Source: an optimization exercise on an open RTL-to-GDS flow (aim: small area, a short achievable clock period and few clock cycles per item). Production flows keep margins and buffers that such runs may drop. RTL that was checked went through simulation tests only; none was proved equivalent to the original. The series may have gaps, and a smaller design here may also do less where the tests do not look. Only the layout flow was run in runs 8 to 17; the RTL was not checked for function there. With no activity given, the tool overestimates toggling in this design, so its power and IR-drop figures are unreliable.

File: design/flow/design.v
module s_box (
    input [3:0] i_sb, output [3:0] o_sb
);
    assign o_sb[0] = (!i_sb[3]&!i_sb[2]&i_sb[1]) | (!i_sb[2]&i_sb[1]&i_sb[0]) 
    | (!i_sb[3]&i_sb[2]&!i_sb[1]) | (i_sb[2]&!i_sb[1]&i_sb[0]) | 
    (i_sb[3]&!i_sb[2]&!i_sb[1]&!i_sb[0]) | (i_sb[3]&i_sb[2]&i_sb[1]&!i_sb[0]);
    assign o_sb[1] = (!i_sb[3]&!i_sb[2]&!i_sb[0]) | (!i_sb[3]&!i_sb[1]&!i_sb[0]) | (i_sb[2]&i_sb[1]&i_sb[0]) 
| (i_sb[3]&!i_sb[2]&i_sb[0]) | (i_sb[3]&i_sb[2]&i_sb[1]);
    assign o_sb[2] = (!i_sb[3]&!i_sb[2]&!i_sb[1]) | (!i_sb[2]&!i_sb[1]&!i_sb[0]) | (!i_sb[3]&i_sb[2]&!i_sb[0]) 
| (i_sb[3]&i_sb[1]&i_sb[0]) | (i_sb[3]&i_sb[2]&i_sb[0]);
    assign o_sb[3] = (!i_sb[3]&!i_sb[2]&!i_sb[0]) | (!i_sb[3]&i_sb[1]&!i_sb[0]) | (!i_sb[3]&i_sb[2]&i_sb[0]) 
| (i_sb[3]&!i_sb[1]&!i_sb[0]) | (i_sb[3]&!i_sb[2]&i_sb[1]&i_sb[0]);
endmodule
module block_shuffle (
    input [15:0] i_bs, output [15:0] o_bs
);
    assign o_bs = {i_bs[7:4], i_bs[3:0], i_bs[15:12], i_bs[11:8]};
endmodule
module round_permutation #(
    parameter [5:0] shift = 5'b0000,
    parameter [7:0] data_length = 8'd16
)(
    input [data_length - 1:0] i_rp,  output [data_length - 1:0] o_rp
); 
assign o_rp = (i_rp << shift) | (i_rp >> (data_length - shift));
endmodule
module key_scheduler (
    input clk, rst, input [4:0] round_counter, input [79:0] i_ks_oldkey, output [79:0] o_ks_newkey 
);
    wire [79:0] level_shift;
    wire [79:0] level_sbox;
    wire [4:0] xor_rc;
    round_permutation #(.shift(13), .data_length(80)) rp (.i_rp(i_ks_oldkey), .o_rp(level_shift));
    s_box sb(.i_sb(level_shift[3:0]), .o_sb(level_sbox[3:0]));
    assign level_sbox[79:4] = level_shift[79:4];
    assign xor_rc = level_sbox[63:59]^(round_counter -1);
    assign o_ks_newkey = {level_sbox[79:64], xor_rc, level_sbox[58:0]};
endmodule
module dec_s_box (
    input [3:0] i_sb, output reg [3:0] o_sb 
);
    always @(*) begin
        case(i_sb)
        4'h0: o_sb = 4'hA;
        4'h1: o_sb = 4'h3;
        4'h2: o_sb = 4'h9;
        4'h3: o_sb = 4'hE;
        4'h4: o_sb = 4'h1;
        4'h5: o_sb = 4'hD;
        4'h6: o_sb = 4'hF;
        4'h7: o_sb = 4'h4;
        4'h8: o_sb = 4'hC;
        4'h9: o_sb = 4'h5;
        4'hA: o_sb = 4'h7;
        4'hB: o_sb = 4'h2;
        4'hC: o_sb = 4'h6;
        4'hD: o_sb = 4'h8;
        4'hE: o_sb = 4'h0;
        4'hF: o_sb = 4'hB;
        endcase
    end
endmodule
module dec_block_shuffle (
    input [15:0] i_bs, output [15:0] o_bs
);
    block_shuffle bs (i_bs, o_bs);
endmodule
module dec_round_permutation #(
    parameter [5:0] shift = 5'b0000,
    parameter [7:0] data_length = 8'd16
)(
    input [data_length - 1:0] i_rp,  output [data_length - 1:0] o_rp
); 
    assign o_rp = (i_rp >> shift) | (i_rp << (data_length - shift));
endmodule
module dec_XOR_layer (
    input [63:0] i_xor, output [63:0] o_xor
);
    assign o_xor = {(i_xor[63:48]^i_xor[47:32]), (i_xor[47:32]^i_xor[31:16]^i_xor[15:0]),(i_xor[63:48]^i_xor[47:32]^i_xor[31:16]), (i_xor[31:16]^i_xor[15:0])};
endmodule
module dec_permutation_layer (
    input [63:0] i_pl, output [63:0] o_pl
);
    wire [63:0] rp2bs;
    wire [63:0] xor2rp;
    dec_XOR_layer xl(.i_xor(i_pl), .o_xor(xor2rp));
            dec_round_permutation #(.shift(1), .data_length(16)) rp0(.i_rp(xor2rp[(16*0 + 15):16*0]), .o_rp(rp2bs[15:0]));
            dec_round_permutation #(.shift(4), .data_length(16)) rp1(.i_rp(xor2rp[(16*1 + 15):16*1]), .o_rp(rp2bs[(16 + 15):16*1]));
            dec_round_permutation #(.shift(7), .data_length(16)) rp2(.i_rp(xor2rp[(16*2 + 15):16*2]), .o_rp(rp2bs[(16*2 + 15):16*2]));
            dec_round_permutation #(.shift(9), .data_length(16)) rp3(.i_rp(xor2rp[(16*3 + 15):16*3]), .o_rp(rp2bs[(16*3 + 15):16*3]));
    genvar i;
    generate
        for (i = 0; i < 4; i = i +1 ) begin
            dec_block_shuffle bs(.i_bs(rp2bs[(16*i + 15):16*i]), .o_bs(o_pl[(16*i + 15):16*i]));
        end
    endgenerate
endmodule
module dec_add_round_key (
    input [63:0] i_ark_cipher, input [63:0] i_ark_key,
    output [63:0] o_ark_msg
);
    wire [63:0] sb2xor;
    wire [63:0] pl2sb;
    dec_permutation_layer pl(.i_pl(i_ark_cipher), .o_pl(pl2sb));
    genvar j;
    generate    
    for(j=0; j < 16; j = j + 1) begin
            dec_s_box sb(.i_sb(pl2sb[(4*j + 3):4*j]), .o_sb(sb2xor[(4*j + 3):4*j]));
        end
    endgenerate
    assign o_ark_msg = i_ark_key ^ sb2xor;
endmodule
module dec_key_scheduler (
    input clk, rst, input [4:0] round_counter, input [79:0] i_ks_oldkey, output [79:0] o_ks_newkey 
);
    wire [79:0] level_shift;
    wire [79:0] level_sbox;
    wire [4:0] xor_rc;
    assign {level_sbox[79:64], xor_rc, level_sbox[58:0]} = i_ks_oldkey;
    assign level_sbox[63:59] = xor_rc ^(round_counter -1);
    assign level_shift[79:4] = level_sbox[79:4];
    dec_s_box sb(.i_sb(level_sbox[3:0]), .o_sb(level_shift[3:0]));
    dec_round_permutation #(.shift(13), .data_length(80)) rp (.i_rp(level_shift), .o_rp(o_ks_newkey));
endmodule
module boron_dec (
    input  clk, rst, start, input [63:0] plain_text, input [79:0] master_key,
    output reg done, output [63:0] cipher_text
);
    function [3:0] sbox(input [3:0] a);
        begin
            sbox[0] = 16'h693c >> a;
            sbox[1] = 16'hca95 >> a;
            sbox[2] = 16'ha953 >> a;
            sbox[3] = 16'h19e5 >> a;
        end
    endfunction
    function [3:0] isbox(input [3:0] a);
        begin
            isbox[0] = 16'h8676 >> a;
            isbox[1] = 16'h9c4b >> a;
            isbox[2] = 16'h17e8 >> a;
            isbox[3] = 16'ha16d >> a;
        end
    endfunction
    function [79:0] kfwd(input [79:0] k, input [4:0] rc);
        reg [79:0] t;
        begin
            t = {k[66:0], k[79:67]};
            t[3:0] = sbox(t[3:0]);
            t[63:59] = t[63:59] ^ rc;
            kfwd = t;
        end
    endfunction
    function [79:0] kinv(input [79:0] k, input [4:0] rc);
        reg [79:0] t;
        begin
            t = k;
            t[63:59] = t[63:59] ^ rc;
            t[3:0] = isbox(t[3:0]);
            kinv = {t[12:0], t[79:13]};
        end
    endfunction
    function [79:0] kfwd12(input [79:0] k, input [4:0] b);
        reg [79:0] t;
        integer i;
        begin
            t = k;
            for (i = 0; i < 12; i = i + 1)
                t = kfwd(t, b + i[4:0]);
            kfwd12 = t;
        end
    endfunction
    function [63:0] iround(input [63:0] x, input [63:0] k);
        reg [15:0] w0, w1, w2, w3;
        reg [63:0] y, z;
        integer j;
        begin
            w3 = (x[63:48] ^ x[47:32]) ^ (k[63:48] ^ k[47:32]);
            w2 = (x[47:32] ^ x[31:16] ^ x[15:0]) ^ (k[47:32] ^ k[31:16] ^ k[15:0]);
            w1 = (x[63:48] ^ x[47:32] ^ x[31:16]) ^ (k[63:48] ^ k[47:32] ^ k[31:16]);
            w0 = (x[31:16] ^ x[15:0]) ^ (k[31:16] ^ k[15:0]);
            y = {{w3[8:0], w3[15:9]}, {w2[6:0], w2[15:7]}, {w1[3:0], w1[15:4]}, {w0[0], w0[15:1]}};
            for (j = 0; j < 4; j = j + 1)
                z[16*j +: 16] = {y[16*j+4 +: 4], y[16*j +: 4], y[16*j+12 +: 4], y[16*j+8 +: 4]};
            for (j = 0; j < 16; j = j + 1)
                iround[4*j +: 4] = isbox(z[4*j +: 4]);
        end
    endfunction
    reg id, kg1, kg2, rd;
    reg [4:0] cnt;
    reg [63:0] x;
    reg [79:0] k;
    wire [79:0] kl = kfwd(master_key, 5'd0);
    wire [79:0] kf = kfwd12(k, kg2 ? 5'd13 : 5'd1);
    wire [79:0] kb = kinv(k, cnt);
    wire [63:0] xr = iround(x, k[63:0]);
    assign cipher_text = x ^ k[63:0];
    always @(posedge clk) begin
        x <= ({64{id}} & plain_text) | ({64{rd}} & xr) | ({64{kg1 | kg2}} & x);
        k <= ({80{id}} & kl) | ({80{kg1 | kg2}} & kf) | ({80{rd}} & kb);
        cnt <= rd ? cnt - 5'd1 : 5'd24;
    end
    always @(posedge clk) begin
        if (!rst) begin
            id <= 1'b1;
            kg1 <= 1'b0;
            kg2 <= 1'b0;
            rd <= 1'b0;
            done <= 1'b0;
        end else begin
            done <= rd && cnt == 5'd0;
            id <= id ? !start : (rd && cnt == 5'd0);
            kg1 <= id && start;
            kg2 <= kg1;
            rd <= kg2 || (rd && cnt != 5'd0);
        end
    end
endmodule
File: design/flow/flow/run.sh
#!/bin/bash
set -euo pipefail
export BUFFER_PORTS_ARGS="-buffer_cell sky130_fd_sc_hd__buf_1"
bash standard.sh > standard.log 2>&1
File: design/flow/standard.sh
#!/bin/bash
# synth_recipe.tcl (not shown) runs the flow's synth.tcl, then flattens the netlist and writes it again
# the make line also repeats each setting of config.mk as NAME=value (left out here)
make -C /OpenROAD-flow-scripts/flow DESIGN_CONFIG=/design/flow/config.mk WORK_HOME=/design/flow/orfs CLKGATE_MAP_FILE= SYNTH_SCRIPT=/design/flow/synth_recipe.tcl "${@:-finish}"
File: design/flow/config.mk
export PLATFORM = sky130hd
export DESIGN_NAME = boron_dec
export DESIGN_NICKNAME = boron_dec
export VERILOG_FILES = /design/flow/design.v
export SDC_FILE = /design/flow/constraint.sdc
export NUM_CORES = 4
export LEC_CHECK = 0
export CAP_MARGIN = 20
export CORE_MARGIN = 2
export CORE_UTILIZATION = 40
export CTS_BUF_LIST = sky130_fd_sc_hd__clkbuf_4 sky130_fd_sc_hd__clkbuf_8
export SETUP_SLACK_MARGIN = 2.5
export SLEW_MARGIN = 20
File: design/flow/constraint.sdc
create_clock -name core_clock -period 5.0 [get_ports {clk}]
set_input_delay 1.0000 -clock core_clock [delete_from_list [all_inputs] [get_ports {clk}]]
set_output_delay 1.0000 -clock core_clock [all_outputs]
set_load 0.01 [all_outputs]
### Static IR drop, run 1

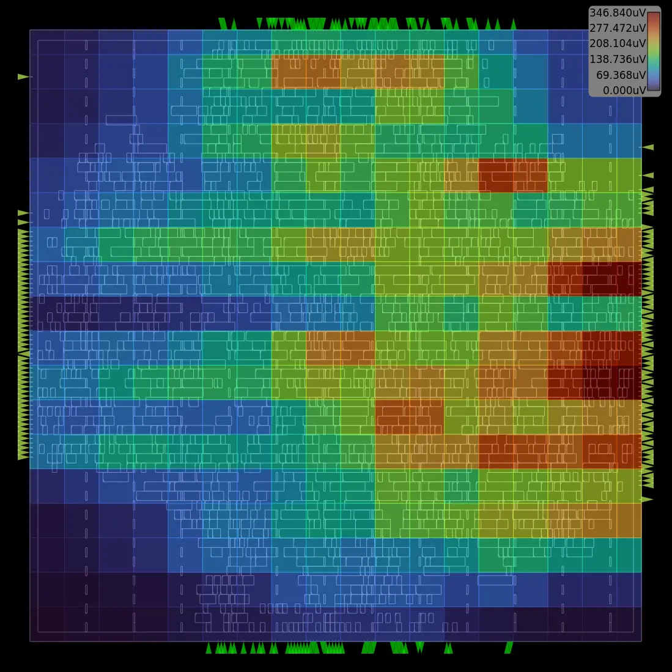

### Congestion heat map, run 1

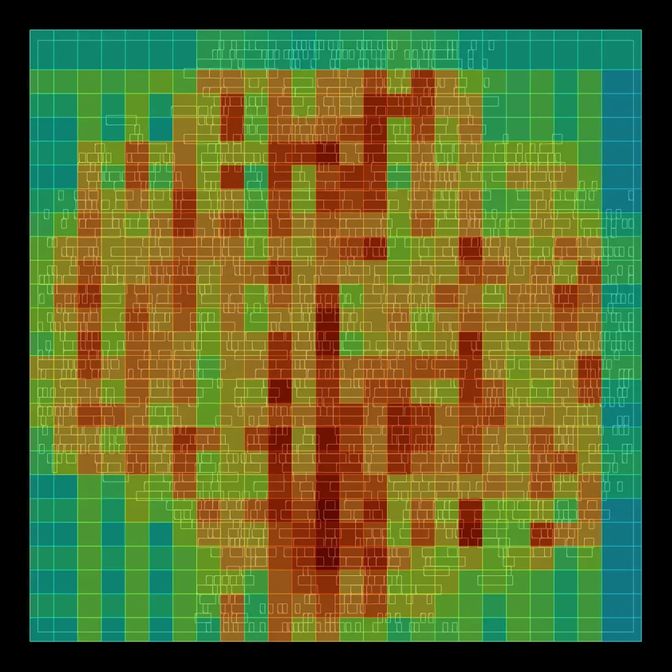
met3 GRT Util: 4.42%
Global Route Usage Sum: 26.5%
per-cell routed wire length: 21.6 µm
GR Util met2: 41.8%

### Metal 4, run 1

Scale: 3 px per µm. Cells faint in the background.
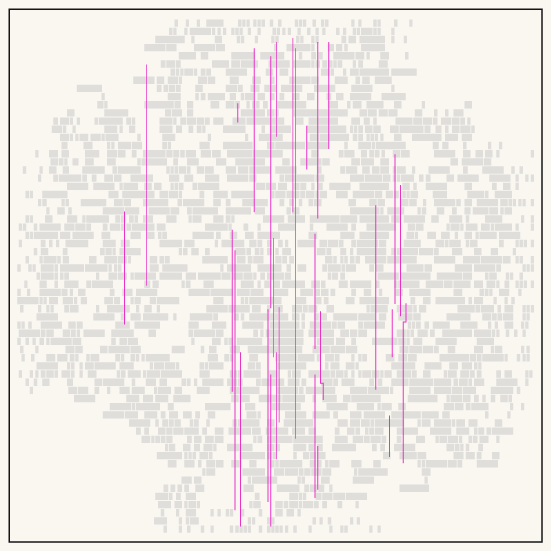
- wire length on this layer: 1,370 µm
- nets with wire on the layer: 24
- share of all routed wire: 3.3%
- longest straight run: 130 µm
- main direction: vertical

==> run_results.csv, run 1 <==
group,metric,value,unit
sta,tightestPinTransition,0.947,ns
logic_synthesis,yosys.cell_count.top_type,"dfxtp_1",
logic_synthesis,synth_edf_count,0,
floorplanning,pin_count,212,
routing,wl_met3,3440,µm
routing,dr_wl_met2,19200,µm
sta,setup_viol,0,
clock_tree,clkTransAtPathRegs,0.09,ns
critical_path,worst-r2r-setup-slack,2.62,ns
routing,firstDrtPassIters,5,
routing,ant_nets,0,
sta,relSlewSlack,36.9,%
outcome,status,"timing/DRC/antenna clean",
critical_path,slowest_stage,"dfxtp_1",
cells_and_area,layout_common_cells,"buf_1 (210), inv_1 (115), dfxtp_1 (101), a22oi_1 (92), o21ai_0 (77)",
min_path,hold_class,"flop to flop",
cells_and_area,largest_reg_flops,80,
sta,hold_viol,0,
routing,wirelength,42000,µm
grt,busiest_layer,"met2",
sta,slew_viol_final,0,
routing,remaining_drc_errors,0,
grt,antenna_found_initial,1,
cells_and_area,layoutNonFillerInstCount,1943,
critical_path,crit_arrival,1.51,ns
sta,fin_worst_skew,0.0204,ns
critical_path,cp-startpoint,"k[26]$_DFF_P_",
floorplanning,fp.dieH,177,µm
clock_tree,cts-htree-levels,4,
critical_path,cp.depth,3,
logic_synthesis,synthFlopType,"dfxtp_1",
clock_tree,clk_latency,0.49,ns
grt,grt_pass1_wl,62200,µm
clock_tree,cts_root_buf,"clkbuf_8",
sta,holdWs,0.479,ns
sta,fin_crit,2.51,ns
floorplanning,dieArea,31400,µm²
grt,grt_use_met1,36.6,%
cells_and_area,sh_seq_area,22.3,%
critical_path,endpoint,"cipher_text[26]",
cells_and_area,final_area,14300,µm²
logic_synthesis,synthSimpleGateAreaFrac,9.09,%
critical_path,reg2reg_to,"x[27]$_DFF_P_",
sta,rsz0062_at_grt,"yes",
sta,timing.fmax,398,MHz
Testbench counts for the RTL of run 1, summed over its fixed seeds: cycles 10,760, items 384.
### The metal 3 layer, run 1

Scale: 2 px per µm.
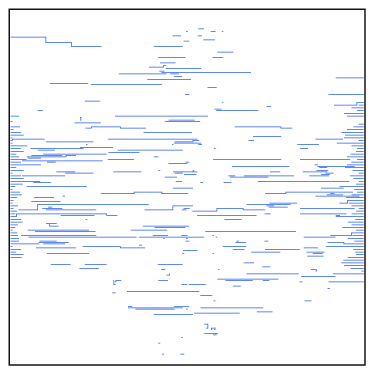

==> run 1 -> run 2 <==
--- a/design/flow/config.mk
+++ b/design/flow/config.mk
@@ -10,4 +10,5 @@
 export CORE_UTILIZATION = 40
 export CTS_BUF_LIST = sky130_fd_sc_hd__clkbuf_4 sky130_fd_sc_hd__clkbuf_8
+export PLACE_DENSITY = 0.75
 export SETUP_SLACK_MARGIN = 2.5
 export SLEW_MARGIN = 20
### The metal 3 layer, run 2

Scale: 2 px per µm.
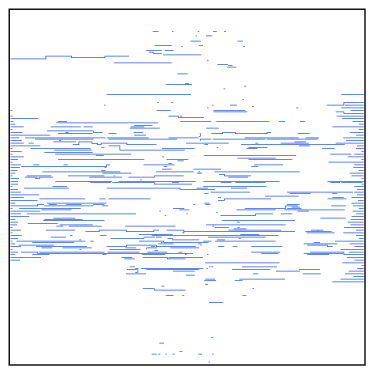
- wire length on this layer: 4,670 µm
- nets with wire on the layer: 335
- share of all routed wire: 11%
met3 GRT Util: 3.76%
vias: 11.6k
final WL: 41,300 µm

==> run_results.csv, run 2 <==
group,metric,value,unit
logic_synthesis,synthFlopType,"dfxtp_1",
outcome,status,"timing/DRC/antenna clean",
sta,fin_crit,2.48,ns
grt,grt_use_met1,35.4,%
routing,remaining_drc_errors,0,
critical_path,r2r-start,"k[40]$_DFF_P_",
min_path,hold_class,"flop to flop",
routing,ant_nets,0,
sta,tightestPinTransition,0.868,ns
grt,busiest_layer,"met2",
cells_and_area,layout_common_cells,"buf_1 (210), inv_1 (116), dfxtp_1 (101), a22oi_1 (92), o21ai_0 (77)",
critical_path,slowest_stage,"dfxtp_1",
sta,rsz0062_at_grt,"yes",
routing,dr_wl_met2,18300,µm
routing,firstDrtPassIters,8,
sta,setup_viol,0,
clock_tree,clkTransAtPathRegs,0.10,ns
grt,grt_pass1_wl,60900,µm
floorplanning,fp.dieH,177,µm
routing,wl_met3,4670,µm
clock_tree,cts-htree-levels,4,
critical_path,cp.depth,2,
logic_synthesis,synthSimpleGateAreaFrac,9.09,%
cells_and_area,final_area,14300,µm²
cells_and_area,layoutNonFillerInstCount,1943,
clock_tree,cts_root_buf,"clkbuf_8",
sta,hold_viol,0,
sta,fin_worst_skew,0.0174,ns
critical_path,worst-r2r-setup-slack,2.61,ns
clock_tree,clk_latency,0.47,ns
sta,relSlewSlack,41.3,%
grt,grt_util_met2,39.0,%
critical_path,crit_arrival,1.48,ns
### Congestion heat map, run 2

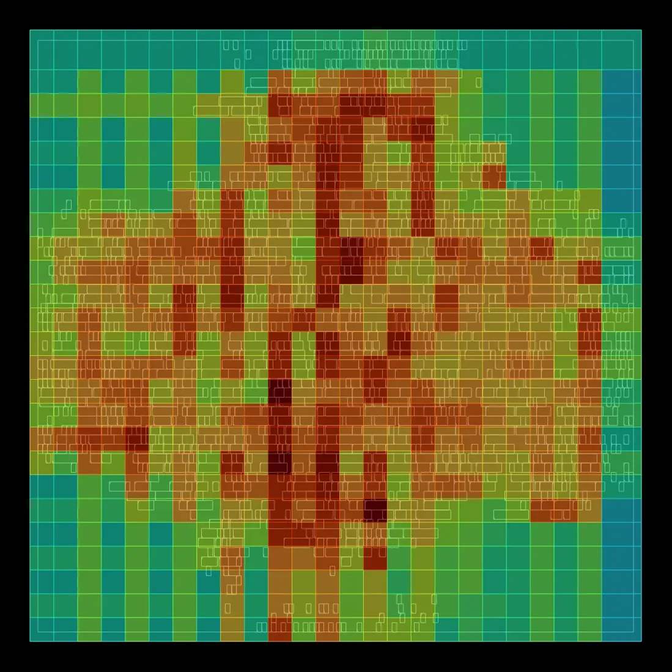
Global Route Usage Sum: 25.6%
per-cell routed wire length: 21.3 µm

### Static IR drop, run 2

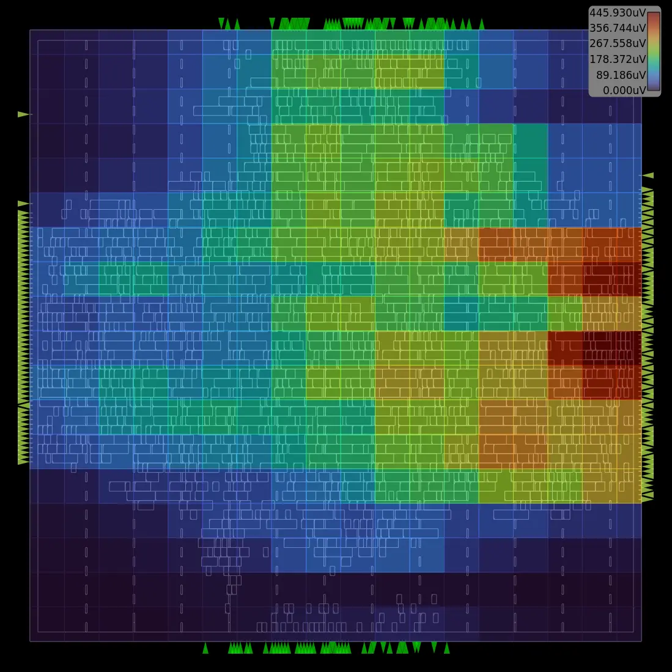

==> run 2 -> run 3 <==
--- a/design/flow/config.mk
+++ b/design/flow/config.mk
@@ -11,4 +11,4 @@
 export CTS_BUF_LIST = sky130_fd_sc_hd__clkbuf_4 sky130_fd_sc_hd__clkbuf_8
 export PLACE_DENSITY = 0.75
-export SETUP_SLACK_MARGIN = 2.5
+export SETUP_SLACK_MARGIN = 2.4
 export SLEW_MARGIN = 20
### Static IR drop, run 3

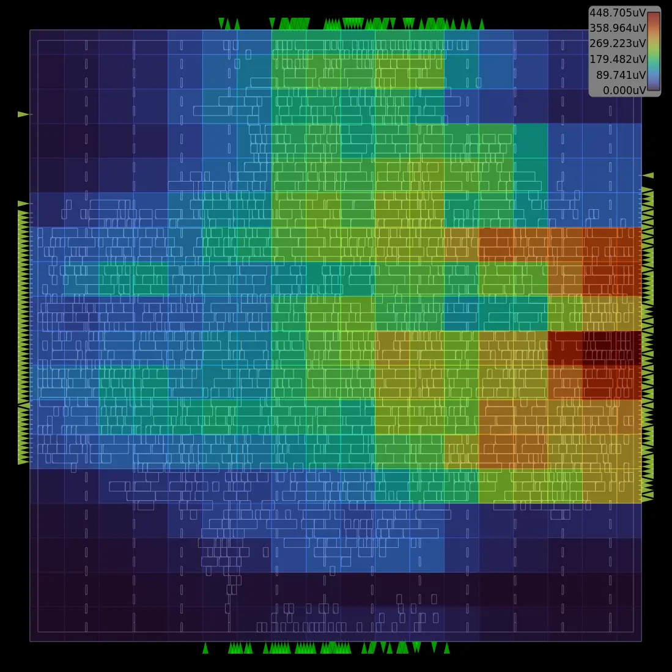

==> run_results.csv, run 3 <==
group,metric,value,unit
outcome,status,"timing/DRC/antenna clean",
sta,rsz0062_at_grt,"yes",
routing,wirelength,40800,µm
critical_path,cp-startpoint,"k[62]$_DFF_P_",
min_path,hold_class,"flop to flop",
grt,met3_usage,4.08,%
sta,tightestPinTransition,0.870,ns
critical_path,crit_arrival,1.55,ns
grt,busiest_layer,"met2",
cells_and_area,sh_seq_area,22.6,%
clock_tree,clkTransAtPathRegs,0.10,ns
critical_path,endpoint,"cipher_text[62]",
routing,wl_met3,4190,µm
sta,setup_viol,0,
critical_path,slowest_stage,"dfxtp_1",
floorplanning,dieArea,31400,µm²
clock_tree,cts-htree-levels,4,
logic_synthesis,synthSimpleGateAreaFrac,9.09,%
routing,firstDrtPassIters,9,
critical_path,r2r-start,"kg2$_SDFF_PN0_",
routing,dr_wl_met2,18100,µm
sta,relSlewSlack,41.9,%
logic_synthesis,synth_edf_count,0,
cells_and_area,final_area,13900,µm²
critical_path,worst-r2r-setup-slack,2.55,ns
routing,remaining_drc_errors,0,
cells_and_area,largest_reg_flops,80,
logic_synthesis,yosys.cell_count.top_type,"dfxtp_1",
routing,ant_nets,0,
grt,grt_util_met2,39.0,%
floorplanning,fp.dieH,177,µm
cells_and_area,layout_common_cells,"buf_1 (211), dfxtp_1 (124), inv_1 (117), a22oi_1 (92), xnor2_1 (78)",
clock_tree,clk_latency,0.47,ns
routing,vias,11541,
critical_path,reg2reg_to,"x[29]$_DFF_P_",
sta,fin_crit,2.55,ns
critical_path,cp.depth,3,
### Nets reached from selected ports, run 3

Scale: 3 px per µm.
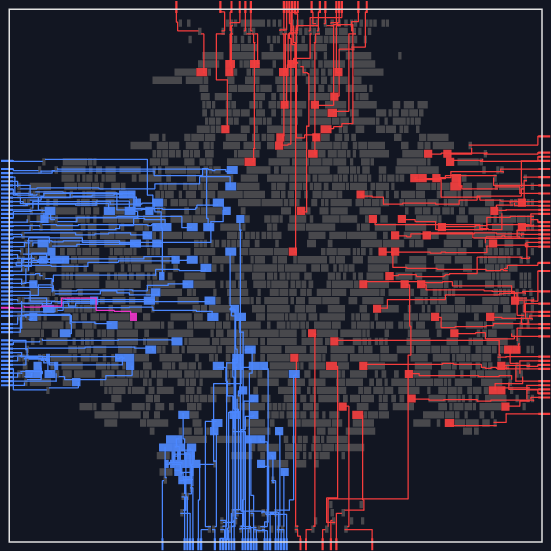
- red: plain_text (bits 64; direction input; edge 38 east, 20 north, 6 south; end cells 65; buffers 64; wire 2,770 µm)
- magenta: start (bits 1; direction input; edge west; end cells 1; buffers 1; wire 48.8 µm)
- blue: master_key (bits 80; direction input; edge 52 west, 28 south; end cells 94; buffers 80; wire 3,780 µm)

### The metal 3 layer, run 3

Scale: 2 px per µm.
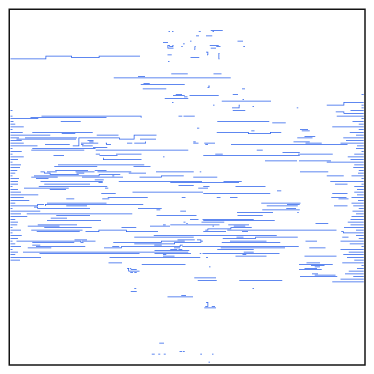

==> run 3 -> run 4 <==
--- a/design/flow/config.mk
+++ b/design/flow/config.mk
@@ -11,4 +11,4 @@
 export CTS_BUF_LIST = sky130_fd_sc_hd__clkbuf_4 sky130_fd_sc_hd__clkbuf_8
 export PLACE_DENSITY = 0.75
-export SETUP_SLACK_MARGIN = 2.4
+export SETUP_SLACK_MARGIN = 2.6
 export SLEW_MARGIN = 20
### The metal 3 layer, run 4

Scale: 2 px per µm.
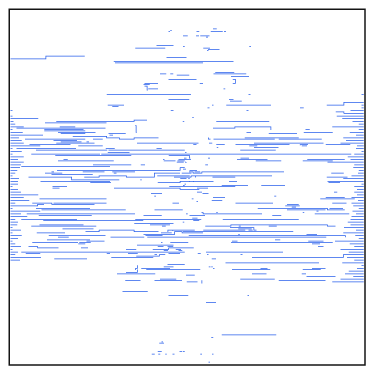
- nets with wire on the layer: 334
- share of all routed wire: 11%
- longest straight run: 125 µm

==> run_results.csv, run 4 <==
group,metric,value,unit
outcome,status,"timing/DRC/antenna clean",
sta,setup_viol,0,
sta,rsz0062_at_grt,"yes",
critical_path,worst-r2r-setup-slack,2.66,ns
routing,wire_per_inst,21.3,µm
grt,met3_usage,5.15,%
critical_path,reg2reg_to,"x[27]$_DFF_P_",
cells_and_area,final_area,15100,µm²
routing,ant_nets,0,
sta,hold_viol,0,
grt,antenna_found_initial,0,
cells_and_area,layoutNonFillerInstCount,2012,
sta,fin_crit,2.38,ns
clock_tree,clkTransAtPathRegs,0.09,ns
floorplanning,dieArea,31400,µm²
sta,tightestPinTransition,0.856,ns
logic_synthesis,synthFlopType,"dfxtp_1",
clock_tree,cts-htree-levels,4,
floorplanning,pin_count,212,
logic_synthesis,synth_edf_count,0,
min_path,min_delay_path_depth,1,
sta,holdWs,0.474,ns
critical_path,cp-startpoint,"k[27]$_DFF_P_",
critical_path,cp.depth,3,
routing,firstDrtPassIters,8,
sta,fin_worst_skew,0.0168,ns
grt,grt_usage,26.1,%
grt,busiest_layer,"met2",
cells_and_area,layout_common_cells,"buf_1 (204), inv_1 (113), a22oi_1 (92), buf_4 (82), o21ai_0 (77)",
critical_path,r2r-start,"k[37]$_DFF_P_",
cells_and_area,sh_seq_area,21.7,%
cells_and_area,largest_reg_flops,80,
clock_tree,clk_latency,0.47,ns
logic_synthesis,yosys.cell_count.top_type,"dfxtp_1",
critical_path,slowest_stage,"dfxtp_1",
logic_synthesis,synthSimpleGateAreaFrac,9.09,%
routing,remaining_drc_errors,0,
floorplanning,fp.dieH,177,µm
critical_path,crit_arrival,1.38,ns
grt,grt_use_met1,34.7,%
routing,dr_wl_met2,19100,µm
grt,grt_pass1_wl,61900,µm
clock_tree,cts_root_buf,"clkbuf_8",
min_path,hold_class,"flop to flop",
sta,slew_viol_final,0,
routing,vias,11904,
### Nets reached from selected ports, run 4

Scale: 3 px per µm.
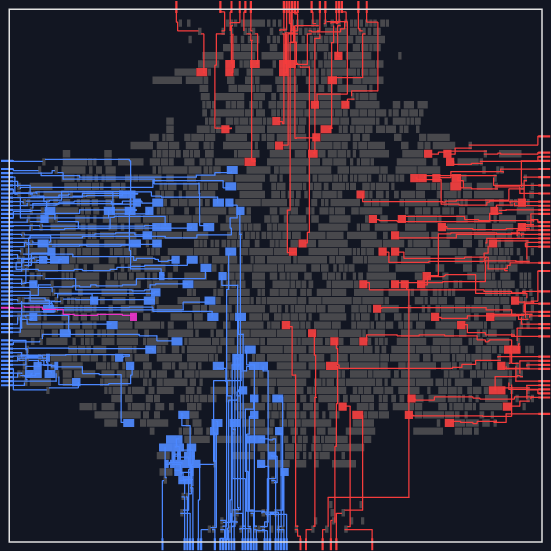
- magenta: start (bits 1; direction input; edge west; end cells 1; buffers 1; wire 44.0 µm)
- red: plain_text (bits 64; direction input; edge 38 east, 20 north, 6 south; end cells 65; buffers 64; wire 2,790 µm)
- blue: master_key (bits 80; direction input; edge 52 west, 28 south; end cells 94; buffers 80; wire 3,820 µm)

### Static IR drop, run 4

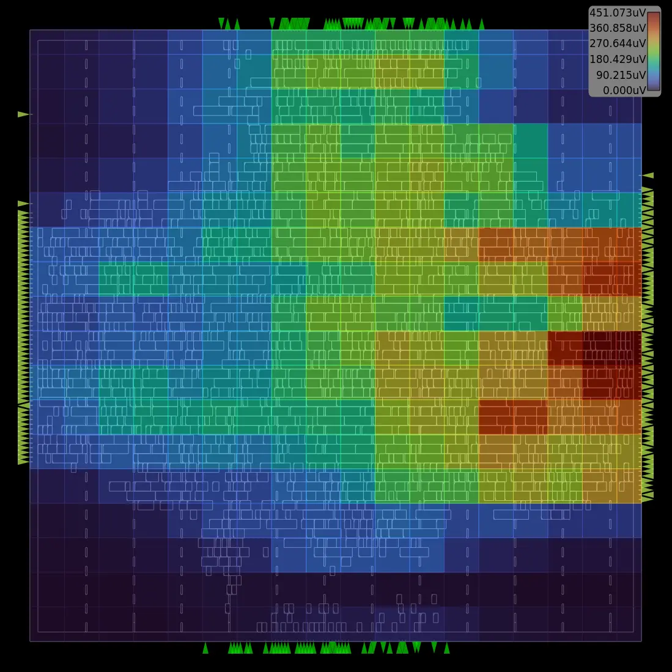

==> run 4 -> run 5 <==
--- a/design/flow/config.mk
+++ b/design/flow/config.mk
@@ -10,5 +10,4 @@
 export CORE_UTILIZATION = 40
 export CTS_BUF_LIST = sky130_fd_sc_hd__clkbuf_4 sky130_fd_sc_hd__clkbuf_8
-export PLACE_DENSITY = 0.75
-export SETUP_SLACK_MARGIN = 2.6
+export SETUP_SLACK_MARGIN = 2.2
 export SLEW_MARGIN = 20
### Static IR drop, run 5

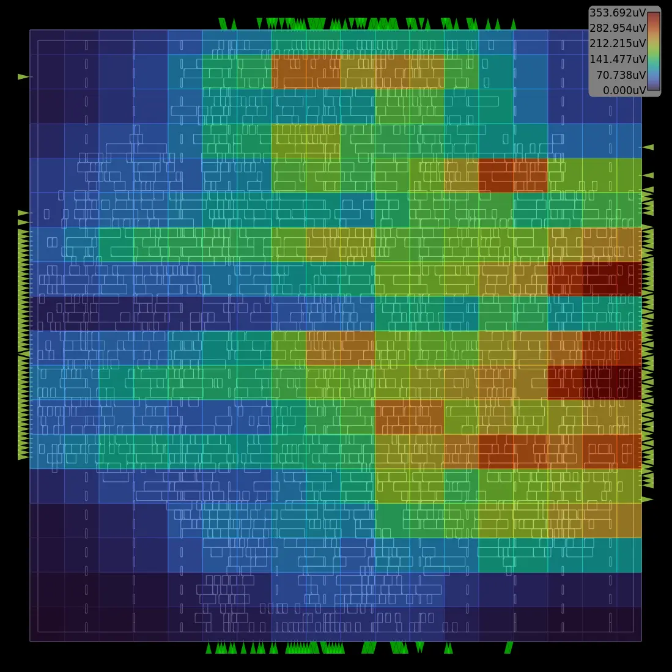

### Metal 4, run 5

Scale: 3 px per µm. Cells faint in the background.
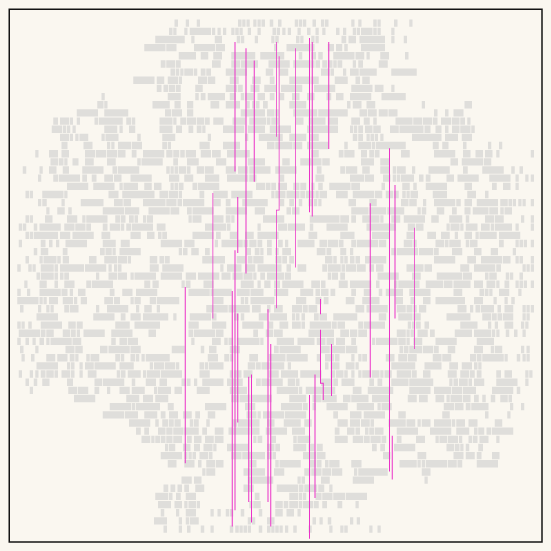
- main direction: vertical
- longest straight run: 107 µm
- wire length on this layer: 1,430 µm
final WL: 41,500 µm
vias: 11.1k

==> run_results.csv, run 5 <==
group,metric,value,unit
grt,grt_usage,26.3,%
grt,met3_usage,5.22,%
floorplanning,dieArea,31400,µm²
cells_and_area,layoutNonFillerInstCount,1935,
cells_and_area,layout_common_cells,"buf_1 (211), dfxtp_1 (144), inv_1 (116), xnor2_1 (98), a22oi_1 (92)",
routing,remaining_drc_errors,0,
critical_path,slowest_stage,"xnor2_1",
clock_tree,cts_root_buf,"clkbuf_8",
critical_path,cp-startpoint,"k[55]$_DFF_P_",
logic_synthesis,yosys.cell_count.top_type,"dfxtp_1",
clock_tree,clkTransAtPathRegs,0.10,ns
min_path,hold_class,"flop to flop",
outcome,status,"timing/DRC/antenna clean",
sta,timing.fmax,366,MHz
cells_and_area,final_area,13500,µm²
floorplanning,fp.dieH,177,µm
routing,ant_nets,0,
critical_path,worst-r2r-setup-slack,2.40,ns
critical_path,endpoint,"cipher_text[55]",
sta,fin_crit,2.73,ns
logic_synthesis,synthSimpleGateAreaFrac,9.09,%
cells_and_area,largest_reg_flops,80,
min_path,min_delay_path_depth,1,
logic_synthesis,synth_edf_count,0,
critical_path,critPathCaptureType,"output pin",
routing,firstDrtPassIters,5,
routing,wl_met3,3530,µm
grt,busiest_layer,"met2",
cells_and_area,sh_seq_area,23.0,%
sta,holdWs,0.475,ns
critical_path,cp.depth,3,
sta,slew_viol_final,0,
routing,wire_per_inst,21.5,µm
grt,antenna_found_initial,1,
grt,grt_util_met2,40.7,%
grt,grt_use_met1,35.7,%
critical_path,reg2reg_to,"k[29]$_DFF_P_",
sta,tightestPinTransition,0.942,ns
sta,setup_viol,0,
critical_path,crit_arrival,1.73,ns
grt,grt_pass1_wl,61300,µm
sta,hold_viol,0,
clock_tree,cts-htree-levels,4,
### Metal layers overlaid, run 5

Scale: 2 px per µm.
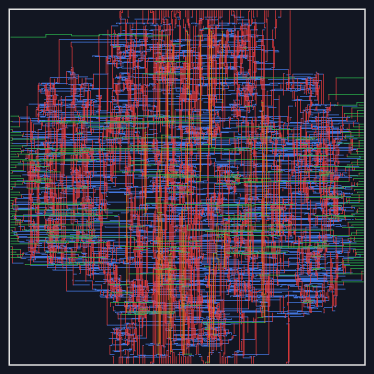

==> run 5 -> run 6 <==
--- a/design/flow/config.mk
+++ b/design/flow/config.mk
@@ -10,4 +10,4 @@
 export CORE_UTILIZATION = 40
 export CTS_BUF_LIST = sky130_fd_sc_hd__clkbuf_4 sky130_fd_sc_hd__clkbuf_8
-export SETUP_SLACK_MARGIN = 2.2
+export SETUP_SLACK_MARGIN = 2.8
 export SLEW_MARGIN = 20
### Metal layers overlaid, run 6

Scale: 2 px per µm.
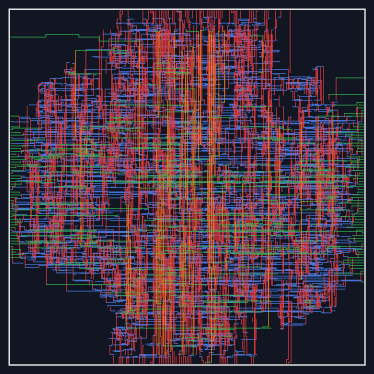
- green: metal 3 (wire length 4,290 µm)
- orange: metal 4 (wire length 2,940 µm)
- red: metal 2 (wire length 21.1 mm)
- blue: metal 1 (wire length 18,600 µm)

==> run_results.csv, run 6 <==
group,metric,value,unit
critical_path,worst-r2r-setup-slack,2.76,ns
sta,slew_viol_final,0,
cells_and_area,largest_reg_flops,80,
grt,grt_usage,28.5,%
cells_and_area,n_fill_cell,2491,
critical_path,cp-startpoint,"x[12]$_DFF_P_",
critical_path,cp.depth,3,
critical_path,r2r-start,"k[17]$_DFF_P_",
cells_and_area,layoutNonFillerInstCount,2117,
critical_path,endpoint,"cipher_text[12]",
min_path,hold_end,"cnt[0]$_SDFF_PN0_",
cells_and_area,final_area,17000,µm²
logic_synthesis,yosys.cell_count.top_type,"dfxtp_1",
sta,fin_worst_skew,0.0185,ns
routing,wire_per_inst,22.2,µm
sta,fin_crit,2.35,ns
grt,busiest_layer,"met2",
grt,grt_pass1_wl,66400,µm
critical_path,slowest_stage,"dfxtp_2",
routing,wl_met3,4290,µm
min_path,min_delay_path_depth,1,
clock_tree,cts-htree-levels,4,
logic_synthesis,synthSimpleGateAreaFrac,9.09,%
logic_synthesis,ys_top_cells_by_count,"dfxtp_1 (154), inv_1 (117), xnor2_1 (110), a22oi_1 (92)",
min_path,hold_class,"flop to flop",
sta,holdWs,0.472,ns
floorplanning,fp.dieH,177,µm
floorplanning,pin_count,212,
logic_synthesis,synthFlopType,"dfxtp_1",
sta,timing.fmax,426,MHz
routing,wirelength,47000,µm
cells_and_area,sh_seq_area,20.3,%
critical_path,critPathCaptureType,"output pin",
grt,antenna_found_initial,1,
floorplanning,dieArea,31400,µm²
outcome,status,"timing/DRC/antenna clean",
routing,dr_wl_met2,21100,µm
clock_tree,clkTransAtPathRegs,0.10,ns
sta,tightestPinTransition,0.937,ns
cells_and_area,drive_gt1_share,35.7,%
cells_and_area,nonClockInverterCount,133,
critical_path,crit_arrival,1.35,ns
logic_synthesis,synth_edf_count,0,
critical_path,reg2reg_to,"x[11]$_DFF_P_",
cells_and_area,layout_common_cells,"buf_4 (175), buf_1 (157), a22oi_1 (92), inv_1 (90), dfxtp_4 (86)",
routing,ant_nets,0,
routing,firstDrtPassIters,7,
routing,remaining_drc_errors,0,
sta,hold_viol,0,
### Congestion heat map, run 6

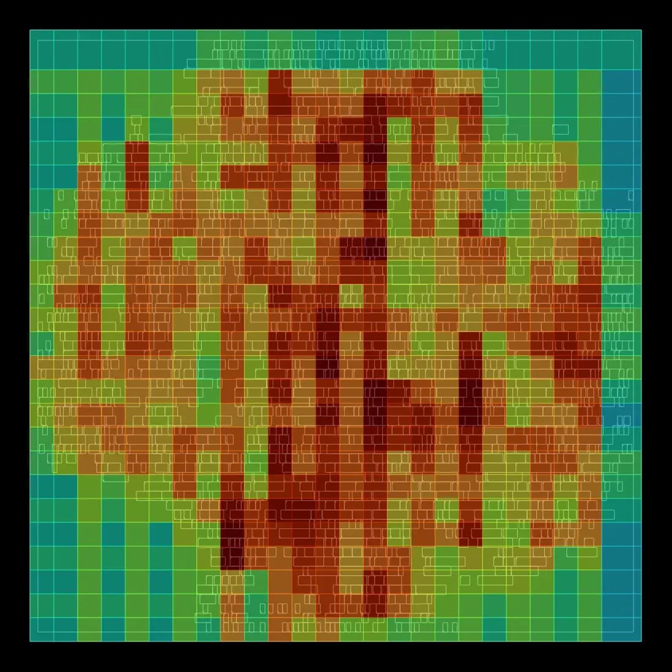
GR Util met2: 44.7%
post-route core utilization: 57.6%
met1 usage: 36.2%
met3 GRT Util: 5.95%

### Metal 4, run 6

Scale: 3 px per µm. Cells faint in the background.
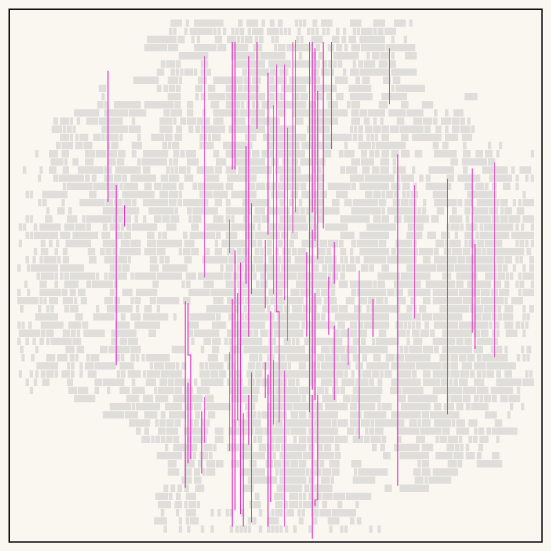

==> run 6 -> run 7 <==
==> design/flow/flow/run.sh (replaced) <==
#!/bin/bash
set -euo pipefail
export BUFFER_PORTS_ARGS="-buffer_cell sky130_fd_sc_hd__buf_1"
export CTS_ARGS="-sink_clustering_enable -repair_clock_nets -buf_list {sky130_fd_sc_hd__clkbuf_4 sky130_fd_sc_hd__clkbuf_8} -dont_use_dummy_load"
bash standard.sh > standard.log 2>&1
--- a/design/flow/config.mk
+++ b/design/flow/config.mk
@@ -9,5 +9,5 @@
 export CORE_MARGIN = 2
 export CORE_UTILIZATION = 40
-export CTS_BUF_LIST = sky130_fd_sc_hd__clkbuf_4 sky130_fd_sc_hd__clkbuf_8
-export SETUP_SLACK_MARGIN = 2.8
+export PLACE_DENSITY = 0.75
+export SETUP_SLACK_MARGIN = 2.5
 export SLEW_MARGIN = 20
### Metal 4, run 7

Scale: 3 px per µm. Cells faint in the background.
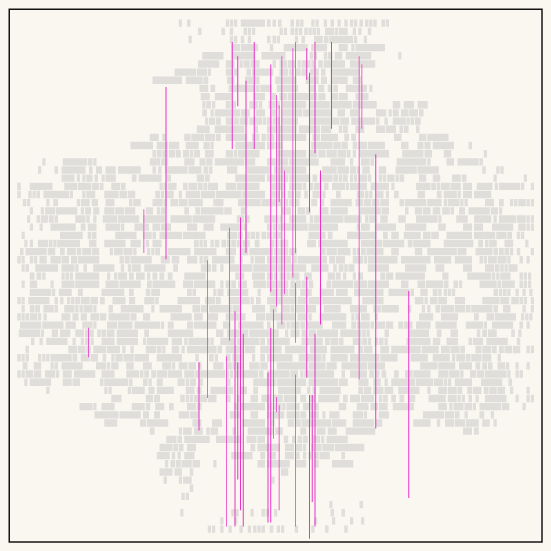
- share of all routed wire: 4.9%
- wire length on this layer: 2,020 µm
- longest straight run: 107 µm
- nets with wire on the layer: 40
- main direction: vertical

==> run_results.csv, run 7 <==
group,metric,value,unit
cells_and_area,drive_gt1_share,14.3,%
routing,wirelength,41100,µm
sta,hold_viol,0,
min_path,min_delay_path_depth,1,
critical_path,slowest_stage,"dfxtp_1",
clock_tree,cts-htree-levels,4,
sta,relSlewSlack,41.1,%
sta,rsz0062_at_grt,"yes",
critical_path,cp.depth,3,
grt,grt_use_met1,35.1,%
grt,busiest_layer,"met2",
logic_synthesis,ys_top_cells_by_count,"dfxtp_1 (154), inv_1 (117), xnor2_1 (110), a22oi_1 (92)",
outcome,status,"timing/DRC/antenna clean",
routing,wire_per_inst,21.3,µm
grt,grt_usage,25.5,%
clock_tree,clkTransAtPathRegs,0.08,ns
routing,ant_nets,0,
cells_and_area,layoutNonFillerInstCount,1927,
sta,holdWs,0.474,ns
routing,remaining_drc_errors,0,
critical_path,reg2reg_to,"k[27]$_DFF_P_",
sta,fin_crit,2.48,ns
min_path,hold_end,"cnt[0]$_SDFF_PN0_",
### Nets reached from selected ports, run 7

Scale: 3 px per µm.
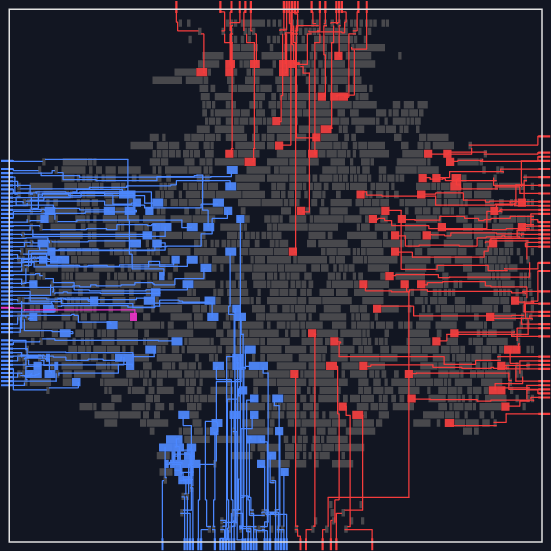
- red: plain_text (bits 64; direction input; edge 38 east, 20 north, 6 south; end cells 65; buffers 64; wire 2,710 µm)
- magenta: start (bits 1; direction input; edge west; end cells 1; buffers 1; wire 42.6 µm)
- blue: master_key (bits 80; direction input; edge 52 west, 28 south; end cells 94; buffers 80; wire 3,780 µm)
buffers added on ports: 211
num ports: 212

### Static IR drop, run 7

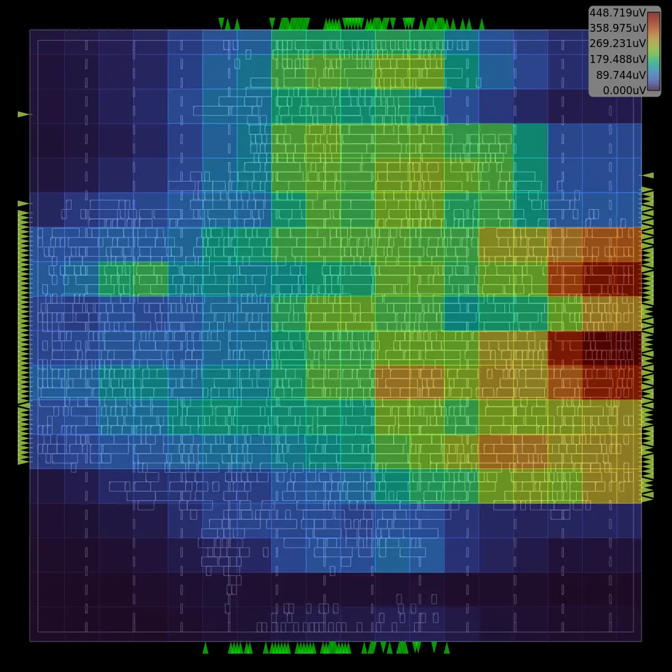

==> run 7 -> run 8 <==
--- a/design/flow/design.v
+++ b/design/flow/design.v
@@ -171,13 +171,13 @@
         end
     endfunction
-    function [63:0] iround(input [63:0] x, input [63:0] k);
+    function [63:0] iround(input [63:0] o);
         reg [15:0] w0, w1, w2, w3;
         reg [63:0] y, z;
         integer j;
         begin
-            w3 = (x[63:48] ^ x[47:32]) ^ (k[63:48] ^ k[47:32]);
-            w2 = (x[47:32] ^ x[31:16] ^ x[15:0]) ^ (k[47:32] ^ k[31:16] ^ k[15:0]);
-            w1 = (x[63:48] ^ x[47:32] ^ x[31:16]) ^ (k[63:48] ^ k[47:32] ^ k[31:16]);
-            w0 = (x[31:16] ^ x[15:0]) ^ (k[31:16] ^ k[15:0]);
+            w3 = o[63:48] ^ o[47:32];
+            w2 = o[47:32] ^ o[31:16] ^ o[15:0];
+            w1 = o[63:48] ^ o[47:32] ^ o[31:16];
+            w0 = o[31:16] ^ o[15:0];
             y = {{w3[8:0], w3[15:9]}, {w2[6:0], w2[15:7]}, {w1[3:0], w1[15:4]}, {w0[0], w0[15:1]}};
             for (j = 0; j < 4; j = j + 1)
@@ -194,5 +194,5 @@
     wire [79:0] kf = kfwd12(k, kg2 ? 5'd13 : 5'd1);
     wire [79:0] kb = kinv(k, cnt);
-    wire [63:0] xr = iround(x, k[63:0]);
+    wire [63:0] xr = iround(x ^ k[63:0]);
     assign cipher_text = x ^ k[63:0];
     always @(posedge clk) begin
==> design/flow/flow/run.sh (replaced) <==
#!/bin/bash
set -euo pipefail
export BUFFER_PORTS_ARGS="-buffer_cell sky130_fd_sc_hd__buf_1"
bash standard.sh > standard.log 2>&1
--- a/design/flow/config.mk
+++ b/design/flow/config.mk
@@ -9,5 +9,4 @@
 export CORE_MARGIN = 2
 export CORE_UTILIZATION = 40
-export PLACE_DENSITY = 0.75
 export SETUP_SLACK_MARGIN = 2.5
 export SLEW_MARGIN = 20
### Static IR drop, run 8

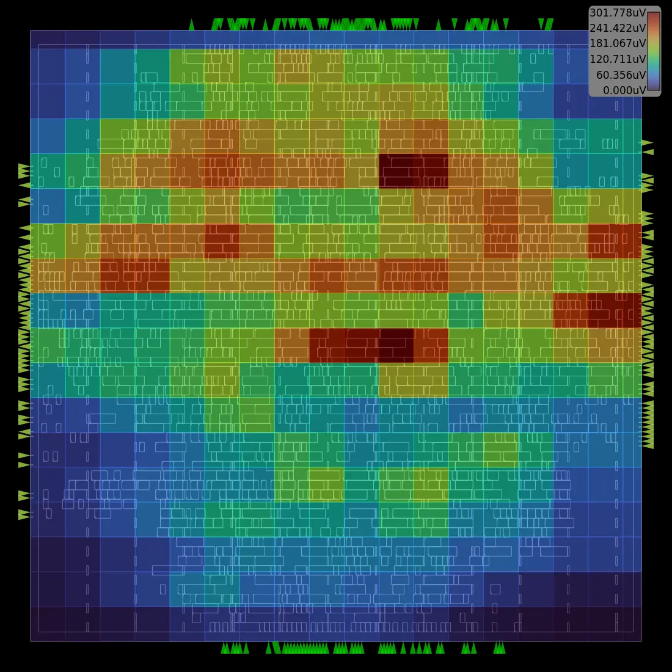

### Metal layers overlaid, run 8

Scale: 2 px per µm.
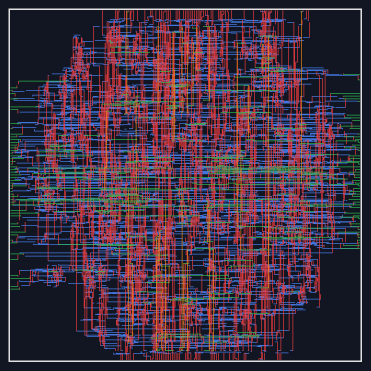
- green: metal 3 (wire length 3,160 µm)
- red: metal 2 (wire length 18,700 µm)
- blue: metal 1 (wire length 18,700 µm)
- orange: metal 4 (wire length 1,460 µm)
vias: 11.3k
Global Route Usage Sum: 26.7%

==> run_results.csv, run 8 <==
group,metric,value,unit
logic_synthesis,yosys.cell_count.top_type,"dfxtp_1",
sta,setup_viol,0,
floorplanning,pin_count,212,
critical_path,critPathCaptureType,"output pin",
cells_and_area,final_area,14400,µm²
min_path,hold_end,"cnt[0]$_SDFF_PN0_",
routing,ant_nets,0,
logic_synthesis,synthSimpleGateAreaFrac,10.3,%
grt,met3_usage,3.44,%
cells_and_area,layoutNonFillerInstCount,1939,
min_path,min_delay_path_depth,1,
cells_and_area,area_growth,22.6,%
critical_path,cp.depth,3,
sta,tightestPinTransition,1.03,ns
clock_tree,clkTransAtPathRegs,0.07,ns
cells_and_area,largest_reg_flops,80,
sta,holdWs,0.460,ns
cells_and_area,layout_common_cells,"buf_1 (211), o21ai_0 (141), inv_1 (131), dfxtp_1 (109), a22oi_1 (92)",
grt,grt_use_met1,37.8,%
critical_path,endpoint,"cipher_text[11]",
outcome,status,"timing/DRC/antenna clean",
routing,remaining_drc_errors,0,
critical_path,r2r-start,"k[45]$_DFF_P_",
floorplanning,dieArea,30700,µm²
cells_and_area,final_core_util,50.0,%
sta,relSlewSlack,30.1,%
critical_path,slowest_stage,"dfxtp_1",
place,io_buffers,211,
grt,grt_util_met2,41.2,%
sta,hold_viol,0,
routing,wirelength,42000,µm
critical_path,crit_arrival,1.50,ns
cells_and_area,nonClockInverterCount,133,
routing,dr_wl_met2,18700,µm
floorplanning,fp.dieH,175,µm
routing,wl_met3,3160,µm
sta,fin_worst_skew,0.0151,ns
logic_synthesis,ys_top_cells_by_count,"dfxtp_1 (154), o21ai_0 (142), inv_1 (132), xnor2_1 (113), a22oi_1 (92)",
grt,busiest_layer,"met2",
cells_and_area,drive_gt1_share,13.1,%
critical_path,worst-r2r-setup-slack,2.65,ns
clock_tree,cts-htree-levels,4,
clock_tree,cts_root_buf,"clkbuf_16",
sta,fin_crit,2.50,ns
routing,wire_per_inst,21.7,µm
cells_and_area,n_fill_cell,2715,
### Metal 4, run 8

Scale: 3 px per µm. Cells faint in the background.
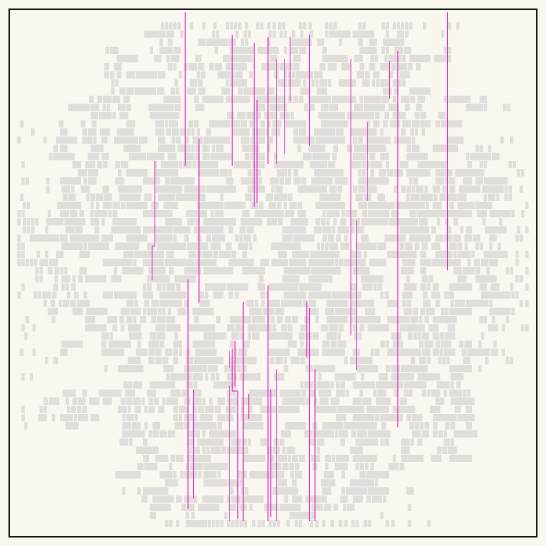

==> run 8 -> run 9 <==
--- a/design/flow/config.mk
+++ b/design/flow/config.mk
@@ -9,4 +9,4 @@
 export CORE_MARGIN = 2
 export CORE_UTILIZATION = 40
-export SETUP_SLACK_MARGIN = 2.5
+export SETUP_SLACK_MARGIN = 3.0
 export SLEW_MARGIN = 20
### Metal 4, run 9

Scale: 3 px per µm. Cells faint in the background.
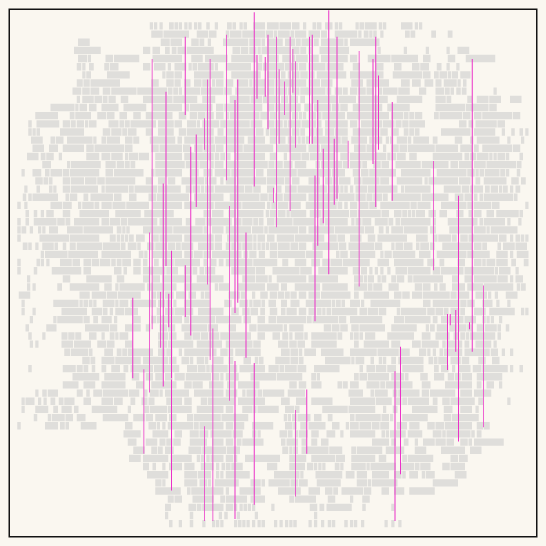
- nets with wire on the layer: 59
- main direction: vertical
- longest straight run: 100 µm
final WL: 51,700 µm
vias: 13.2k

==> run_results.csv, run 9 <==
group,metric,value,unit
critical_path,reg2reg_to,"x[51]$_DFF_P_",
outcome,status,"timing/DRC/antenna clean",
cells_and_area,largest_reg_flops,80,
routing,remaining_drc_errors,0,
cells_and_area,n_all_buffers,490,
critical_path,cp.depth,2,
cells_and_area,fin_nets,2010,
critical_path,worst-r2r-setup-slack,2.70,ns
logic_synthesis,yosys.cell_count.top_type,"dfxtp_1",
cells_and_area,layoutNonFillerInstCount,2213,
sta,tightestPinTransition,0.864,ns
grt,busiest_layer,"met2",
grt,grt_usage,29.8,%
cells_and_area,layout_common_cells,"buf_4 (214), buf_1 (160), o21ai_0 (95), a22oi_1 (91), buf_6 (87)",
critical_path,cp-startpoint,"k[50]$_DFF_P_",
min_path,hold_class,"flop to flop",
sta,rsz0062_at_grt,"yes",
routing,firstDrtPassIters,8,
logic_synthesis,synth_edf_count,0,
cells_and_area,n_fill_cell,2084,
cells_and_area,final_core_util,66.4,%
routing,dr_wl_met2,23500,µm
critical_path,slowest_stage,"dfxtp_4",
sta,hold_viol,0,
min_path,hold_end,"k[61]$_DFF_P_",
clock_tree,clk_latency,0.44,ns
cells_and_area,drive_gt1_share,45.3,%
cells_and_area,nonClockInverterCount,133,
routing,wl_met1,20700,µm
sta,fin_worst_skew,0.0132,ns
floorplanning,fp.dieH,175,µm
clock_tree,cts_root_buf,"clkbuf_16",
clock_tree,cts-htree-levels,4,
grt,grt_util_met2,47.2,%
critical_path,critPathCaptureType,"output pin",
sta,relSlewSlack,42.4,%
floorplanning,dieArea,30700,µm²
cells_and_area,antennaDiodeCount,0,
sta,slew_viol_final,0,
sta,holdWs,0.453,ns
logic_synthesis,ys_top_cells_by_count,"dfxtp_1 (154), o21ai_0 (142), inv_1 (132), xnor2_1 (113), a22oi_1 (92)",
cells_and_area,sh_seq_area,18.1,%
grt,grt_use_met1,40.4,%
place,io_buffers,211,
logic_synthesis,synthFlopType,"dfxtp_1",
cells_and_area,final_area,19100,µm²
critical_path,crit_arrival,1.33,ns
grt,antenna_found_initial,0,
sta,fin_crit,2.33,ns
critical_path,endpoint,"cipher_text[50]",
routing,ant_nets,0,
place,dp_cells,1905,
grt,grt_pass1_wl,69300,µm
### The metal 3 layer, run 9

Scale: 2 px per µm.
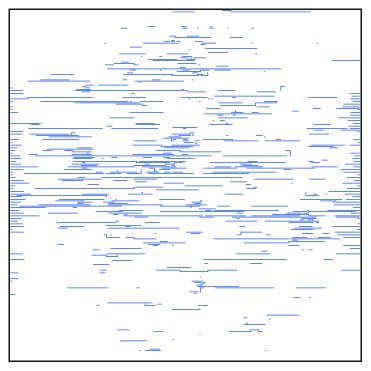
- main direction: horizontal
- longest straight run: 87.9 µm
- nets with wire on the layer: 370
- share of all routed wire: 9.4%

==> run 9 -> run 10 <==
--- a/design/flow/config.mk
+++ b/design/flow/config.mk
@@ -8,5 +8,6 @@
 export CAP_MARGIN = 20
 export CORE_MARGIN = 2
-export CORE_UTILIZATION = 40
+export CORE_UTILIZATION = 60
+export CTS_BUF_LIST = sky130_fd_sc_hd__clkbuf_4 sky130_fd_sc_hd__clkbuf_8
 export SETUP_SLACK_MARGIN = 3.0
 export SLEW_MARGIN = 20
==> run_results.csv, run 10 <==
group,metric,value,unit
outcome,status,"did not finish",
outcome,haltStage,"global routing (5_1_grt)",
outcome,error_line,"[ERROR GRT-0232] Routing congestion too high. Check the congestion heatmap in the GUI.",
logic_synthesis,synth_fa_ha_area_share,5.98,%
logic_synthesis,synth_edf_count,0,
place,dp_cells,1787,
floorplanning,fp.dieH,144,µm
logic_synthesis,yosys-top-cells-area,"dfxtp_1 (26%), xnor2_1 (8.4%), o21ai_0 (6.1%)",
grt,grt_usage,86.6,%
logic_synthesis,synthCells,1383,
sta,worst_endpoint,"cipher_text[7]",
logic_synthesis,syn_area,11700,µm²
grt,met3_usage,74.8,%
logic_synthesis,yosysWarnings,1,
grt,grt_use_met1,83.7,%
logic_synthesis,synthFlopType,"dfxtp_1",
place,io_buffers,211,
logic_synthesis,synth.area.mux_share,4.26,%
place,place_ws,2.35,ns
grt,busiest_layer,"met2",
grt,grt_util_met2,100,%
logic_synthesis,yosys.cell_count.top_type,"dfxtp_1",
place,gp_congestion,0.938,
clock_tree,postCtsSetupRepairBufs,177,
logic_synthesis,synth.top_cell.area_share,26.3,%
clock_tree,clkSinkCount,154,
clock_tree,cts_root_buf,"clkbuf_8",
clock_tree,cts-htree-levels,4,
clock_tree,ctsHoldBuffers,0,
floorplanning,row_count,51,
clock_tree,cts_buffers,17,
logic_synthesis,synth_top_family_by_area,"compound AO/OA/AOI/OAI gates",
logic_synthesis,postSynthNetCount,1577,
floorplanning,pin_count,212,
logic_synthesis,synthSimpleGateAreaFrac,10.3,%
logic_synthesis,ys_top_cells_by_count,"dfxtp_1 (154), o21ai_0 (142), inv_1 (132), xnor2_1 (113), a22oi_1 (92)",
logic_synthesis,avgSynthCellArea,8.49,µm²
logic_synthesis,synth-compound-area-share,27.6,%
logic_synthesis,ys_ff_latch,154,
logic_synthesis,synth_top_area_cell,"dfxtp_1",
==> run 10 -> run 11 <==
--- a/design/flow/config.mk
+++ b/design/flow/config.mk
@@ -8,6 +8,7 @@
 export CAP_MARGIN = 20
 export CORE_MARGIN = 2
-export CORE_UTILIZATION = 60
+export CORE_UTILIZATION = 40
 export CTS_BUF_LIST = sky130_fd_sc_hd__clkbuf_4 sky130_fd_sc_hd__clkbuf_8
-export SETUP_SLACK_MARGIN = 3.0
+export PLACE_DENSITY = 0.75
+export SETUP_SLACK_MARGIN = 2.5
 export SLEW_MARGIN = 20
### Metal layers overlaid, run 11

Scale: 2 px per µm.
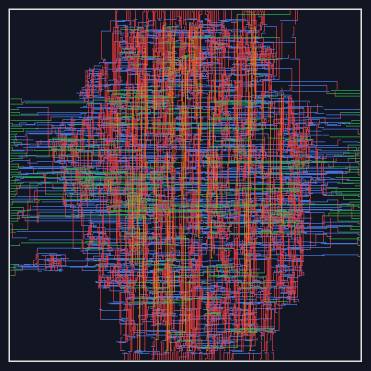
- orange: metal 4 (wire length 2,610 µm)
- blue: metal 1 (wire length 17,300 µm)
- green: metal 3 (wire length 4,230 µm)
- red: metal 2 (wire length 18,200 µm)

### Metal 4, run 11

Scale: 3 px per µm. Cells faint in the background.
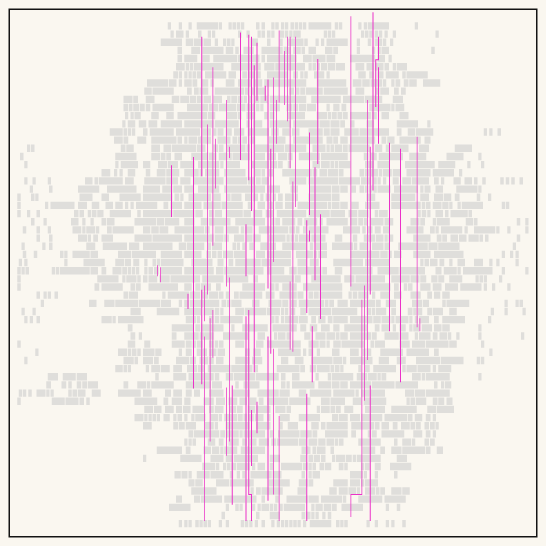
- share of all routed wire: 6.2%
- longest straight run: 102 µm
- nets with wire on the layer: 60
final WL: 42,300 µm
vias: 11.7k

==> run_results.csv, run 11 <==
group,metric,value,unit
sta,fin_worst_skew,0.0202,ns
critical_path,endpoint,"cipher_text[29]",
grt,antenna_found_initial,0,
clock_tree,cts_root_buf,"clkbuf_8",
logic_synthesis,synth_fa_ha_area_share,5.98,%
clock_tree,clkTransAtPathRegs,0.10,ns
routing,wl_met1,17300,µm
cells_and_area,drive_gt1_share,13.9,%
logic_synthesis,synthFlopType,"dfxtp_1",
logic_synthesis,avgSynthCellArea,8.49,µm²
logic_synthesis,syn_area,11700,µm²
clock_tree,clkSinkCount,154,
logic_synthesis,synth_edf_count,0,
cells_and_area,sh_seq_area,22.3,%
logic_synthesis,yosys.cell_count.top_type,"dfxtp_1",
logic_synthesis,synth.top_cell.area_share,26.3,%
grt,met3_usage,6.10,%
sta,relSlewSlack,34.4,%
min_path,hold_class,"flop to flop",
grt,grt_use_met1,35.1,%
floorplanning,row_count,62,
cells_and_area,final_core_util,49.5,%
floorplanning,pin_count,212,
cells_and_area,n_all_buffers,229,
logic_synthesis,yosys-top-cells-area,"dfxtp_1 (26%), xnor2_1 (8.4%), o21ai_0 (6.1%)",
place,dp_cells,1908,
cells_and_area,final_area,14300,µm²
critical_path,cp.depth,3,
clock_tree,clk_latency,0.48,ns
sta,setup_viol,0,
logic_synthesis,synth_top_family_by_area,"compound AO/OA/AOI/OAI gates",
outcome,status,"timing/DRC/antenna clean",
min_path,hold_end,"k[61]$_DFF_P_",
critical_path,slowest_stage,"dfxtp_1",
critical_path,crit_arrival,1.53,ns
logic_synthesis,ys_ff_latch,154,
grt,grt_usage,26.5,%
clock_tree,cts_buffers,17,
logic_synthesis,postSynthNetCount,1577,
### Nets reached from selected ports, run 11

Scale: 3 px per µm.
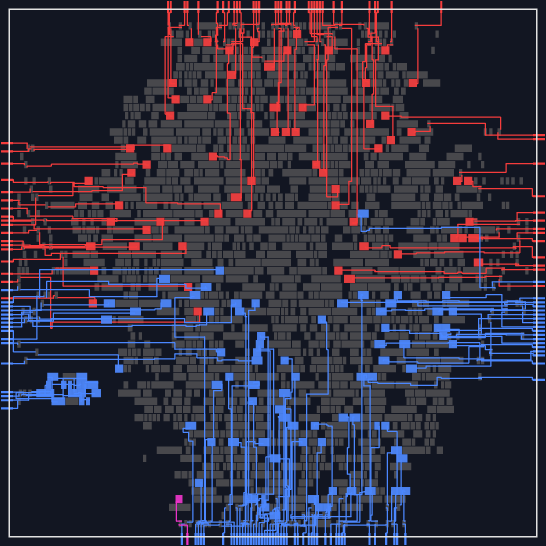

==> run 11 -> run 12 <==
==> design/flow/run.sh (new file) <==
#!/bin/bash
# synth_recipe.tcl (not shown) runs the flow's synth.tcl, then flattens the netlist and writes it again
# the make line also repeats each setting of config.mk as NAME=value (left out here)
make -C /OpenROAD-flow-scripts/flow DESIGN_CONFIG=/design/flow/config.mk WORK_HOME=/design/flow/orfs CLKGATE_MAP_FILE= SYNTH_SCRIPT=/design/flow/synth_recipe.tcl finish
--- a/design/flow/config.mk
+++ b/design/flow/config.mk
@@ -9,6 +9,4 @@
 export CORE_MARGIN = 2
 export CORE_UTILIZATION = 40
-export CTS_BUF_LIST = sky130_fd_sc_hd__clkbuf_4 sky130_fd_sc_hd__clkbuf_8
-export PLACE_DENSITY = 0.75
 export SETUP_SLACK_MARGIN = 2.5
 export SLEW_MARGIN = 20
removed: design/flow/flow/run.sh
removed: design/flow/standard.sh
### Nets reached from selected ports, run 12

Scale: 3 px per µm.
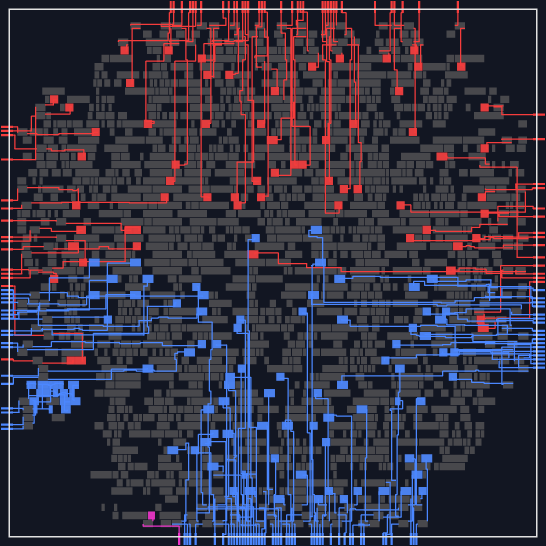
- blue: master_key (bits 80; direction input; edge 46 south, 17 west, 17 east; end cells 94; buffers 80; wire 3,870 µm)
- magenta: start (bits 1; direction input; edge south; end cells 1; buffers 1; wire 17.0 µm)
- red: plain_text (bits 64; direction input; edge 35 north, 15 west, 14 east; end cells 64; buffers 64; wire 2,680 µm)

### Static IR drop, run 12

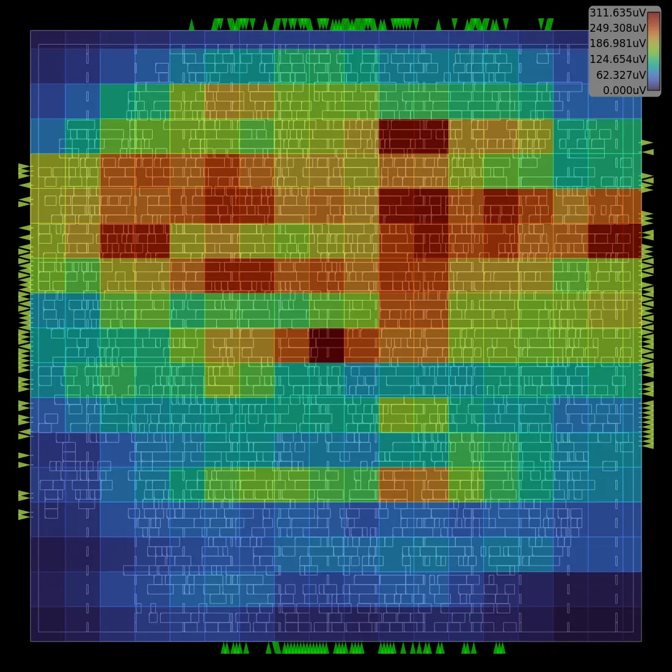

==> run_results.csv, run 12 <==
group,metric,value,unit
outcome,status,"timing/DRC/antenna clean",
routing,wl_met1,19700,µm
sta,hold_viol,0,
logic_synthesis,yosys.cell_count.top_type,"dfxtp_1",
critical_path,crit_arrival,1.51,ns
sta,holdWs,0.449,ns
sta,relSlewSlack,30.5,%
cells_and_area,largest_reg_flops,80,
cells_and_area,layout_common_cells,"clkdlybuf4s50_1 (147), o21ai_0 (141), inv_1 (130), a22oi_1 (92), nor2_1 (84)",
logic_synthesis,synth_fa_ha_area_share,5.98,%
clock_tree,clkTransAtPathRegs,0.07,ns
grt,grt_util_met2,44.9,%
routing,dr_wl_met2,20400,µm
critical_path,cp-startpoint,"k[36]$_DFF_P_",
place,dp_cells,1904,
routing,wirelength,44900,µm
logic_synthesis,synth_top_area_cell,"dfxtp_1",
logic_synthesis,syn_area,11700,µm²
min_path,min_delay_path_depth,1,
sta,fin_crit,2.51,ns
routing,wire_per_inst,22.4,µm
floorplanning,pin_count,212,
routing,vias,11801,
routing,firstDrtPassIters,7,
sta,timing.fmax,399,MHz
cells_and_area,antennaDiodeCount,0,
place,gp_congestion,0.927,
clock_tree,cts-htree-levels,4,
routing,ant_nets,0,
logic_synthesis,yosysWarnings,1,
routing,wl_met3,3490,µm
cells_and_area,drive_gt1_share,21.1,%
critical_path,reg2reg_to,"x[63]$_DFF_P_",
### The metal 3 layer, run 12

Scale: 2 px per µm.
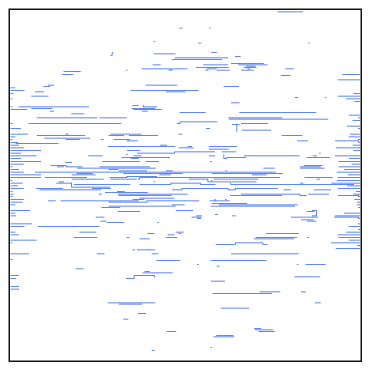

==> run 12 -> run 13 <==
--- a/design/flow/design.v
+++ b/design/flow/design.v
@@ -194,8 +194,8 @@
     wire [79:0] kf = kfwd12(k, kg2 ? 5'd13 : 5'd1);
     wire [79:0] kb = kinv(k, cnt);
-    wire [63:0] xr = iround(x ^ k[63:0]);
-    assign cipher_text = x ^ k[63:0];
+    wire [63:0] xr = iround(x) ^ kb[63:0];
+    assign cipher_text = x;
     always @(posedge clk) begin
-        x <= ({64{id}} & plain_text) | ({64{rd}} & xr) | ({64{kg1 | kg2}} & x);
+        x <= ({64{id}} & plain_text) | ({64{rd}} & xr) | ({64{kg1 | kg2}} & (x ^ ({64{kg2}} & kf[63:0])));
         k <= ({80{id}} & kl) | ({80{kg1 | kg2}} & kf) | ({80{rd}} & kb);
         cnt <= rd ? cnt - 5'd1 : 5'd24;
==> design/flow/flow/run.sh (new file) <==
#!/bin/bash
set -euo pipefail
export BUFFER_PORTS_ARGS="-buffer_cell sky130_fd_sc_hd__buf_1"
bash standard.sh > standard.log 2>&1
==> design/flow/standard.sh (new file) <==
#!/bin/bash
# synth_recipe.tcl (not shown) runs the flow's synth.tcl, then flattens the netlist and writes it again
# the make line also repeats each setting of config.mk as NAME=value (left out here)
make -C /OpenROAD-flow-scripts/flow DESIGN_CONFIG=/design/flow/config.mk WORK_HOME=/design/flow/orfs CLKGATE_MAP_FILE= SYNTH_SCRIPT=/design/flow/synth_recipe.tcl "${@:-finish}"
--- a/design/flow/config.mk
+++ b/design/flow/config.mk
@@ -9,4 +9,5 @@
 export CORE_MARGIN = 2
 export CORE_UTILIZATION = 40
+export CTS_BUF_LIST = sky130_fd_sc_hd__clkbuf_4 sky130_fd_sc_hd__clkbuf_8
 export SETUP_SLACK_MARGIN = 2.5
 export SLEW_MARGIN = 20
removed: design/flow/run.sh
### The metal 3 layer, run 13

Scale: 2 px per µm.
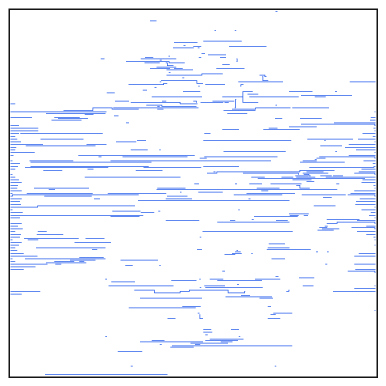
- wire length on this layer: 4,450 µm
- longest straight run: 90.2 µm
- share of all routed wire: 9.3%
- nets with wire on the layer: 269

### Metal 4, run 13

Scale: 3 px per µm. Cells faint in the background.
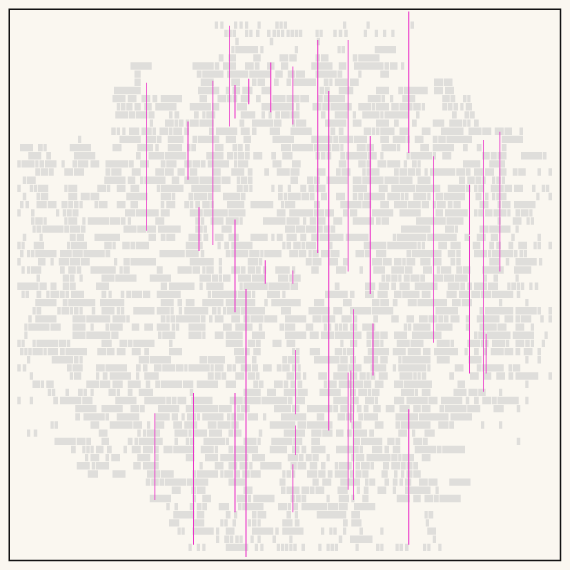
- main direction: vertical
- wire length on this layer: 1,330 µm
- nets with wire on the layer: 32
- share of all routed wire: 2.8%
vias: 12.2k
final WL: 48,000 µm

==> run_results.csv, run 13 <==
group,metric,value,unit
outcome,status,"timing/DRC/antenna clean",
logic_synthesis,avgSynthCellArea,8.76,µm²
logic_synthesis,synthCells,1467,
sta,relSlewSlack,32.9,%
routing,wl_met3,4450,µm
floorplanning,row_count,65,
critical_path,cp-startpoint,"x[36]$_DFF_P_",
routing,wire_per_inst,23.4,µm
min_path,min_delay_path_depth,1,
cells_and_area,final_core_util,47.0,%
routing,wl_met1,20300,µm
cells_and_area,n_fill_cell,3103,
logic_synthesis,syn_area,12800,µm²
logic_synthesis,synth.top_cell.area_share,24.0,%
critical_path,endpoint,"x[27]$_DFF_P_",
sta,fin_crit,2.47,ns
sta,fin_worst_skew,0.0219,ns
routing,firstDrtPassIters,9,
cells_and_area,antennaDiodeCount,0,
cells_and_area,layoutNonFillerInstCount,2046,
place,place_ws,2.25,ns
logic_synthesis,synth-compound-area-share,23.8,%
routing,dr_wl_met2,21900,µm
place,io_buffers,211,
logic_synthesis,postSynthNetCount,1732,
critical_path,critPathCaptureType,"flop",
grt,busiest_layer,"met2",
place,gp_congestion,0.907,
logic_synthesis,synth_edf_count,0,
routing,remaining_drc_errors,0,
### Static IR drop, run 13

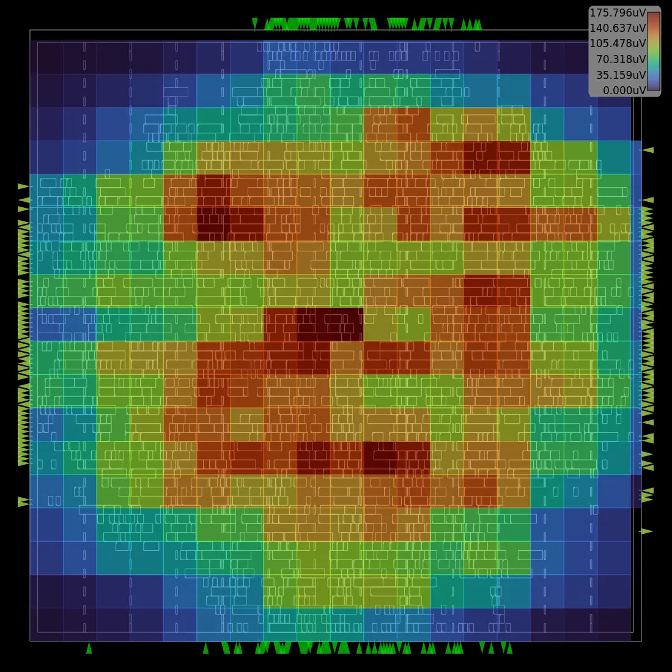

==> run 13 -> run 14 <==
--- a/design/flow/design.v
+++ b/design/flow/design.v
@@ -161,12 +161,12 @@
         end
     endfunction
-    function [79:0] kfwd12(input [79:0] k, input [4:0] b);
+    function [79:0] kfwd5(input [79:0] k, input [4:0] b);
         reg [79:0] t;
-        integer i;
-        begin
-            t = k;
-            for (i = 0; i < 12; i = i + 1)
-                t = kfwd(t, b + i[4:0]);
-            kfwd12 = t;
+        begin
+            t = kfwd(k, b);
+            t = kfwd(t, b + 5'd1);
+            t = kfwd(t, b + 5'd2);
+            t = kfwd(t, b + 5'd3);
+            kfwd5 = kfwd(t, b + 5'd4);
         end
     endfunction
@@ -187,31 +187,45 @@
         end
     endfunction
-    reg id, kg1, kg2, rd;
+    reg id, kg, rd;
     reg [4:0] cnt;
     reg [63:0] x;
     reg [79:0] k;
-    wire [79:0] kl = kfwd(master_key, 5'd0);
-    wire [79:0] kf = kfwd12(k, kg2 ? 5'd13 : 5'd1);
+    wire [79:0] kl = kfwd5(master_key, 5'd0);
+    wire [79:0] kf = kfwd5(k, cnt);
     wire [79:0] kb = kinv(k, cnt);
-    wire [63:0] xr = iround(x) ^ kb[63:0];
-    assign cipher_text = x;
+    wire [63:0] xr = iround(x ^ k[63:0]);
+    assign cipher_text = x ^ k[63:0];
     always @(posedge clk) begin
-        x <= ({64{id}} & plain_text) | ({64{rd}} & xr) | ({64{kg1 | kg2}} & (x ^ ({64{kg2}} & kf[63:0])));
-        k <= ({80{id}} & kl) | ({80{kg1 | kg2}} & kf) | ({80{rd}} & kb);
-        cnt <= rd ? cnt - 5'd1 : 5'd24;
+        x <= ({64{id}} & plain_text) | ({64{rd}} & xr) | ({64{kg}} & x);
+        k <= ({80{id}} & kl) | ({80{kg}} & kf) | ({80{rd}} & kb);
+        if (id)
+            cnt <= 5'd5;
+        else if (kg)
+            cnt <= (cnt == 5'd20) ? 5'd24 : cnt + 5'd5;
+        else
+            cnt <= cnt - 5'd1;
     end
     always @(posedge clk) begin
         if (!rst) begin
             id <= 1'b1;
-            kg1 <= 1'b0;
-            kg2 <= 1'b0;
+            kg <= 1'b0;
             rd <= 1'b0;
             done <= 1'b0;
         end else begin
             done <= rd && cnt == 5'd0;
-            id <= id ? !start : (rd && cnt == 5'd0);
-            kg1 <= id && start;
-            kg2 <= kg1;
-            rd <= kg2 || (rd && cnt != 5'd0);
+            if (id) begin
+                id <= !start;
+                kg <= start;
+            end else if (kg) begin
+                if (cnt == 5'd20) begin
+                    kg <= 1'b0;
+                    rd <= 1'b1;
+                end
+            end else if (rd) begin
+                if (cnt == 5'd0) begin
+                    rd <= 1'b0;
+                    id <= 1'b1;
+                end
+            end
         end
     end
==> design/flow/run.sh (new file) <==
#!/bin/bash
# synth_recipe.tcl (not shown) runs the flow's synth.tcl, then flattens the netlist and writes it again
# the make line also repeats each setting of config.mk as NAME=value (left out here)
make -C /OpenROAD-flow-scripts/flow DESIGN_CONFIG=/design/flow/config.mk WORK_HOME=/design/flow/orfs CLKGATE_MAP_FILE= SYNTH_SCRIPT=/design/flow/synth_recipe.tcl finish
--- a/design/flow/config.mk
+++ b/design/flow/config.mk
@@ -9,5 +9,3 @@
 export CORE_MARGIN = 2
 export CORE_UTILIZATION = 40
-export CTS_BUF_LIST = sky130_fd_sc_hd__clkbuf_4 sky130_fd_sc_hd__clkbuf_8
-export SETUP_SLACK_MARGIN = 2.5
 export SLEW_MARGIN = 20
removed: design/flow/flow/run.sh
removed: design/flow/standard.sh
### Static IR drop, run 14

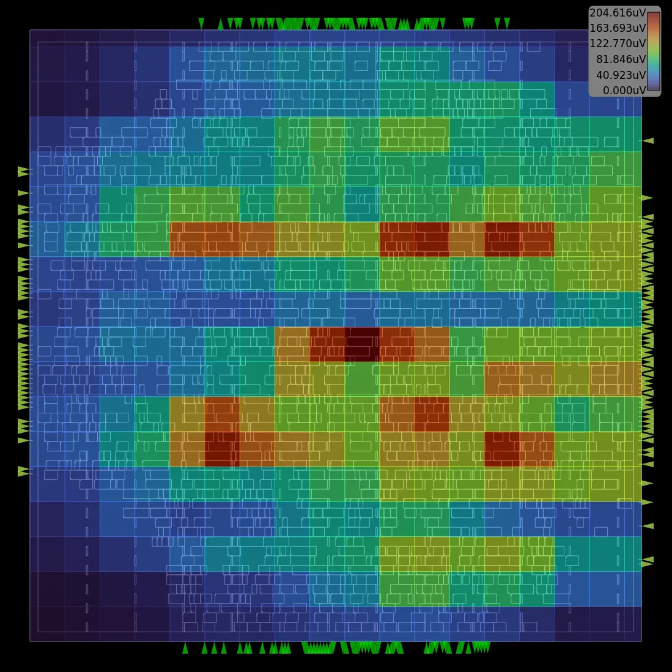

### Metal 4, run 14

Scale: 3 px per µm. Cells faint in the background.
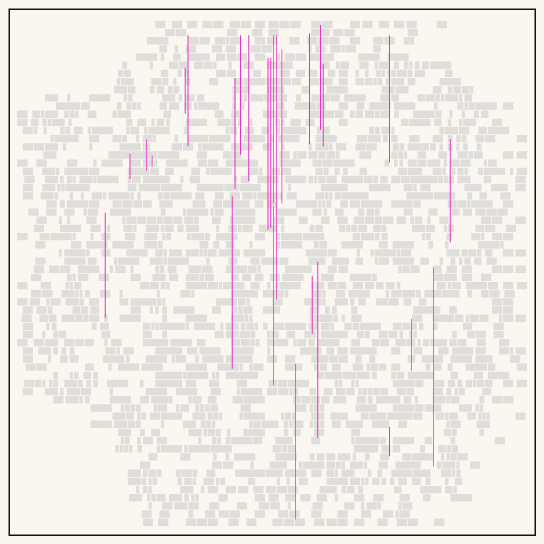
- longest straight run: 87.7 µm
- wire length on this layer: 1,050 µm
vias: 10.8k
final WL: 39,500 µm

==> run_results.csv, run 14 <==
group,metric,value,unit
outcome,status,"timing/DRC/antenna clean",
place,gp_congestion,0.910,
sta,setup_viol,0,
cells_and_area,final_core_util,50.8,%
clock_tree,ctsHoldBuffers,0,
logic_synthesis,synthFlopType,"dfxtp_1",
routing,wl_met1,17800,µm
routing,remaining_drc_errors,0,
logic_synthesis,yosys-top-cells-area,"dfxtp_1 (26%), ha_1 (8.9%), xnor2_1 (7.5%)",
logic_synthesis,synthSimpleGateAreaFrac,8.58,%
sta,timing.fmax,318,MHz
logic_synthesis,synthCells,1368,
critical_path,slowest_stage,"clkdlybuf4s50_1",
sta,slew_viol_final,0,
critical_path,cp-startpoint,"x[35]$_DFF_P_",
cells_and_area,nonClockInverterCount,161,
grt,grt_pass1_wl,58600,µm
critical_path,endpoint,"cipher_text[35]",
place,io_buffers,211,
sta,fin_crit,3.14,ns
grt,met3_usage,3.83,%
cells_and_area,drive_gt1_share,5.16,%
grt,busiest_layer,"met2",
logic_synthesis,avgSynthCellArea,8.53,µm²
sta,relSlewSlack,29.9,%
cells_and_area,area_growth,24.9,%
routing,wire_per_inst,20.6,µm
floorplanning,row_count,62,
clock_tree,cts-htree-levels,4,
clock_tree,clk_latency,0.43,ns
logic_synthesis,ys_ff_latch,153,
grt,antenna_found_initial,1,
critical_path,reg2reg_to,"x[35]$_DFF_P_",
cells_and_area,final_area,14600,µm²
### Nets reached from selected ports, run 14

Scale: 3 px per µm.
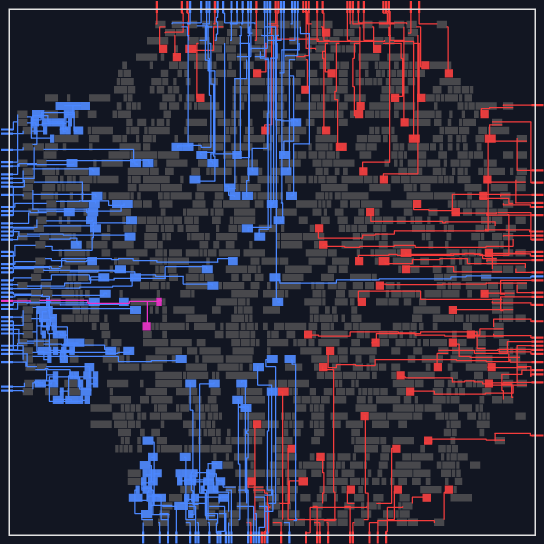

==> run 14 -> run 15 <==
--- a/design/flow/config.mk
+++ b/design/flow/config.mk
@@ -8,4 +8,5 @@
 export CAP_MARGIN = 20
 export CORE_MARGIN = 2
-export CORE_UTILIZATION = 40
+export CORE_UTILIZATION = 60
+export CTS_BUF_LIST = sky130_fd_sc_hd__clkbuf_4 sky130_fd_sc_hd__clkbuf_8
 export SLEW_MARGIN = 20
### Nets reached from selected ports, run 15

Scale: 4 px per µm.
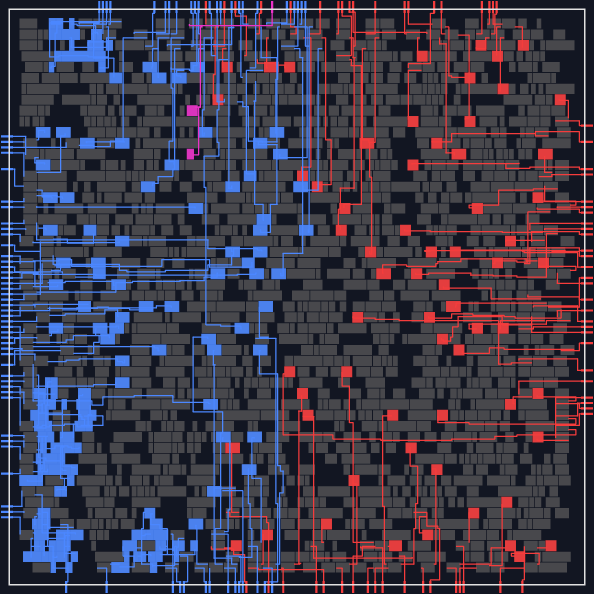
- magenta: start (bits 1; direction input; edge north; end cells 2; buffers 1; wire 60.2 µm)
- red: plain_text (bits 64; direction input; edge 27 east, 19 north, 18 south; end cells 64; buffers 64; wire 2,330 µm)
- blue: master_key (bits 80; direction input; edge 43 west, 23 north, 14 south; end cells 150; buffers 80; wire 2,980 µm)

==> run_results.csv, run 15 <==
group,metric,value,unit
clock_tree,clk_latency,0.46,ns
logic_synthesis,syn_area,11700,µm²
logic_synthesis,synthFlopType,"dfxtp_1",
sta,relSlewSlack,34.9,%
routing,firstDrtPassIters,12,
routing,dr_wl_met2,16700,µm
sta,timing.fmax,323,MHz
outcome,status,"timing/DRC/antenna clean",
min_path,hold_class,"flop to flop",
logic_synthesis,synth_edf_count,0,
critical_path,cp-startpoint,"k[1]$_DFF_P_",
cells_and_area,layoutNonFillerInstCount,1796,
cells_and_area,n_fill_cell,1524,
min_path,hold_end,"k[51]$_DFF_P_",
logic_synthesis,synth_fa_ha_area_share,9.24,%
routing,wl_met1,15000,µm
critical_path,reg2reg_to,"x[18]$_DFF_P_",
cells_and_area,area_growth,22.2,%
logic_synthesis,avgSynthCellArea,8.53,µm²
floorplanning,dieArea,20600,µm²
sta,rsz0062_at_grt,"no",
sta,fin_crit,3.09,ns
clock_tree,clkTransAtPathRegs,0.10,ns
### The metal 3 layer, run 15

Scale: 2 px per µm.
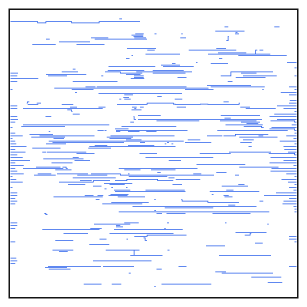
- longest straight run: 76.8 µm
- main direction: horizontal
- share of all routed wire: 10%
- nets with wire on the layer: 269
- wire length on this layer: 3,790 µm
vias: 11.0k
final WL: 36,800 µm
met3 GRT Util: 7.16%

### Static IR drop, run 15

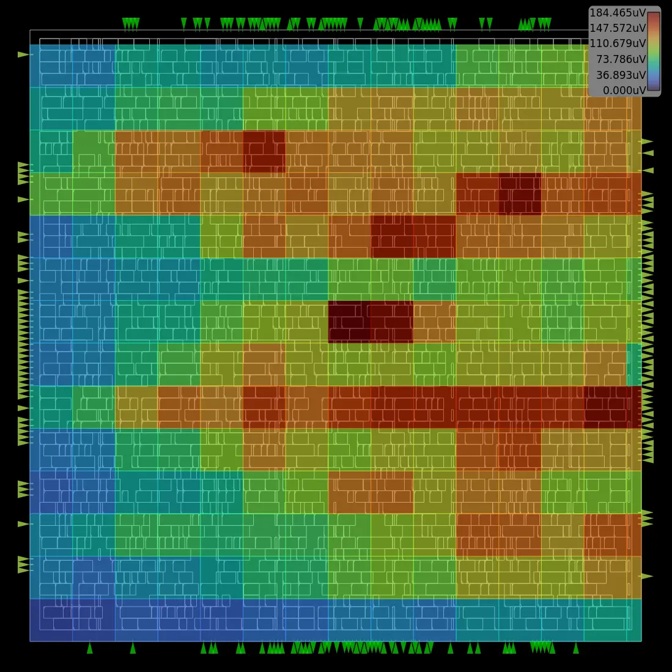

==> run 15 -> run 16 <==
--- a/design/flow/design.v
+++ b/design/flow/design.v
@@ -128,18 +128,18 @@
 );
     function [3:0] sbox(input [3:0] a);
-        begin
-            sbox[0] = 16'h693c >> a;
-            sbox[1] = 16'hca95 >> a;
-            sbox[2] = 16'ha953 >> a;
-            sbox[3] = 16'h19e5 >> a;
-        end
+        case (a)
+            4'h0: sbox = 4'hE; 4'h1: sbox = 4'h4; 4'h2: sbox = 4'hB; 4'h3: sbox = 4'h1;
+            4'h4: sbox = 4'h7; 4'h5: sbox = 4'h9; 4'h6: sbox = 4'hC; 4'h7: sbox = 4'hA;
+            4'h8: sbox = 4'hD; 4'h9: sbox = 4'h2; 4'hA: sbox = 4'h0; 4'hB: sbox = 4'hF;
+            4'hC: sbox = 4'h8; 4'hD: sbox = 4'h5; 4'hE: sbox = 4'h3; default: sbox = 4'h6;
+        endcase
     endfunction
     function [3:0] isbox(input [3:0] a);
-        begin
-            isbox[0] = 16'h8676 >> a;
-            isbox[1] = 16'h9c4b >> a;
-            isbox[2] = 16'h17e8 >> a;
-            isbox[3] = 16'ha16d >> a;
-        end
+        case (a)
+            4'h0: isbox = 4'hA; 4'h1: isbox = 4'h3; 4'h2: isbox = 4'h9; 4'h3: isbox = 4'hE;
+            4'h4: isbox = 4'h1; 4'h5: isbox = 4'hD; 4'h6: isbox = 4'hF; 4'h7: isbox = 4'h4;
+            4'h8: isbox = 4'hC; 4'h9: isbox = 4'h5; 4'hA: isbox = 4'h7; 4'hB: isbox = 4'h2;
+            4'hC: isbox = 4'h6; 4'hD: isbox = 4'h8; 4'hE: isbox = 4'h0; default: isbox = 4'hB;
+        endcase
     endfunction
     function [79:0] kfwd(input [79:0] k, input [4:0] rc);
@@ -161,7 +161,9 @@
         end
     endfunction
-    function [79:0] kfwd5(input [79:0] k, input [4:0] b);
+    function [79:0] kfwd5(input [79:0] k, input [2:0] j);
         reg [79:0] t;
-        begin
+        reg [4:0] b;
+        begin
+            b = {j, 2'b00} + {2'b00, j};
             t = kfwd(k, b);
             t = kfwd(t, b + 5'd1);
@@ -187,45 +189,46 @@
         end
     endfunction
-    reg id, kg, rd;
+    localparam IDLE = 2'd0, KEYGEN = 2'd1, ROUND = 2'd2;
+    reg [1:0] phase;
     reg [4:0] cnt;
     reg [63:0] x;
     reg [79:0] k;
-    wire [79:0] kl = kfwd5(master_key, 5'd0);
-    wire [79:0] kf = kfwd5(k, cnt);
-    wire [79:0] kb = kinv(k, cnt);
+    wire idle = (phase != KEYGEN) && (phase != ROUND);
+    wire [79:0] kf = kfwd5(idle ? master_key : k, idle ? 3'd0 : cnt[2:0]);
+    wire [79:0] kb = kinv(k, cnt - 5'd1);
     wire [63:0] xr = iround(x ^ k[63:0]);
     assign cipher_text = x ^ k[63:0];
     always @(posedge clk) begin
-        x <= ({64{id}} & plain_text) | ({64{rd}} & xr) | ({64{kg}} & x);
-        k <= ({80{id}} & kl) | ({80{kg}} & kf) | ({80{rd}} & kb);
-        if (id)
-            cnt <= 5'd5;
-        else if (kg)
-            cnt <= (cnt == 5'd20) ? 5'd24 : cnt + 5'd5;
-        else
-            cnt <= cnt - 5'd1;
-    end
-    always @(posedge clk) begin
         if (!rst) begin
-            id <= 1'b1;
-            kg <= 1'b0;
-            rd <= 1'b0;
+            phase <= IDLE;
             done <= 1'b0;
         end else begin
-            done <= rd && cnt == 5'd0;
-            if (id) begin
-                id <= !start;
-                kg <= start;
-            end else if (kg) begin
-                if (cnt == 5'd20) begin
-                    kg <= 1'b0;
-                    rd <= 1'b1;
+            done <= 1'b0;
+            case (phase)
+                KEYGEN: begin
+                    k <= kf;
+                    if (cnt == 5'd4) begin
+                        phase <= ROUND;
+                        cnt <= 5'd25;
+                    end else
+                        cnt <= cnt + 5'd1;
                 end
-            end else if (rd) begin
-                if (cnt == 5'd0) begin
-                    rd <= 1'b0;
-                    id <= 1'b1;
+                ROUND: begin
+                    x <= xr;
+                    k <= kb;
+                    cnt <= cnt - 5'd1;
+                    if (cnt == 5'd1) begin
+                        phase <= IDLE;
+                        done <= 1'b1;
+                    end
                 end
-            end
+                default:
+                    if (start) begin
+                        x <= plain_text;
+                        k <= kf;
+                        cnt <= 5'd1;
+                        phase <= KEYGEN;
+                    end
+            endcase
         end
     end
--- a/design/flow/config.mk
+++ b/design/flow/config.mk
@@ -8,5 +8,4 @@
 export CAP_MARGIN = 20
 export CORE_MARGIN = 2
-export CORE_UTILIZATION = 60
-export CTS_BUF_LIST = sky130_fd_sc_hd__clkbuf_4 sky130_fd_sc_hd__clkbuf_8
+export CORE_UTILIZATION = 40
 export SLEW_MARGIN = 20
### Static IR drop, run 16

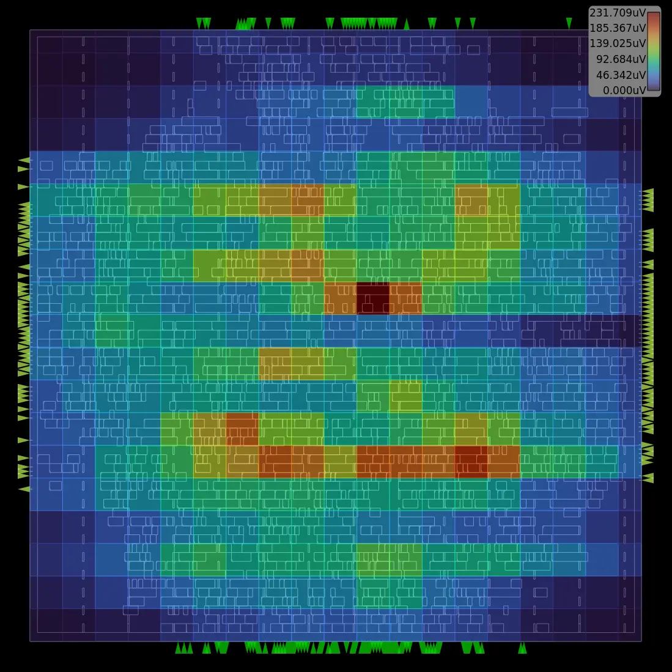

### Metal 4, run 16

Scale: 3 px per µm. Cells faint in the background.
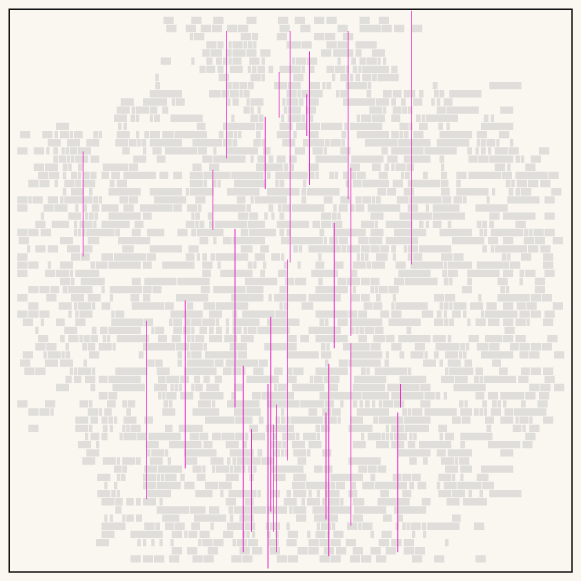
- main direction: vertical
- share of all routed wire: 3.1%
- wire length on this layer: 1,270 µm
- nets with wire on the layer: 23
- longest straight run: 84.3 µm

==> run_results.csv, run 16 <==
group,metric,value,unit
outcome,status,"timing/DRC/antenna clean",
grt,busiest_layer,"met2",
sta,fin_worst_skew,0.0149,ns
cells_and_area,n_fill_cell,3048,
grt,grt_pass1_wl,61400,µm
grt,antenna_found_initial,0,
logic_synthesis,synthFlopType,"edfxtp_1",
clock_tree,ctsHoldBuffers,0,
routing,vias,10290,
routing,wl_met1,18600,µm
logic_synthesis,synth_fa_ha_area_share,13.3,%
place,dp_cells,1934,
logic_synthesis,synth_edf_count,149,
cells_and_area,largest_reg_flops,80,
routing,wirelength,41000,µm
clock_tree,cts_root_buf,"clkbuf_16",
critical_path,critPathCaptureType,"flop",
sta,hold_viol,0,
routing,wire_per_inst,20.9,µm
sta,rsz0062_at_grt,"no",
clock_tree,postCtsSetupRepairBufs,0,
cells_and_area,area_growth,23.7,%
cells_and_area,sh_seq_area,27.8,%
cells_and_area,final_area,16600,µm²
logic_synthesis,yosys.cell_count.top_type,"edfxtp_1",
critical_path,slowest_stage,"ha_4",
floorplanning,fp.dieH,187,µm
clock_tree,clkSinkCount,156,
sta,tightestPinTransition,1.04,ns
critical_path,reg2reg_to,"kinv$func$/design/flow/design.v:198$5473.$result[68]$_DFF_P_",
logic_synthesis,synth_top_area_cell,"edfxtp_1",
cells_and_area,antennaDiodeCount,0,
### Nets reached from selected ports, run 16

Scale: 3 px per µm.
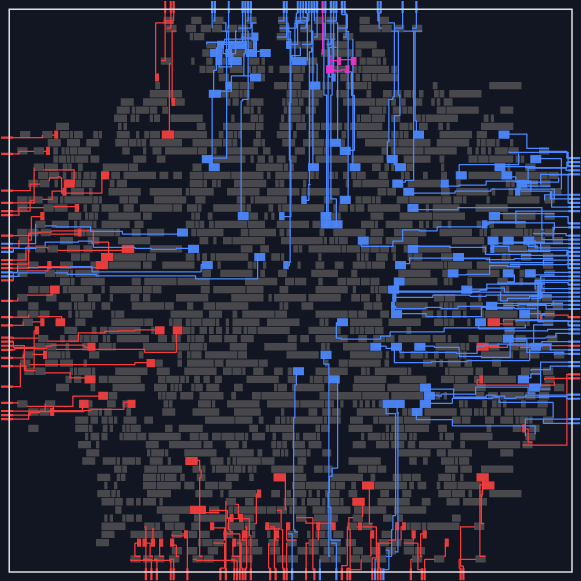

==> run 17: a larger rewrite; changed files in full <==
==> design/flow/design.v <==
module s_box (
    input [3:0] i_sb, output [3:0] o_sb
);
    assign o_sb[0] = (!i_sb[3]&!i_sb[2]&i_sb[1]) | (!i_sb[2]&i_sb[1]&i_sb[0]) 
    | (!i_sb[3]&i_sb[2]&!i_sb[1]) | (i_sb[2]&!i_sb[1]&i_sb[0]) | 
    (i_sb[3]&!i_sb[2]&!i_sb[1]&!i_sb[0]) | (i_sb[3]&i_sb[2]&i_sb[1]&!i_sb[0]);
    assign o_sb[1] = (!i_sb[3]&!i_sb[2]&!i_sb[0]) | (!i_sb[3]&!i_sb[1]&!i_sb[0]) | (i_sb[2]&i_sb[1]&i_sb[0]) 
| (i_sb[3]&!i_sb[2]&i_sb[0]) | (i_sb[3]&i_sb[2]&i_sb[1]);
    assign o_sb[2] = (!i_sb[3]&!i_sb[2]&!i_sb[1]) | (!i_sb[2]&!i_sb[1]&!i_sb[0]) | (!i_sb[3]&i_sb[2]&!i_sb[0]) 
| (i_sb[3]&i_sb[1]&i_sb[0]) | (i_sb[3]&i_sb[2]&i_sb[0]);
    assign o_sb[3] = (!i_sb[3]&!i_sb[2]&!i_sb[0]) | (!i_sb[3]&i_sb[1]&!i_sb[0]) | (!i_sb[3]&i_sb[2]&i_sb[0]) 
| (i_sb[3]&!i_sb[1]&!i_sb[0]) | (i_sb[3]&!i_sb[2]&i_sb[1]&i_sb[0]);
endmodule
module block_shuffle (
    input [15:0] i_bs, output [15:0] o_bs
);
    assign o_bs = {i_bs[7:4], i_bs[3:0], i_bs[15:12], i_bs[11:8]};
endmodule
module round_permutation #(
    parameter [5:0] shift = 5'b0000,
    parameter [7:0] data_length = 8'd16
)(
    input [data_length - 1:0] i_rp,  output [data_length - 1:0] o_rp
); 
assign o_rp = (i_rp << shift) | (i_rp >> (data_length - shift));
endmodule
module key_scheduler (
    input clk, rst, input [4:0] round_counter, input [79:0] i_ks_oldkey, output [79:0] o_ks_newkey 
);
    wire [79:0] level_shift;
    wire [79:0] level_sbox;
    wire [4:0] xor_rc;
    round_permutation #(.shift(13), .data_length(80)) rp (.i_rp(i_ks_oldkey), .o_rp(level_shift));
    s_box sb(.i_sb(level_shift[3:0]), .o_sb(level_sbox[3:0]));
    assign level_sbox[79:4] = level_shift[79:4];
    assign xor_rc = level_sbox[63:59]^(round_counter -1);
    assign o_ks_newkey = {level_sbox[79:64], xor_rc, level_sbox[58:0]};
endmodule
module dec_s_box (
    input [3:0] i_sb, output reg [3:0] o_sb 
);
    always @(*) begin
        case(i_sb)
        4'h0: o_sb = 4'hA;
        4'h1: o_sb = 4'h3;
        4'h2: o_sb = 4'h9;
        4'h3: o_sb = 4'hE;
        4'h4: o_sb = 4'h1;
        4'h5: o_sb = 4'hD;
        4'h6: o_sb = 4'hF;
        4'h7: o_sb = 4'h4;
        4'h8: o_sb = 4'hC;
        4'h9: o_sb = 4'h5;
        4'hA: o_sb = 4'h7;
        4'hB: o_sb = 4'h2;
        4'hC: o_sb = 4'h6;
        4'hD: o_sb = 4'h8;
        4'hE: o_sb = 4'h0;
        4'hF: o_sb = 4'hB;
        endcase
    end
endmodule
module dec_block_shuffle (
    input [15:0] i_bs, output [15:0] o_bs
);
    block_shuffle bs (i_bs, o_bs);
endmodule
module dec_round_permutation #(
    parameter [5:0] shift = 5'b0000,
    parameter [7:0] data_length = 8'd16
)(
    input [data_length - 1:0] i_rp,  output [data_length - 1:0] o_rp
); 
    assign o_rp = (i_rp >> shift) | (i_rp << (data_length - shift));
endmodule
module dec_XOR_layer (
    input [63:0] i_xor, output [63:0] o_xor
);
    assign o_xor = {(i_xor[63:48]^i_xor[47:32]), (i_xor[47:32]^i_xor[31:16]^i_xor[15:0]),(i_xor[63:48]^i_xor[47:32]^i_xor[31:16]), (i_xor[31:16]^i_xor[15:0])};
endmodule
module dec_permutation_layer (
    input [63:0] i_pl, output [63:0] o_pl
);
    wire [63:0] rp2bs;
    wire [63:0] xor2rp;
    dec_XOR_layer xl(.i_xor(i_pl), .o_xor(xor2rp));
            dec_round_permutation #(.shift(1), .data_length(16)) rp0(.i_rp(xor2rp[(16*0 + 15):16*0]), .o_rp(rp2bs[15:0]));
            dec_round_permutation #(.shift(4), .data_length(16)) rp1(.i_rp(xor2rp[(16*1 + 15):16*1]), .o_rp(rp2bs[(16 + 15):16*1]));
            dec_round_permutation #(.shift(7), .data_length(16)) rp2(.i_rp(xor2rp[(16*2 + 15):16*2]), .o_rp(rp2bs[(16*2 + 15):16*2]));
            dec_round_permutation #(.shift(9), .data_length(16)) rp3(.i_rp(xor2rp[(16*3 + 15):16*3]), .o_rp(rp2bs[(16*3 + 15):16*3]));
    genvar i;
    generate
        for (i = 0; i < 4; i = i +1 ) begin
            dec_block_shuffle bs(.i_bs(rp2bs[(16*i + 15):16*i]), .o_bs(o_pl[(16*i + 15):16*i]));
        end
    endgenerate
endmodule
module dec_add_round_key (
    input [63:0] i_ark_cipher, input [63:0] i_ark_key,
    output [63:0] o_ark_msg
);
    wire [63:0] sb2xor;
    wire [63:0] pl2sb;
    dec_permutation_layer pl(.i_pl(i_ark_cipher), .o_pl(pl2sb));
    genvar j;
    generate    
    for(j=0; j < 16; j = j + 1) begin
            dec_s_box sb(.i_sb(pl2sb[(4*j + 3):4*j]), .o_sb(sb2xor[(4*j + 3):4*j]));
        end
    endgenerate
    assign o_ark_msg = i_ark_key ^ sb2xor;
endmodule
module dec_key_scheduler (
    input clk, rst, input [4:0] round_counter, input [79:0] i_ks_oldkey, output [79:0] o_ks_newkey 
);
    wire [79:0] level_shift;
    wire [79:0] level_sbox;
    wire [4:0] xor_rc;
    assign {level_sbox[79:64], xor_rc, level_sbox[58:0]} = i_ks_oldkey;
    assign level_sbox[63:59] = xor_rc ^(round_counter -1);
    assign level_shift[79:4] = level_sbox[79:4];
    dec_s_box sb(.i_sb(level_sbox[3:0]), .o_sb(level_shift[3:0]));
    dec_round_permutation #(.shift(13), .data_length(80)) rp (.i_rp(level_shift), .o_rp(o_ks_newkey));
endmodule
module boron_dec (
    input  clk, rst, start, input [63:0] plain_text, input [79:0] master_key,
    output reg done, output reg [63:0] cipher_text
);
    parameter IDLE = 3'b000, KEYGEN = 3'b011, ROUND = 3'b001;
    reg [2:0] reg_sm_main;
    reg [4:0] reg_round_counter;
    reg [63:0] reg_plaintext;
    wire [63:0] reg_nextplaintext;
    reg [79:0] reg_key;
    wire [79:0] reg_nextkey, dec_reg_nextkey;
    key_scheduler ks(.clk(clk), .rst(rst), .round_counter(reg_round_counter), .i_ks_oldkey(reg_key), .o_ks_newkey(reg_nextkey));
    dec_key_scheduler dks(.clk(clk), .rst(rst), .round_counter(reg_round_counter), .i_ks_oldkey(reg_key), .o_ks_newkey(dec_reg_nextkey));
    dec_add_round_key ark(.i_ark_cipher(reg_plaintext), .i_ark_key(dec_reg_nextkey[63:0]), .o_ark_msg(reg_nextplaintext));
    always @(posedge clk ) begin
        if(!rst) begin
            reg_sm_main <= IDLE;
            done <= 1'b0;
        end
        else begin
            done <= 1'b0;
            case (reg_sm_main)
                IDLE:  
                    if(start) begin
                        reg_plaintext <= plain_text;
                        reg_key <= master_key;
                        reg_sm_main <= KEYGEN;
                        reg_round_counter <= 5'd1;
                    end
                    else
                        reg_sm_main <= IDLE;
                KEYGEN:
                    if(reg_round_counter < 25) begin
                        reg_key <= reg_nextkey;
                        reg_round_counter <= reg_round_counter + 1;
                        reg_sm_main <= KEYGEN;
                    end else begin
                        reg_sm_main <= ROUND;
                        reg_plaintext <= (reg_nextkey[63:0] ^ reg_plaintext);
                        reg_key <= reg_nextkey;
                    end
                ROUND:
                    if(reg_round_counter > 1) begin
                        reg_plaintext <= reg_nextplaintext;
                        reg_key <= dec_reg_nextkey;
                        reg_round_counter <= reg_round_counter - 1;
                        reg_sm_main <= ROUND;
                    end
                    else begin
                        cipher_text <= reg_nextplaintext;
                        done <= 1'b1;
                        reg_sm_main <= IDLE;
                    end
                default:
                    reg_sm_main <= IDLE;
            endcase
        end
    end
endmodule
### Nets reached from selected ports, run 17

Scale: 3 px per µm.
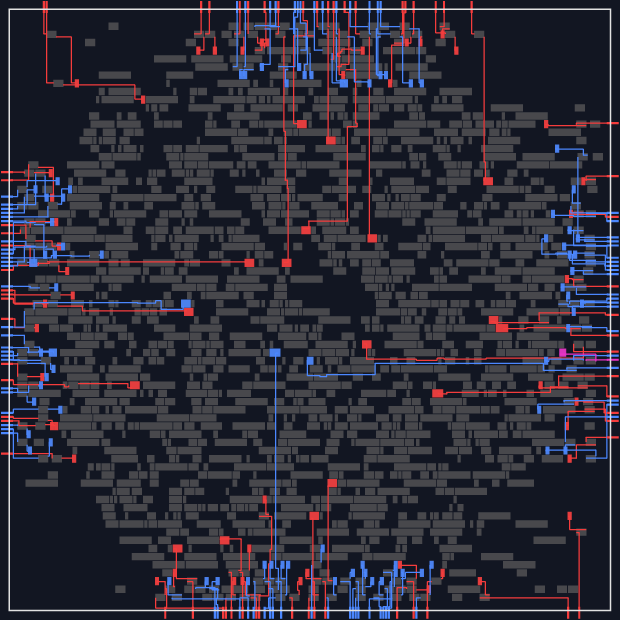
- blue: master_key (bits 80; direction input; edge 25 west, 21 south, 20 east, 14 north; end cells 80; buffers 80; wire 1,790 µm)
- magenta: start (bits 1; direction input; edge east; end cells 1; buffers 1; wire 21.6 µm)
- red: plain_text (bits 64; direction input; edge 20 north, 17 south, 15 west, 12 east; end cells 64; buffers 64; wire 1,920 µm)

### Static IR drop, run 17

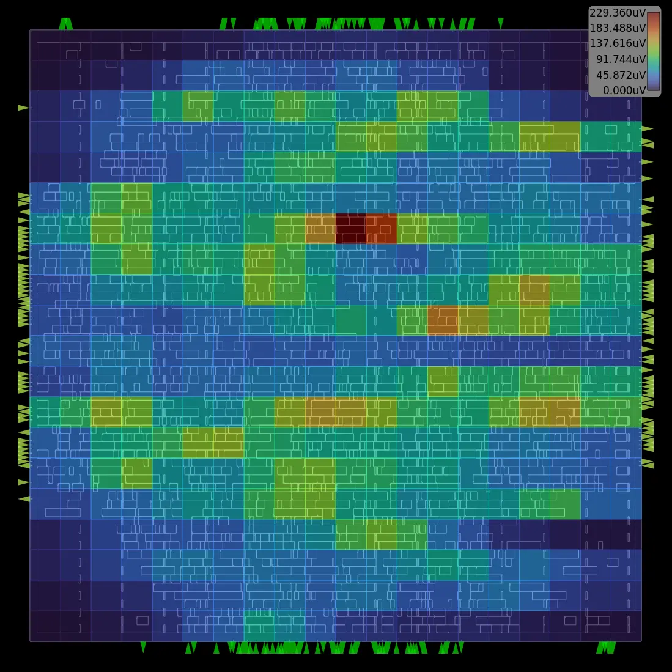

==> run_results.csv, run 17 <==
group,metric,value,unit
critical_path,worst-r2r-setup-slack,1.71,ns
place,place_ws,1.27,ns
logic_synthesis,yosys-top-cells-area,"edfxtp_1 (42%), ha_1 (9.9%), mux2i_1 (7.6%)",
logic_synthesis,synth_top_family_by_area,"multiplexers",
cells_and_area,largest_reg_flops,80,
sta,timing.fmax,304,MHz
min_path,hold_class,"flop to flop",
routing,dr_wl_met2,20600,µm
logic_synthesis,synth_fa_ha_area_share,9.95,%
grt,grt_util_met2,36.0,%
logic_synthesis,ys_ff_latch,220,
clock_tree,postCtsSetupRepairBufs,0,
place,gp_congestion,0.862,
min_path,hold_end,"cipher_text[40]$_DFFE_PP_",
place,dp_cells,2013,
cells_and_area,antennaDiodeCount,0,
logic_synthesis,synth.area.mux_share,15.4,%
grt,busiest_layer,"met2",
logic_synthesis,avgSynthCellArea,11.4,µm²
critical_path,endpoint,"reg_plaintext[39]$_DFFE_PP_",
sta,fin_crit,3.29,ns
logic_synthesis,synth_edf_count,213,
clock_tree,clkSinkCount,220,
logic_synthesis,syn_area,15300,µm²
critical_path,crit_arrival,3.54,ns
clock_tree,cts_buffers,26,
critical_path,cp-startpoint,"reg_plaintext[4]$_DFFE_PP_",
logic_synthesis,yosysWarnings,2,
critical_path,reg2reg_to,"reg_plaintext[39]$_DFFE_PP_",
cells_and_area,drive_gt1_share,6.97,%
cells_and_area,n_fill_cell,3433,
routing,wirelength,44200,µm
outcome,status,"timing/DRC/antenna clean",
routing,ant_nets,0,
logic_synthesis,synth.top_cell.area_share,41.7,%
cells_and_area,layoutNonFillerInstCount,2061,
routing,wl_met1,20400,µm
logic_synthesis,synth-compound-area-share,8.16,%
routing,wire_per_inst,21.5,µm
grt,grt_pass1_wl,66300,µm
sta,hold_viol,0,
logic_synthesis,postSynthNetCount,1615,
routing,firstDrtPassIters,5,
grt,antenna_found_initial,0,
### Congestion heat map, run 17

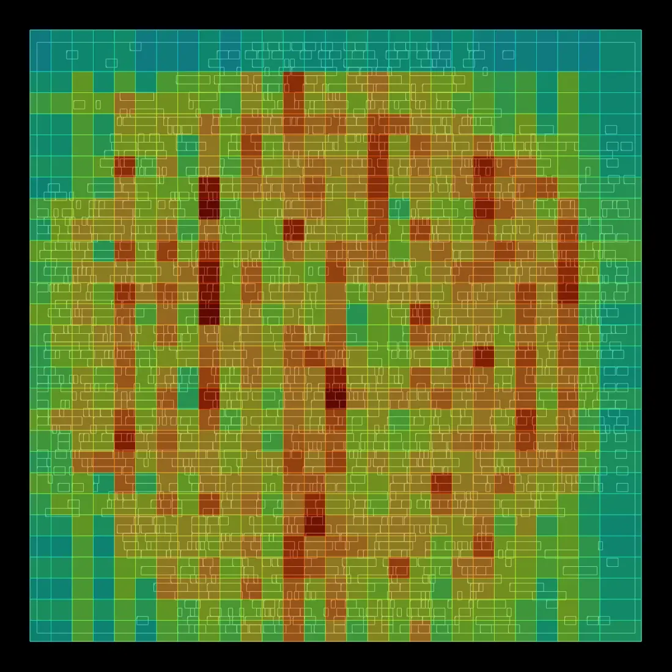

## Run 18: large edit since run 17, in outline
design/flow/design.v: 183 -> 256 lines; modules unchanged: 11
  boron_dec: edited, 59 -> 132 lines
==> design/flow/flow/run.sh (new file) <==
#!/bin/bash
set -euo pipefail
export BUFFER_PORTS_ARGS="-buffer_cell sky130_fd_sc_hd__buf_1"
export CTS_ARGS="-sink_clustering_enable -repair_clock_nets -buf_list {sky130_fd_sc_hd__clkbuf_4 sky130_fd_sc_hd__clkbuf_8} -dont_use_dummy_load"
bash standard.sh > standard.log 2>&1
==> design/flow/standard.sh (new file) <==
#!/bin/bash
# synth_recipe.tcl (not shown) runs the flow's synth.tcl, then flattens the netlist and writes it again
# the make line also repeats each setting of config.mk as NAME=value (left out here)
make -C /OpenROAD-flow-scripts/flow DESIGN_CONFIG=/design/flow/config.mk WORK_HOME=/design/flow/orfs CLKGATE_MAP_FILE= SYNTH_SCRIPT=/design/flow/synth_recipe.tcl "${@:-finish}"
--- a/design/flow/config.mk
+++ b/design/flow/config.mk
@@ -9,3 +9,5 @@
 export CORE_MARGIN = 2
 export CORE_UTILIZATION = 40
+export PLACE_DENSITY = 0.75
+export SETUP_SLACK_MARGIN = 2.7
 export SLEW_MARGIN = 20
removed: design/flow/run.sh
### Congestion heat map, run 18

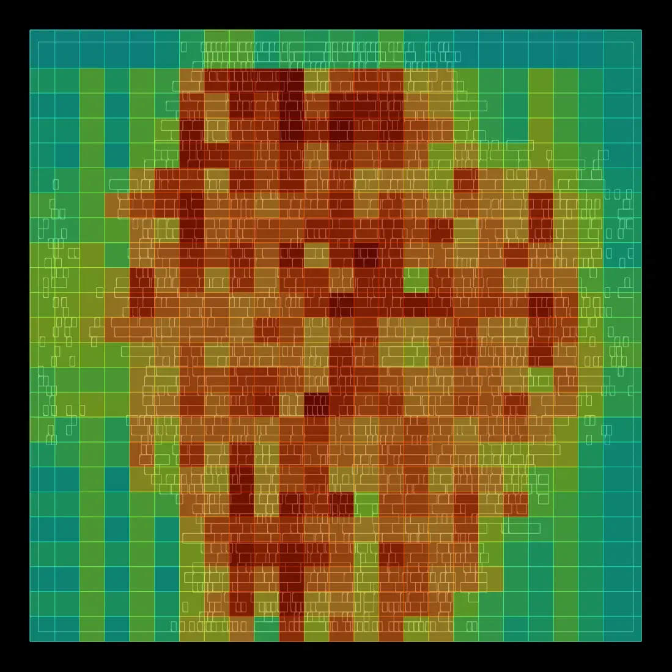
per-cell routed wire length: 22.4 µm
GRT busiest layer: met2
GR Util met2: 43.0%
met3 GRT Util: 6.81%
met1 usage: 35.9%

==> run_results.csv, run 18 <==
group,metric,value,unit
sta,rsz0062_at_grt,"yes",
cells_and_area,largest_reg_flops,80,
logic_synthesis,synthCells,1298,
logic_synthesis,ys_top_cells_by_count,"dfxtp_1 (154), o21ai_0 (147), xnor2_1 (146), inv_1 (100), a22oi_1 (84)",
critical_path,reg2reg_to,"x[18]$_DFF_P_",
logic_synthesis,synth_top_area_cell,"dfxtp_1",
critical_path,worst-r2r-setup-slack,2.66,ns
clock_tree,cts_root_buf,"clkbuf_8",
logic_synthesis,synth_edf_count,0,
logic_synthesis,synth-compound-area-share,28.0,%
critical_path,cp-startpoint,"k[45]$_DFF_P_",
routing,remaining_drc_errors,0,
min_path,hold_class,"flop to flop",
routing,wirelength,42800,µm
cells_and_area,drive_gt1_share,25.0,%
grt,grt_usage,27.9,%
sta,holdWs,0.439,ns
sta,slew_viol_final,0,
outcome,status,"timing/DRC/antenna clean",
grt,grt_pass1_wl,60500,µm
logic_synthesis,yosys.cell_count.top_type,"dfxtp_1",
clock_tree,clkTransAtPathRegs,0.08,ns
cells_and_area,nonClockInverterCount,100,
place,io_buffers,211,
sta,fin_worst_skew,0.0315,ns
clock_tree,clk_latency,0.47,ns
cells_and_area,n_fill_cell,2298,
logic_synthesis,synthSimpleGateAreaFrac,11.5,%
logic_synthesis,synthFlopType,"dfxtp_1",
routing,wl_met3,4730,µm
sta,fin_crit,2.34,ns
critical_path,slowest_stage,"xor2_1",
cells_and_area,area_growth,34.0,%
routing,dr_wl_met2,19000,µm
logic_synthesis,synth.top_cell.area_share,28.2,%
routing,firstDrtPassIters,8,
cells_and_area,n_all_buffers,336,
floorplanning,fp.dieH,169,µm
min_path,hold_end,"k[61]$_DFF_P_",
place,place_ws,2.17,ns
routing,ant_nets,0,
clock_tree,ctsHoldBuffers,0,
Testbench counts for the RTL of run 18, summed over its fixed seeds: cycles 10,760, items 384.
### The metal 3 layer, run 18

Scale: 2 px per µm.
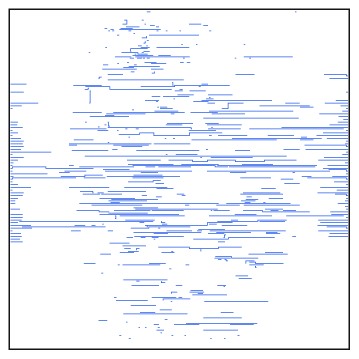
- share of all routed wire: 11%
- longest straight run: 101 µm
- wire length on this layer: 4,730 µm
- main direction: horizontal


==> gallery <==
Metal layers overlaid.
Scale: 2 px per µm.
image #1
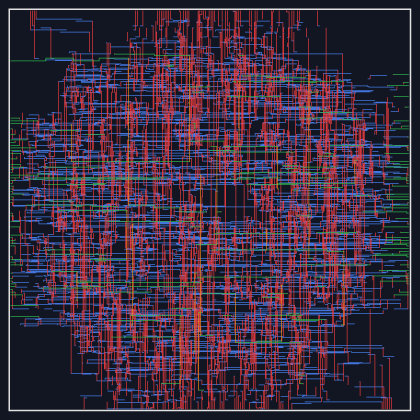
image #2
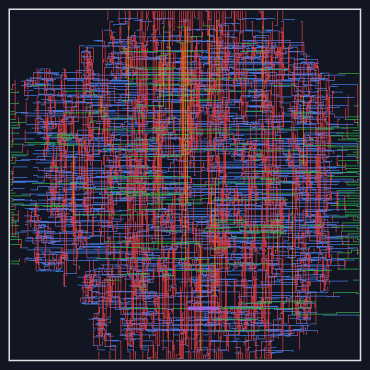
image #3
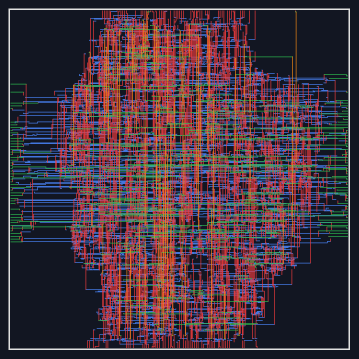
image #4
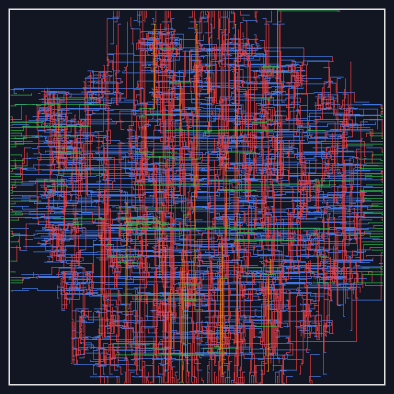
image #5
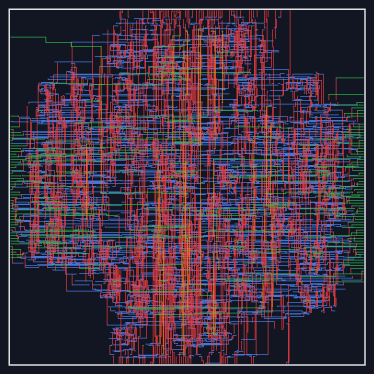
image #6
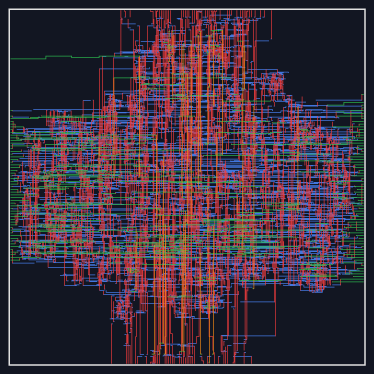
| picture | from |
|---|---|
| image #2 | run 14 |
| image #6 | run 3 |
| image #4 | run 16 |
| image #3 | run 18 |
| image #5 | run 1 |
| image #1 | run 17 |


==> notes/layouts.md <==
Pictures saved along the way, in no particular order.

Metal 4.
picture 1
Scale: 3 px per µm. Cells faint in the background.
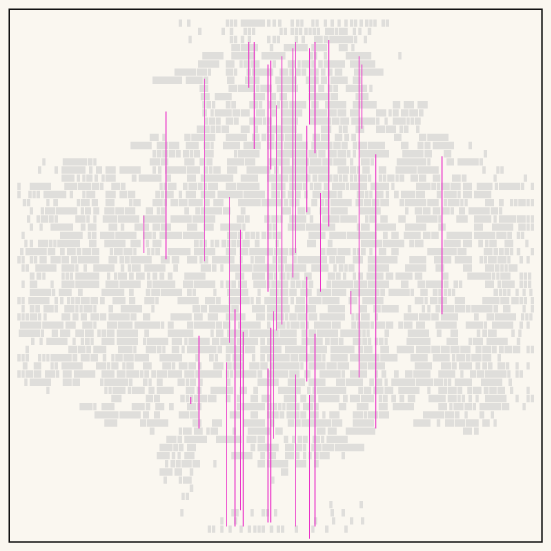
picture 2
Scale: 4 px per µm. Cells faint in the background.
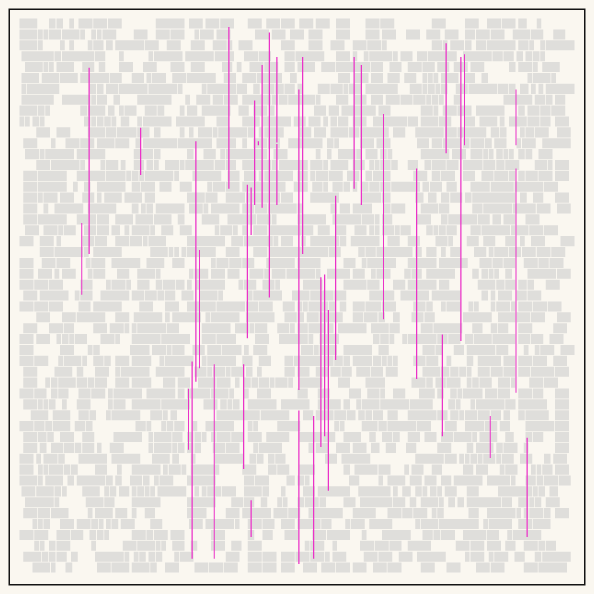
picture 3
Scale: 3 px per µm. Cells faint in the background.
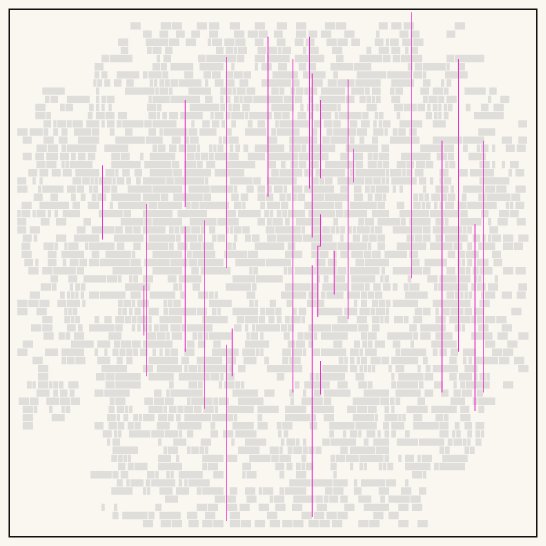
picture 4
Scale: 3 px per µm. Cells faint in the background.
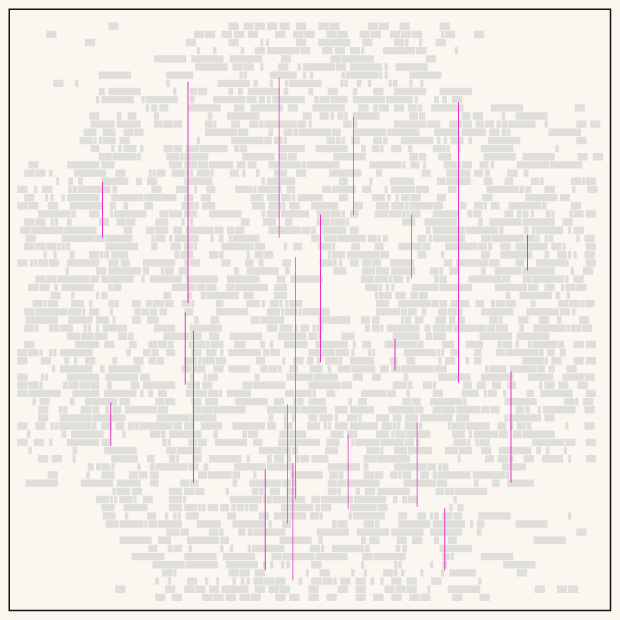
picture 5
Scale: 3 px per µm. Cells faint in the background.
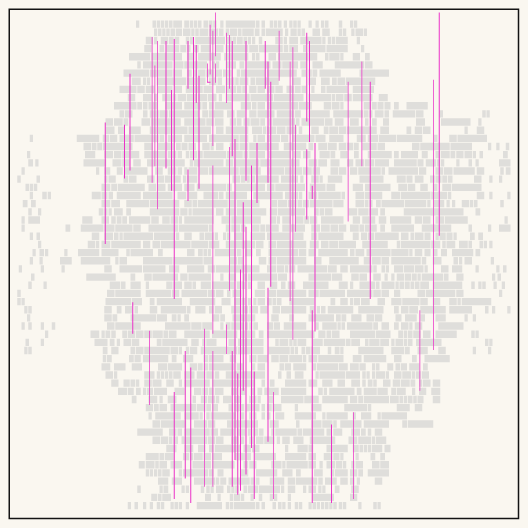
The one with the largest die is picture 4.
The one with the smallest die is picture 2.
Run 17 is picture 4.
Run 12 is picture 3.
Run 3 is picture 1.
Run 18 is picture 5.
Run 15 is picture 2.

Key to picture 4:
- nets with wire on the layer: 11
- share of all routed wire: 1.7%
- wire length on this layer: 752 µm

what the ideal ports hide:
In the flow no input, the clock included, has a driving cell. The finished layouts below were timed again as built, in two steps.
Step 1: set_driving_cell puts a clkbuf_16 on clk and a buf_2 on each other input, an assumption about the parent block.
Step 2 adds t to the input delays and takes it off the output delays; t is the mean of the earliest and latest rising clock arrival at the registers after step 1. Input paths then give back, and output paths get back, about the clock's delay inside the block.
Slacks: ideal / step 1 / step 2; pairs: ideal / step 1.
| run | t, ns | setup WS [ns] | hold slack, ns | worst setup path at the end | worst data-port slew with drivers (ns) |
|---|---|---|---|---|---|
| run 1 | 0.524 | 2.488 / 2.439 / 2.620 | 0.479 / 0.479 / 0.479 | register to register | 0.07 |
| run 2 | 0.510 | 2.524 / 2.478 / 2.612 | 0.472 / 0.472 / 0.472 | register to register | 0.06 |
| run 3 | 0.506 | 2.447 / 2.400 / 2.549 | 0.468 / 0.468 / 0.468 | register to register | 0.05 |
| run 4 | 0.512 | 2.616 / 2.570 / 2.661 | 0.474 / 0.474 / 0.474 | register to register | 0.05 |
| run 5 | 0.522 | 2.271 / 2.223 / 2.396 | 0.475 / 0.475 / 0.475 | register to register | 0.08 |
| run 6 | 0.540 | 2.654 / 2.604 / 2.764 | 0.472 / 0.472 / 0.472 | register to register | 0.07 |
| run 7 | 0.497 | 2.516 / 2.472 / 2.575 | 0.474 / 0.474 / 0.474 | register to register | 0.05 |
| run 8 | 0.478 | 2.499 / 2.450 / 2.649 | 0.460 / 0.460 / 0.460 | register to register | 0.05 |
| run 9 | 0.483 | 2.670 / 2.622 / 2.696 | 0.453 / 0.453 / 0.453 | register to register | 0.05 |
| run 11 | 0.514 | 2.469 / 2.423 / 2.500 | 0.459 / 0.459 / 0.459 | register to register | 0.05 |
| run 12 | 0.485 | 2.492 / 2.440 / 2.448 | 0.449 / 0.449 / 0.449 | input to register | 0.06 |
| run 13 | 0.524 | 2.532 / 2.532 / 2.532 | 0.464 / 0.464 / 0.464 | register to register | 0.04 |
| run 14 | 0.475 | 1.860 / 1.810 / 2.035 | 0.476 / 0.476 / 0.476 | register to register | 0.05 |
| run 15 | 0.494 | 1.907 / 1.863 / 2.158 | 0.493 / 0.493 / 0.493 | input to register | 0.07 |
| run 16 | 0.477 | 1.200 / 1.200 / 0.920 | 0.550 / 0.550 / 0.550 | input to register | 0.05 |
| run 17 | 0.593 | 1.706 / 1.706 / 1.304 | 0.654 / 0.654 / 0.654 | input to register | 0.05 |
| run 18 | 0.498 | 2.658 / 2.645 / 2.658 | 0.439 / 0.439 / 0.439 | register to register | 0.06 |
After both steps every run listed still meets setup and hold. The setup slack of run 17, which loses most, moves by 0.000 ns with the drivers and by -0.402 ns with both steps.
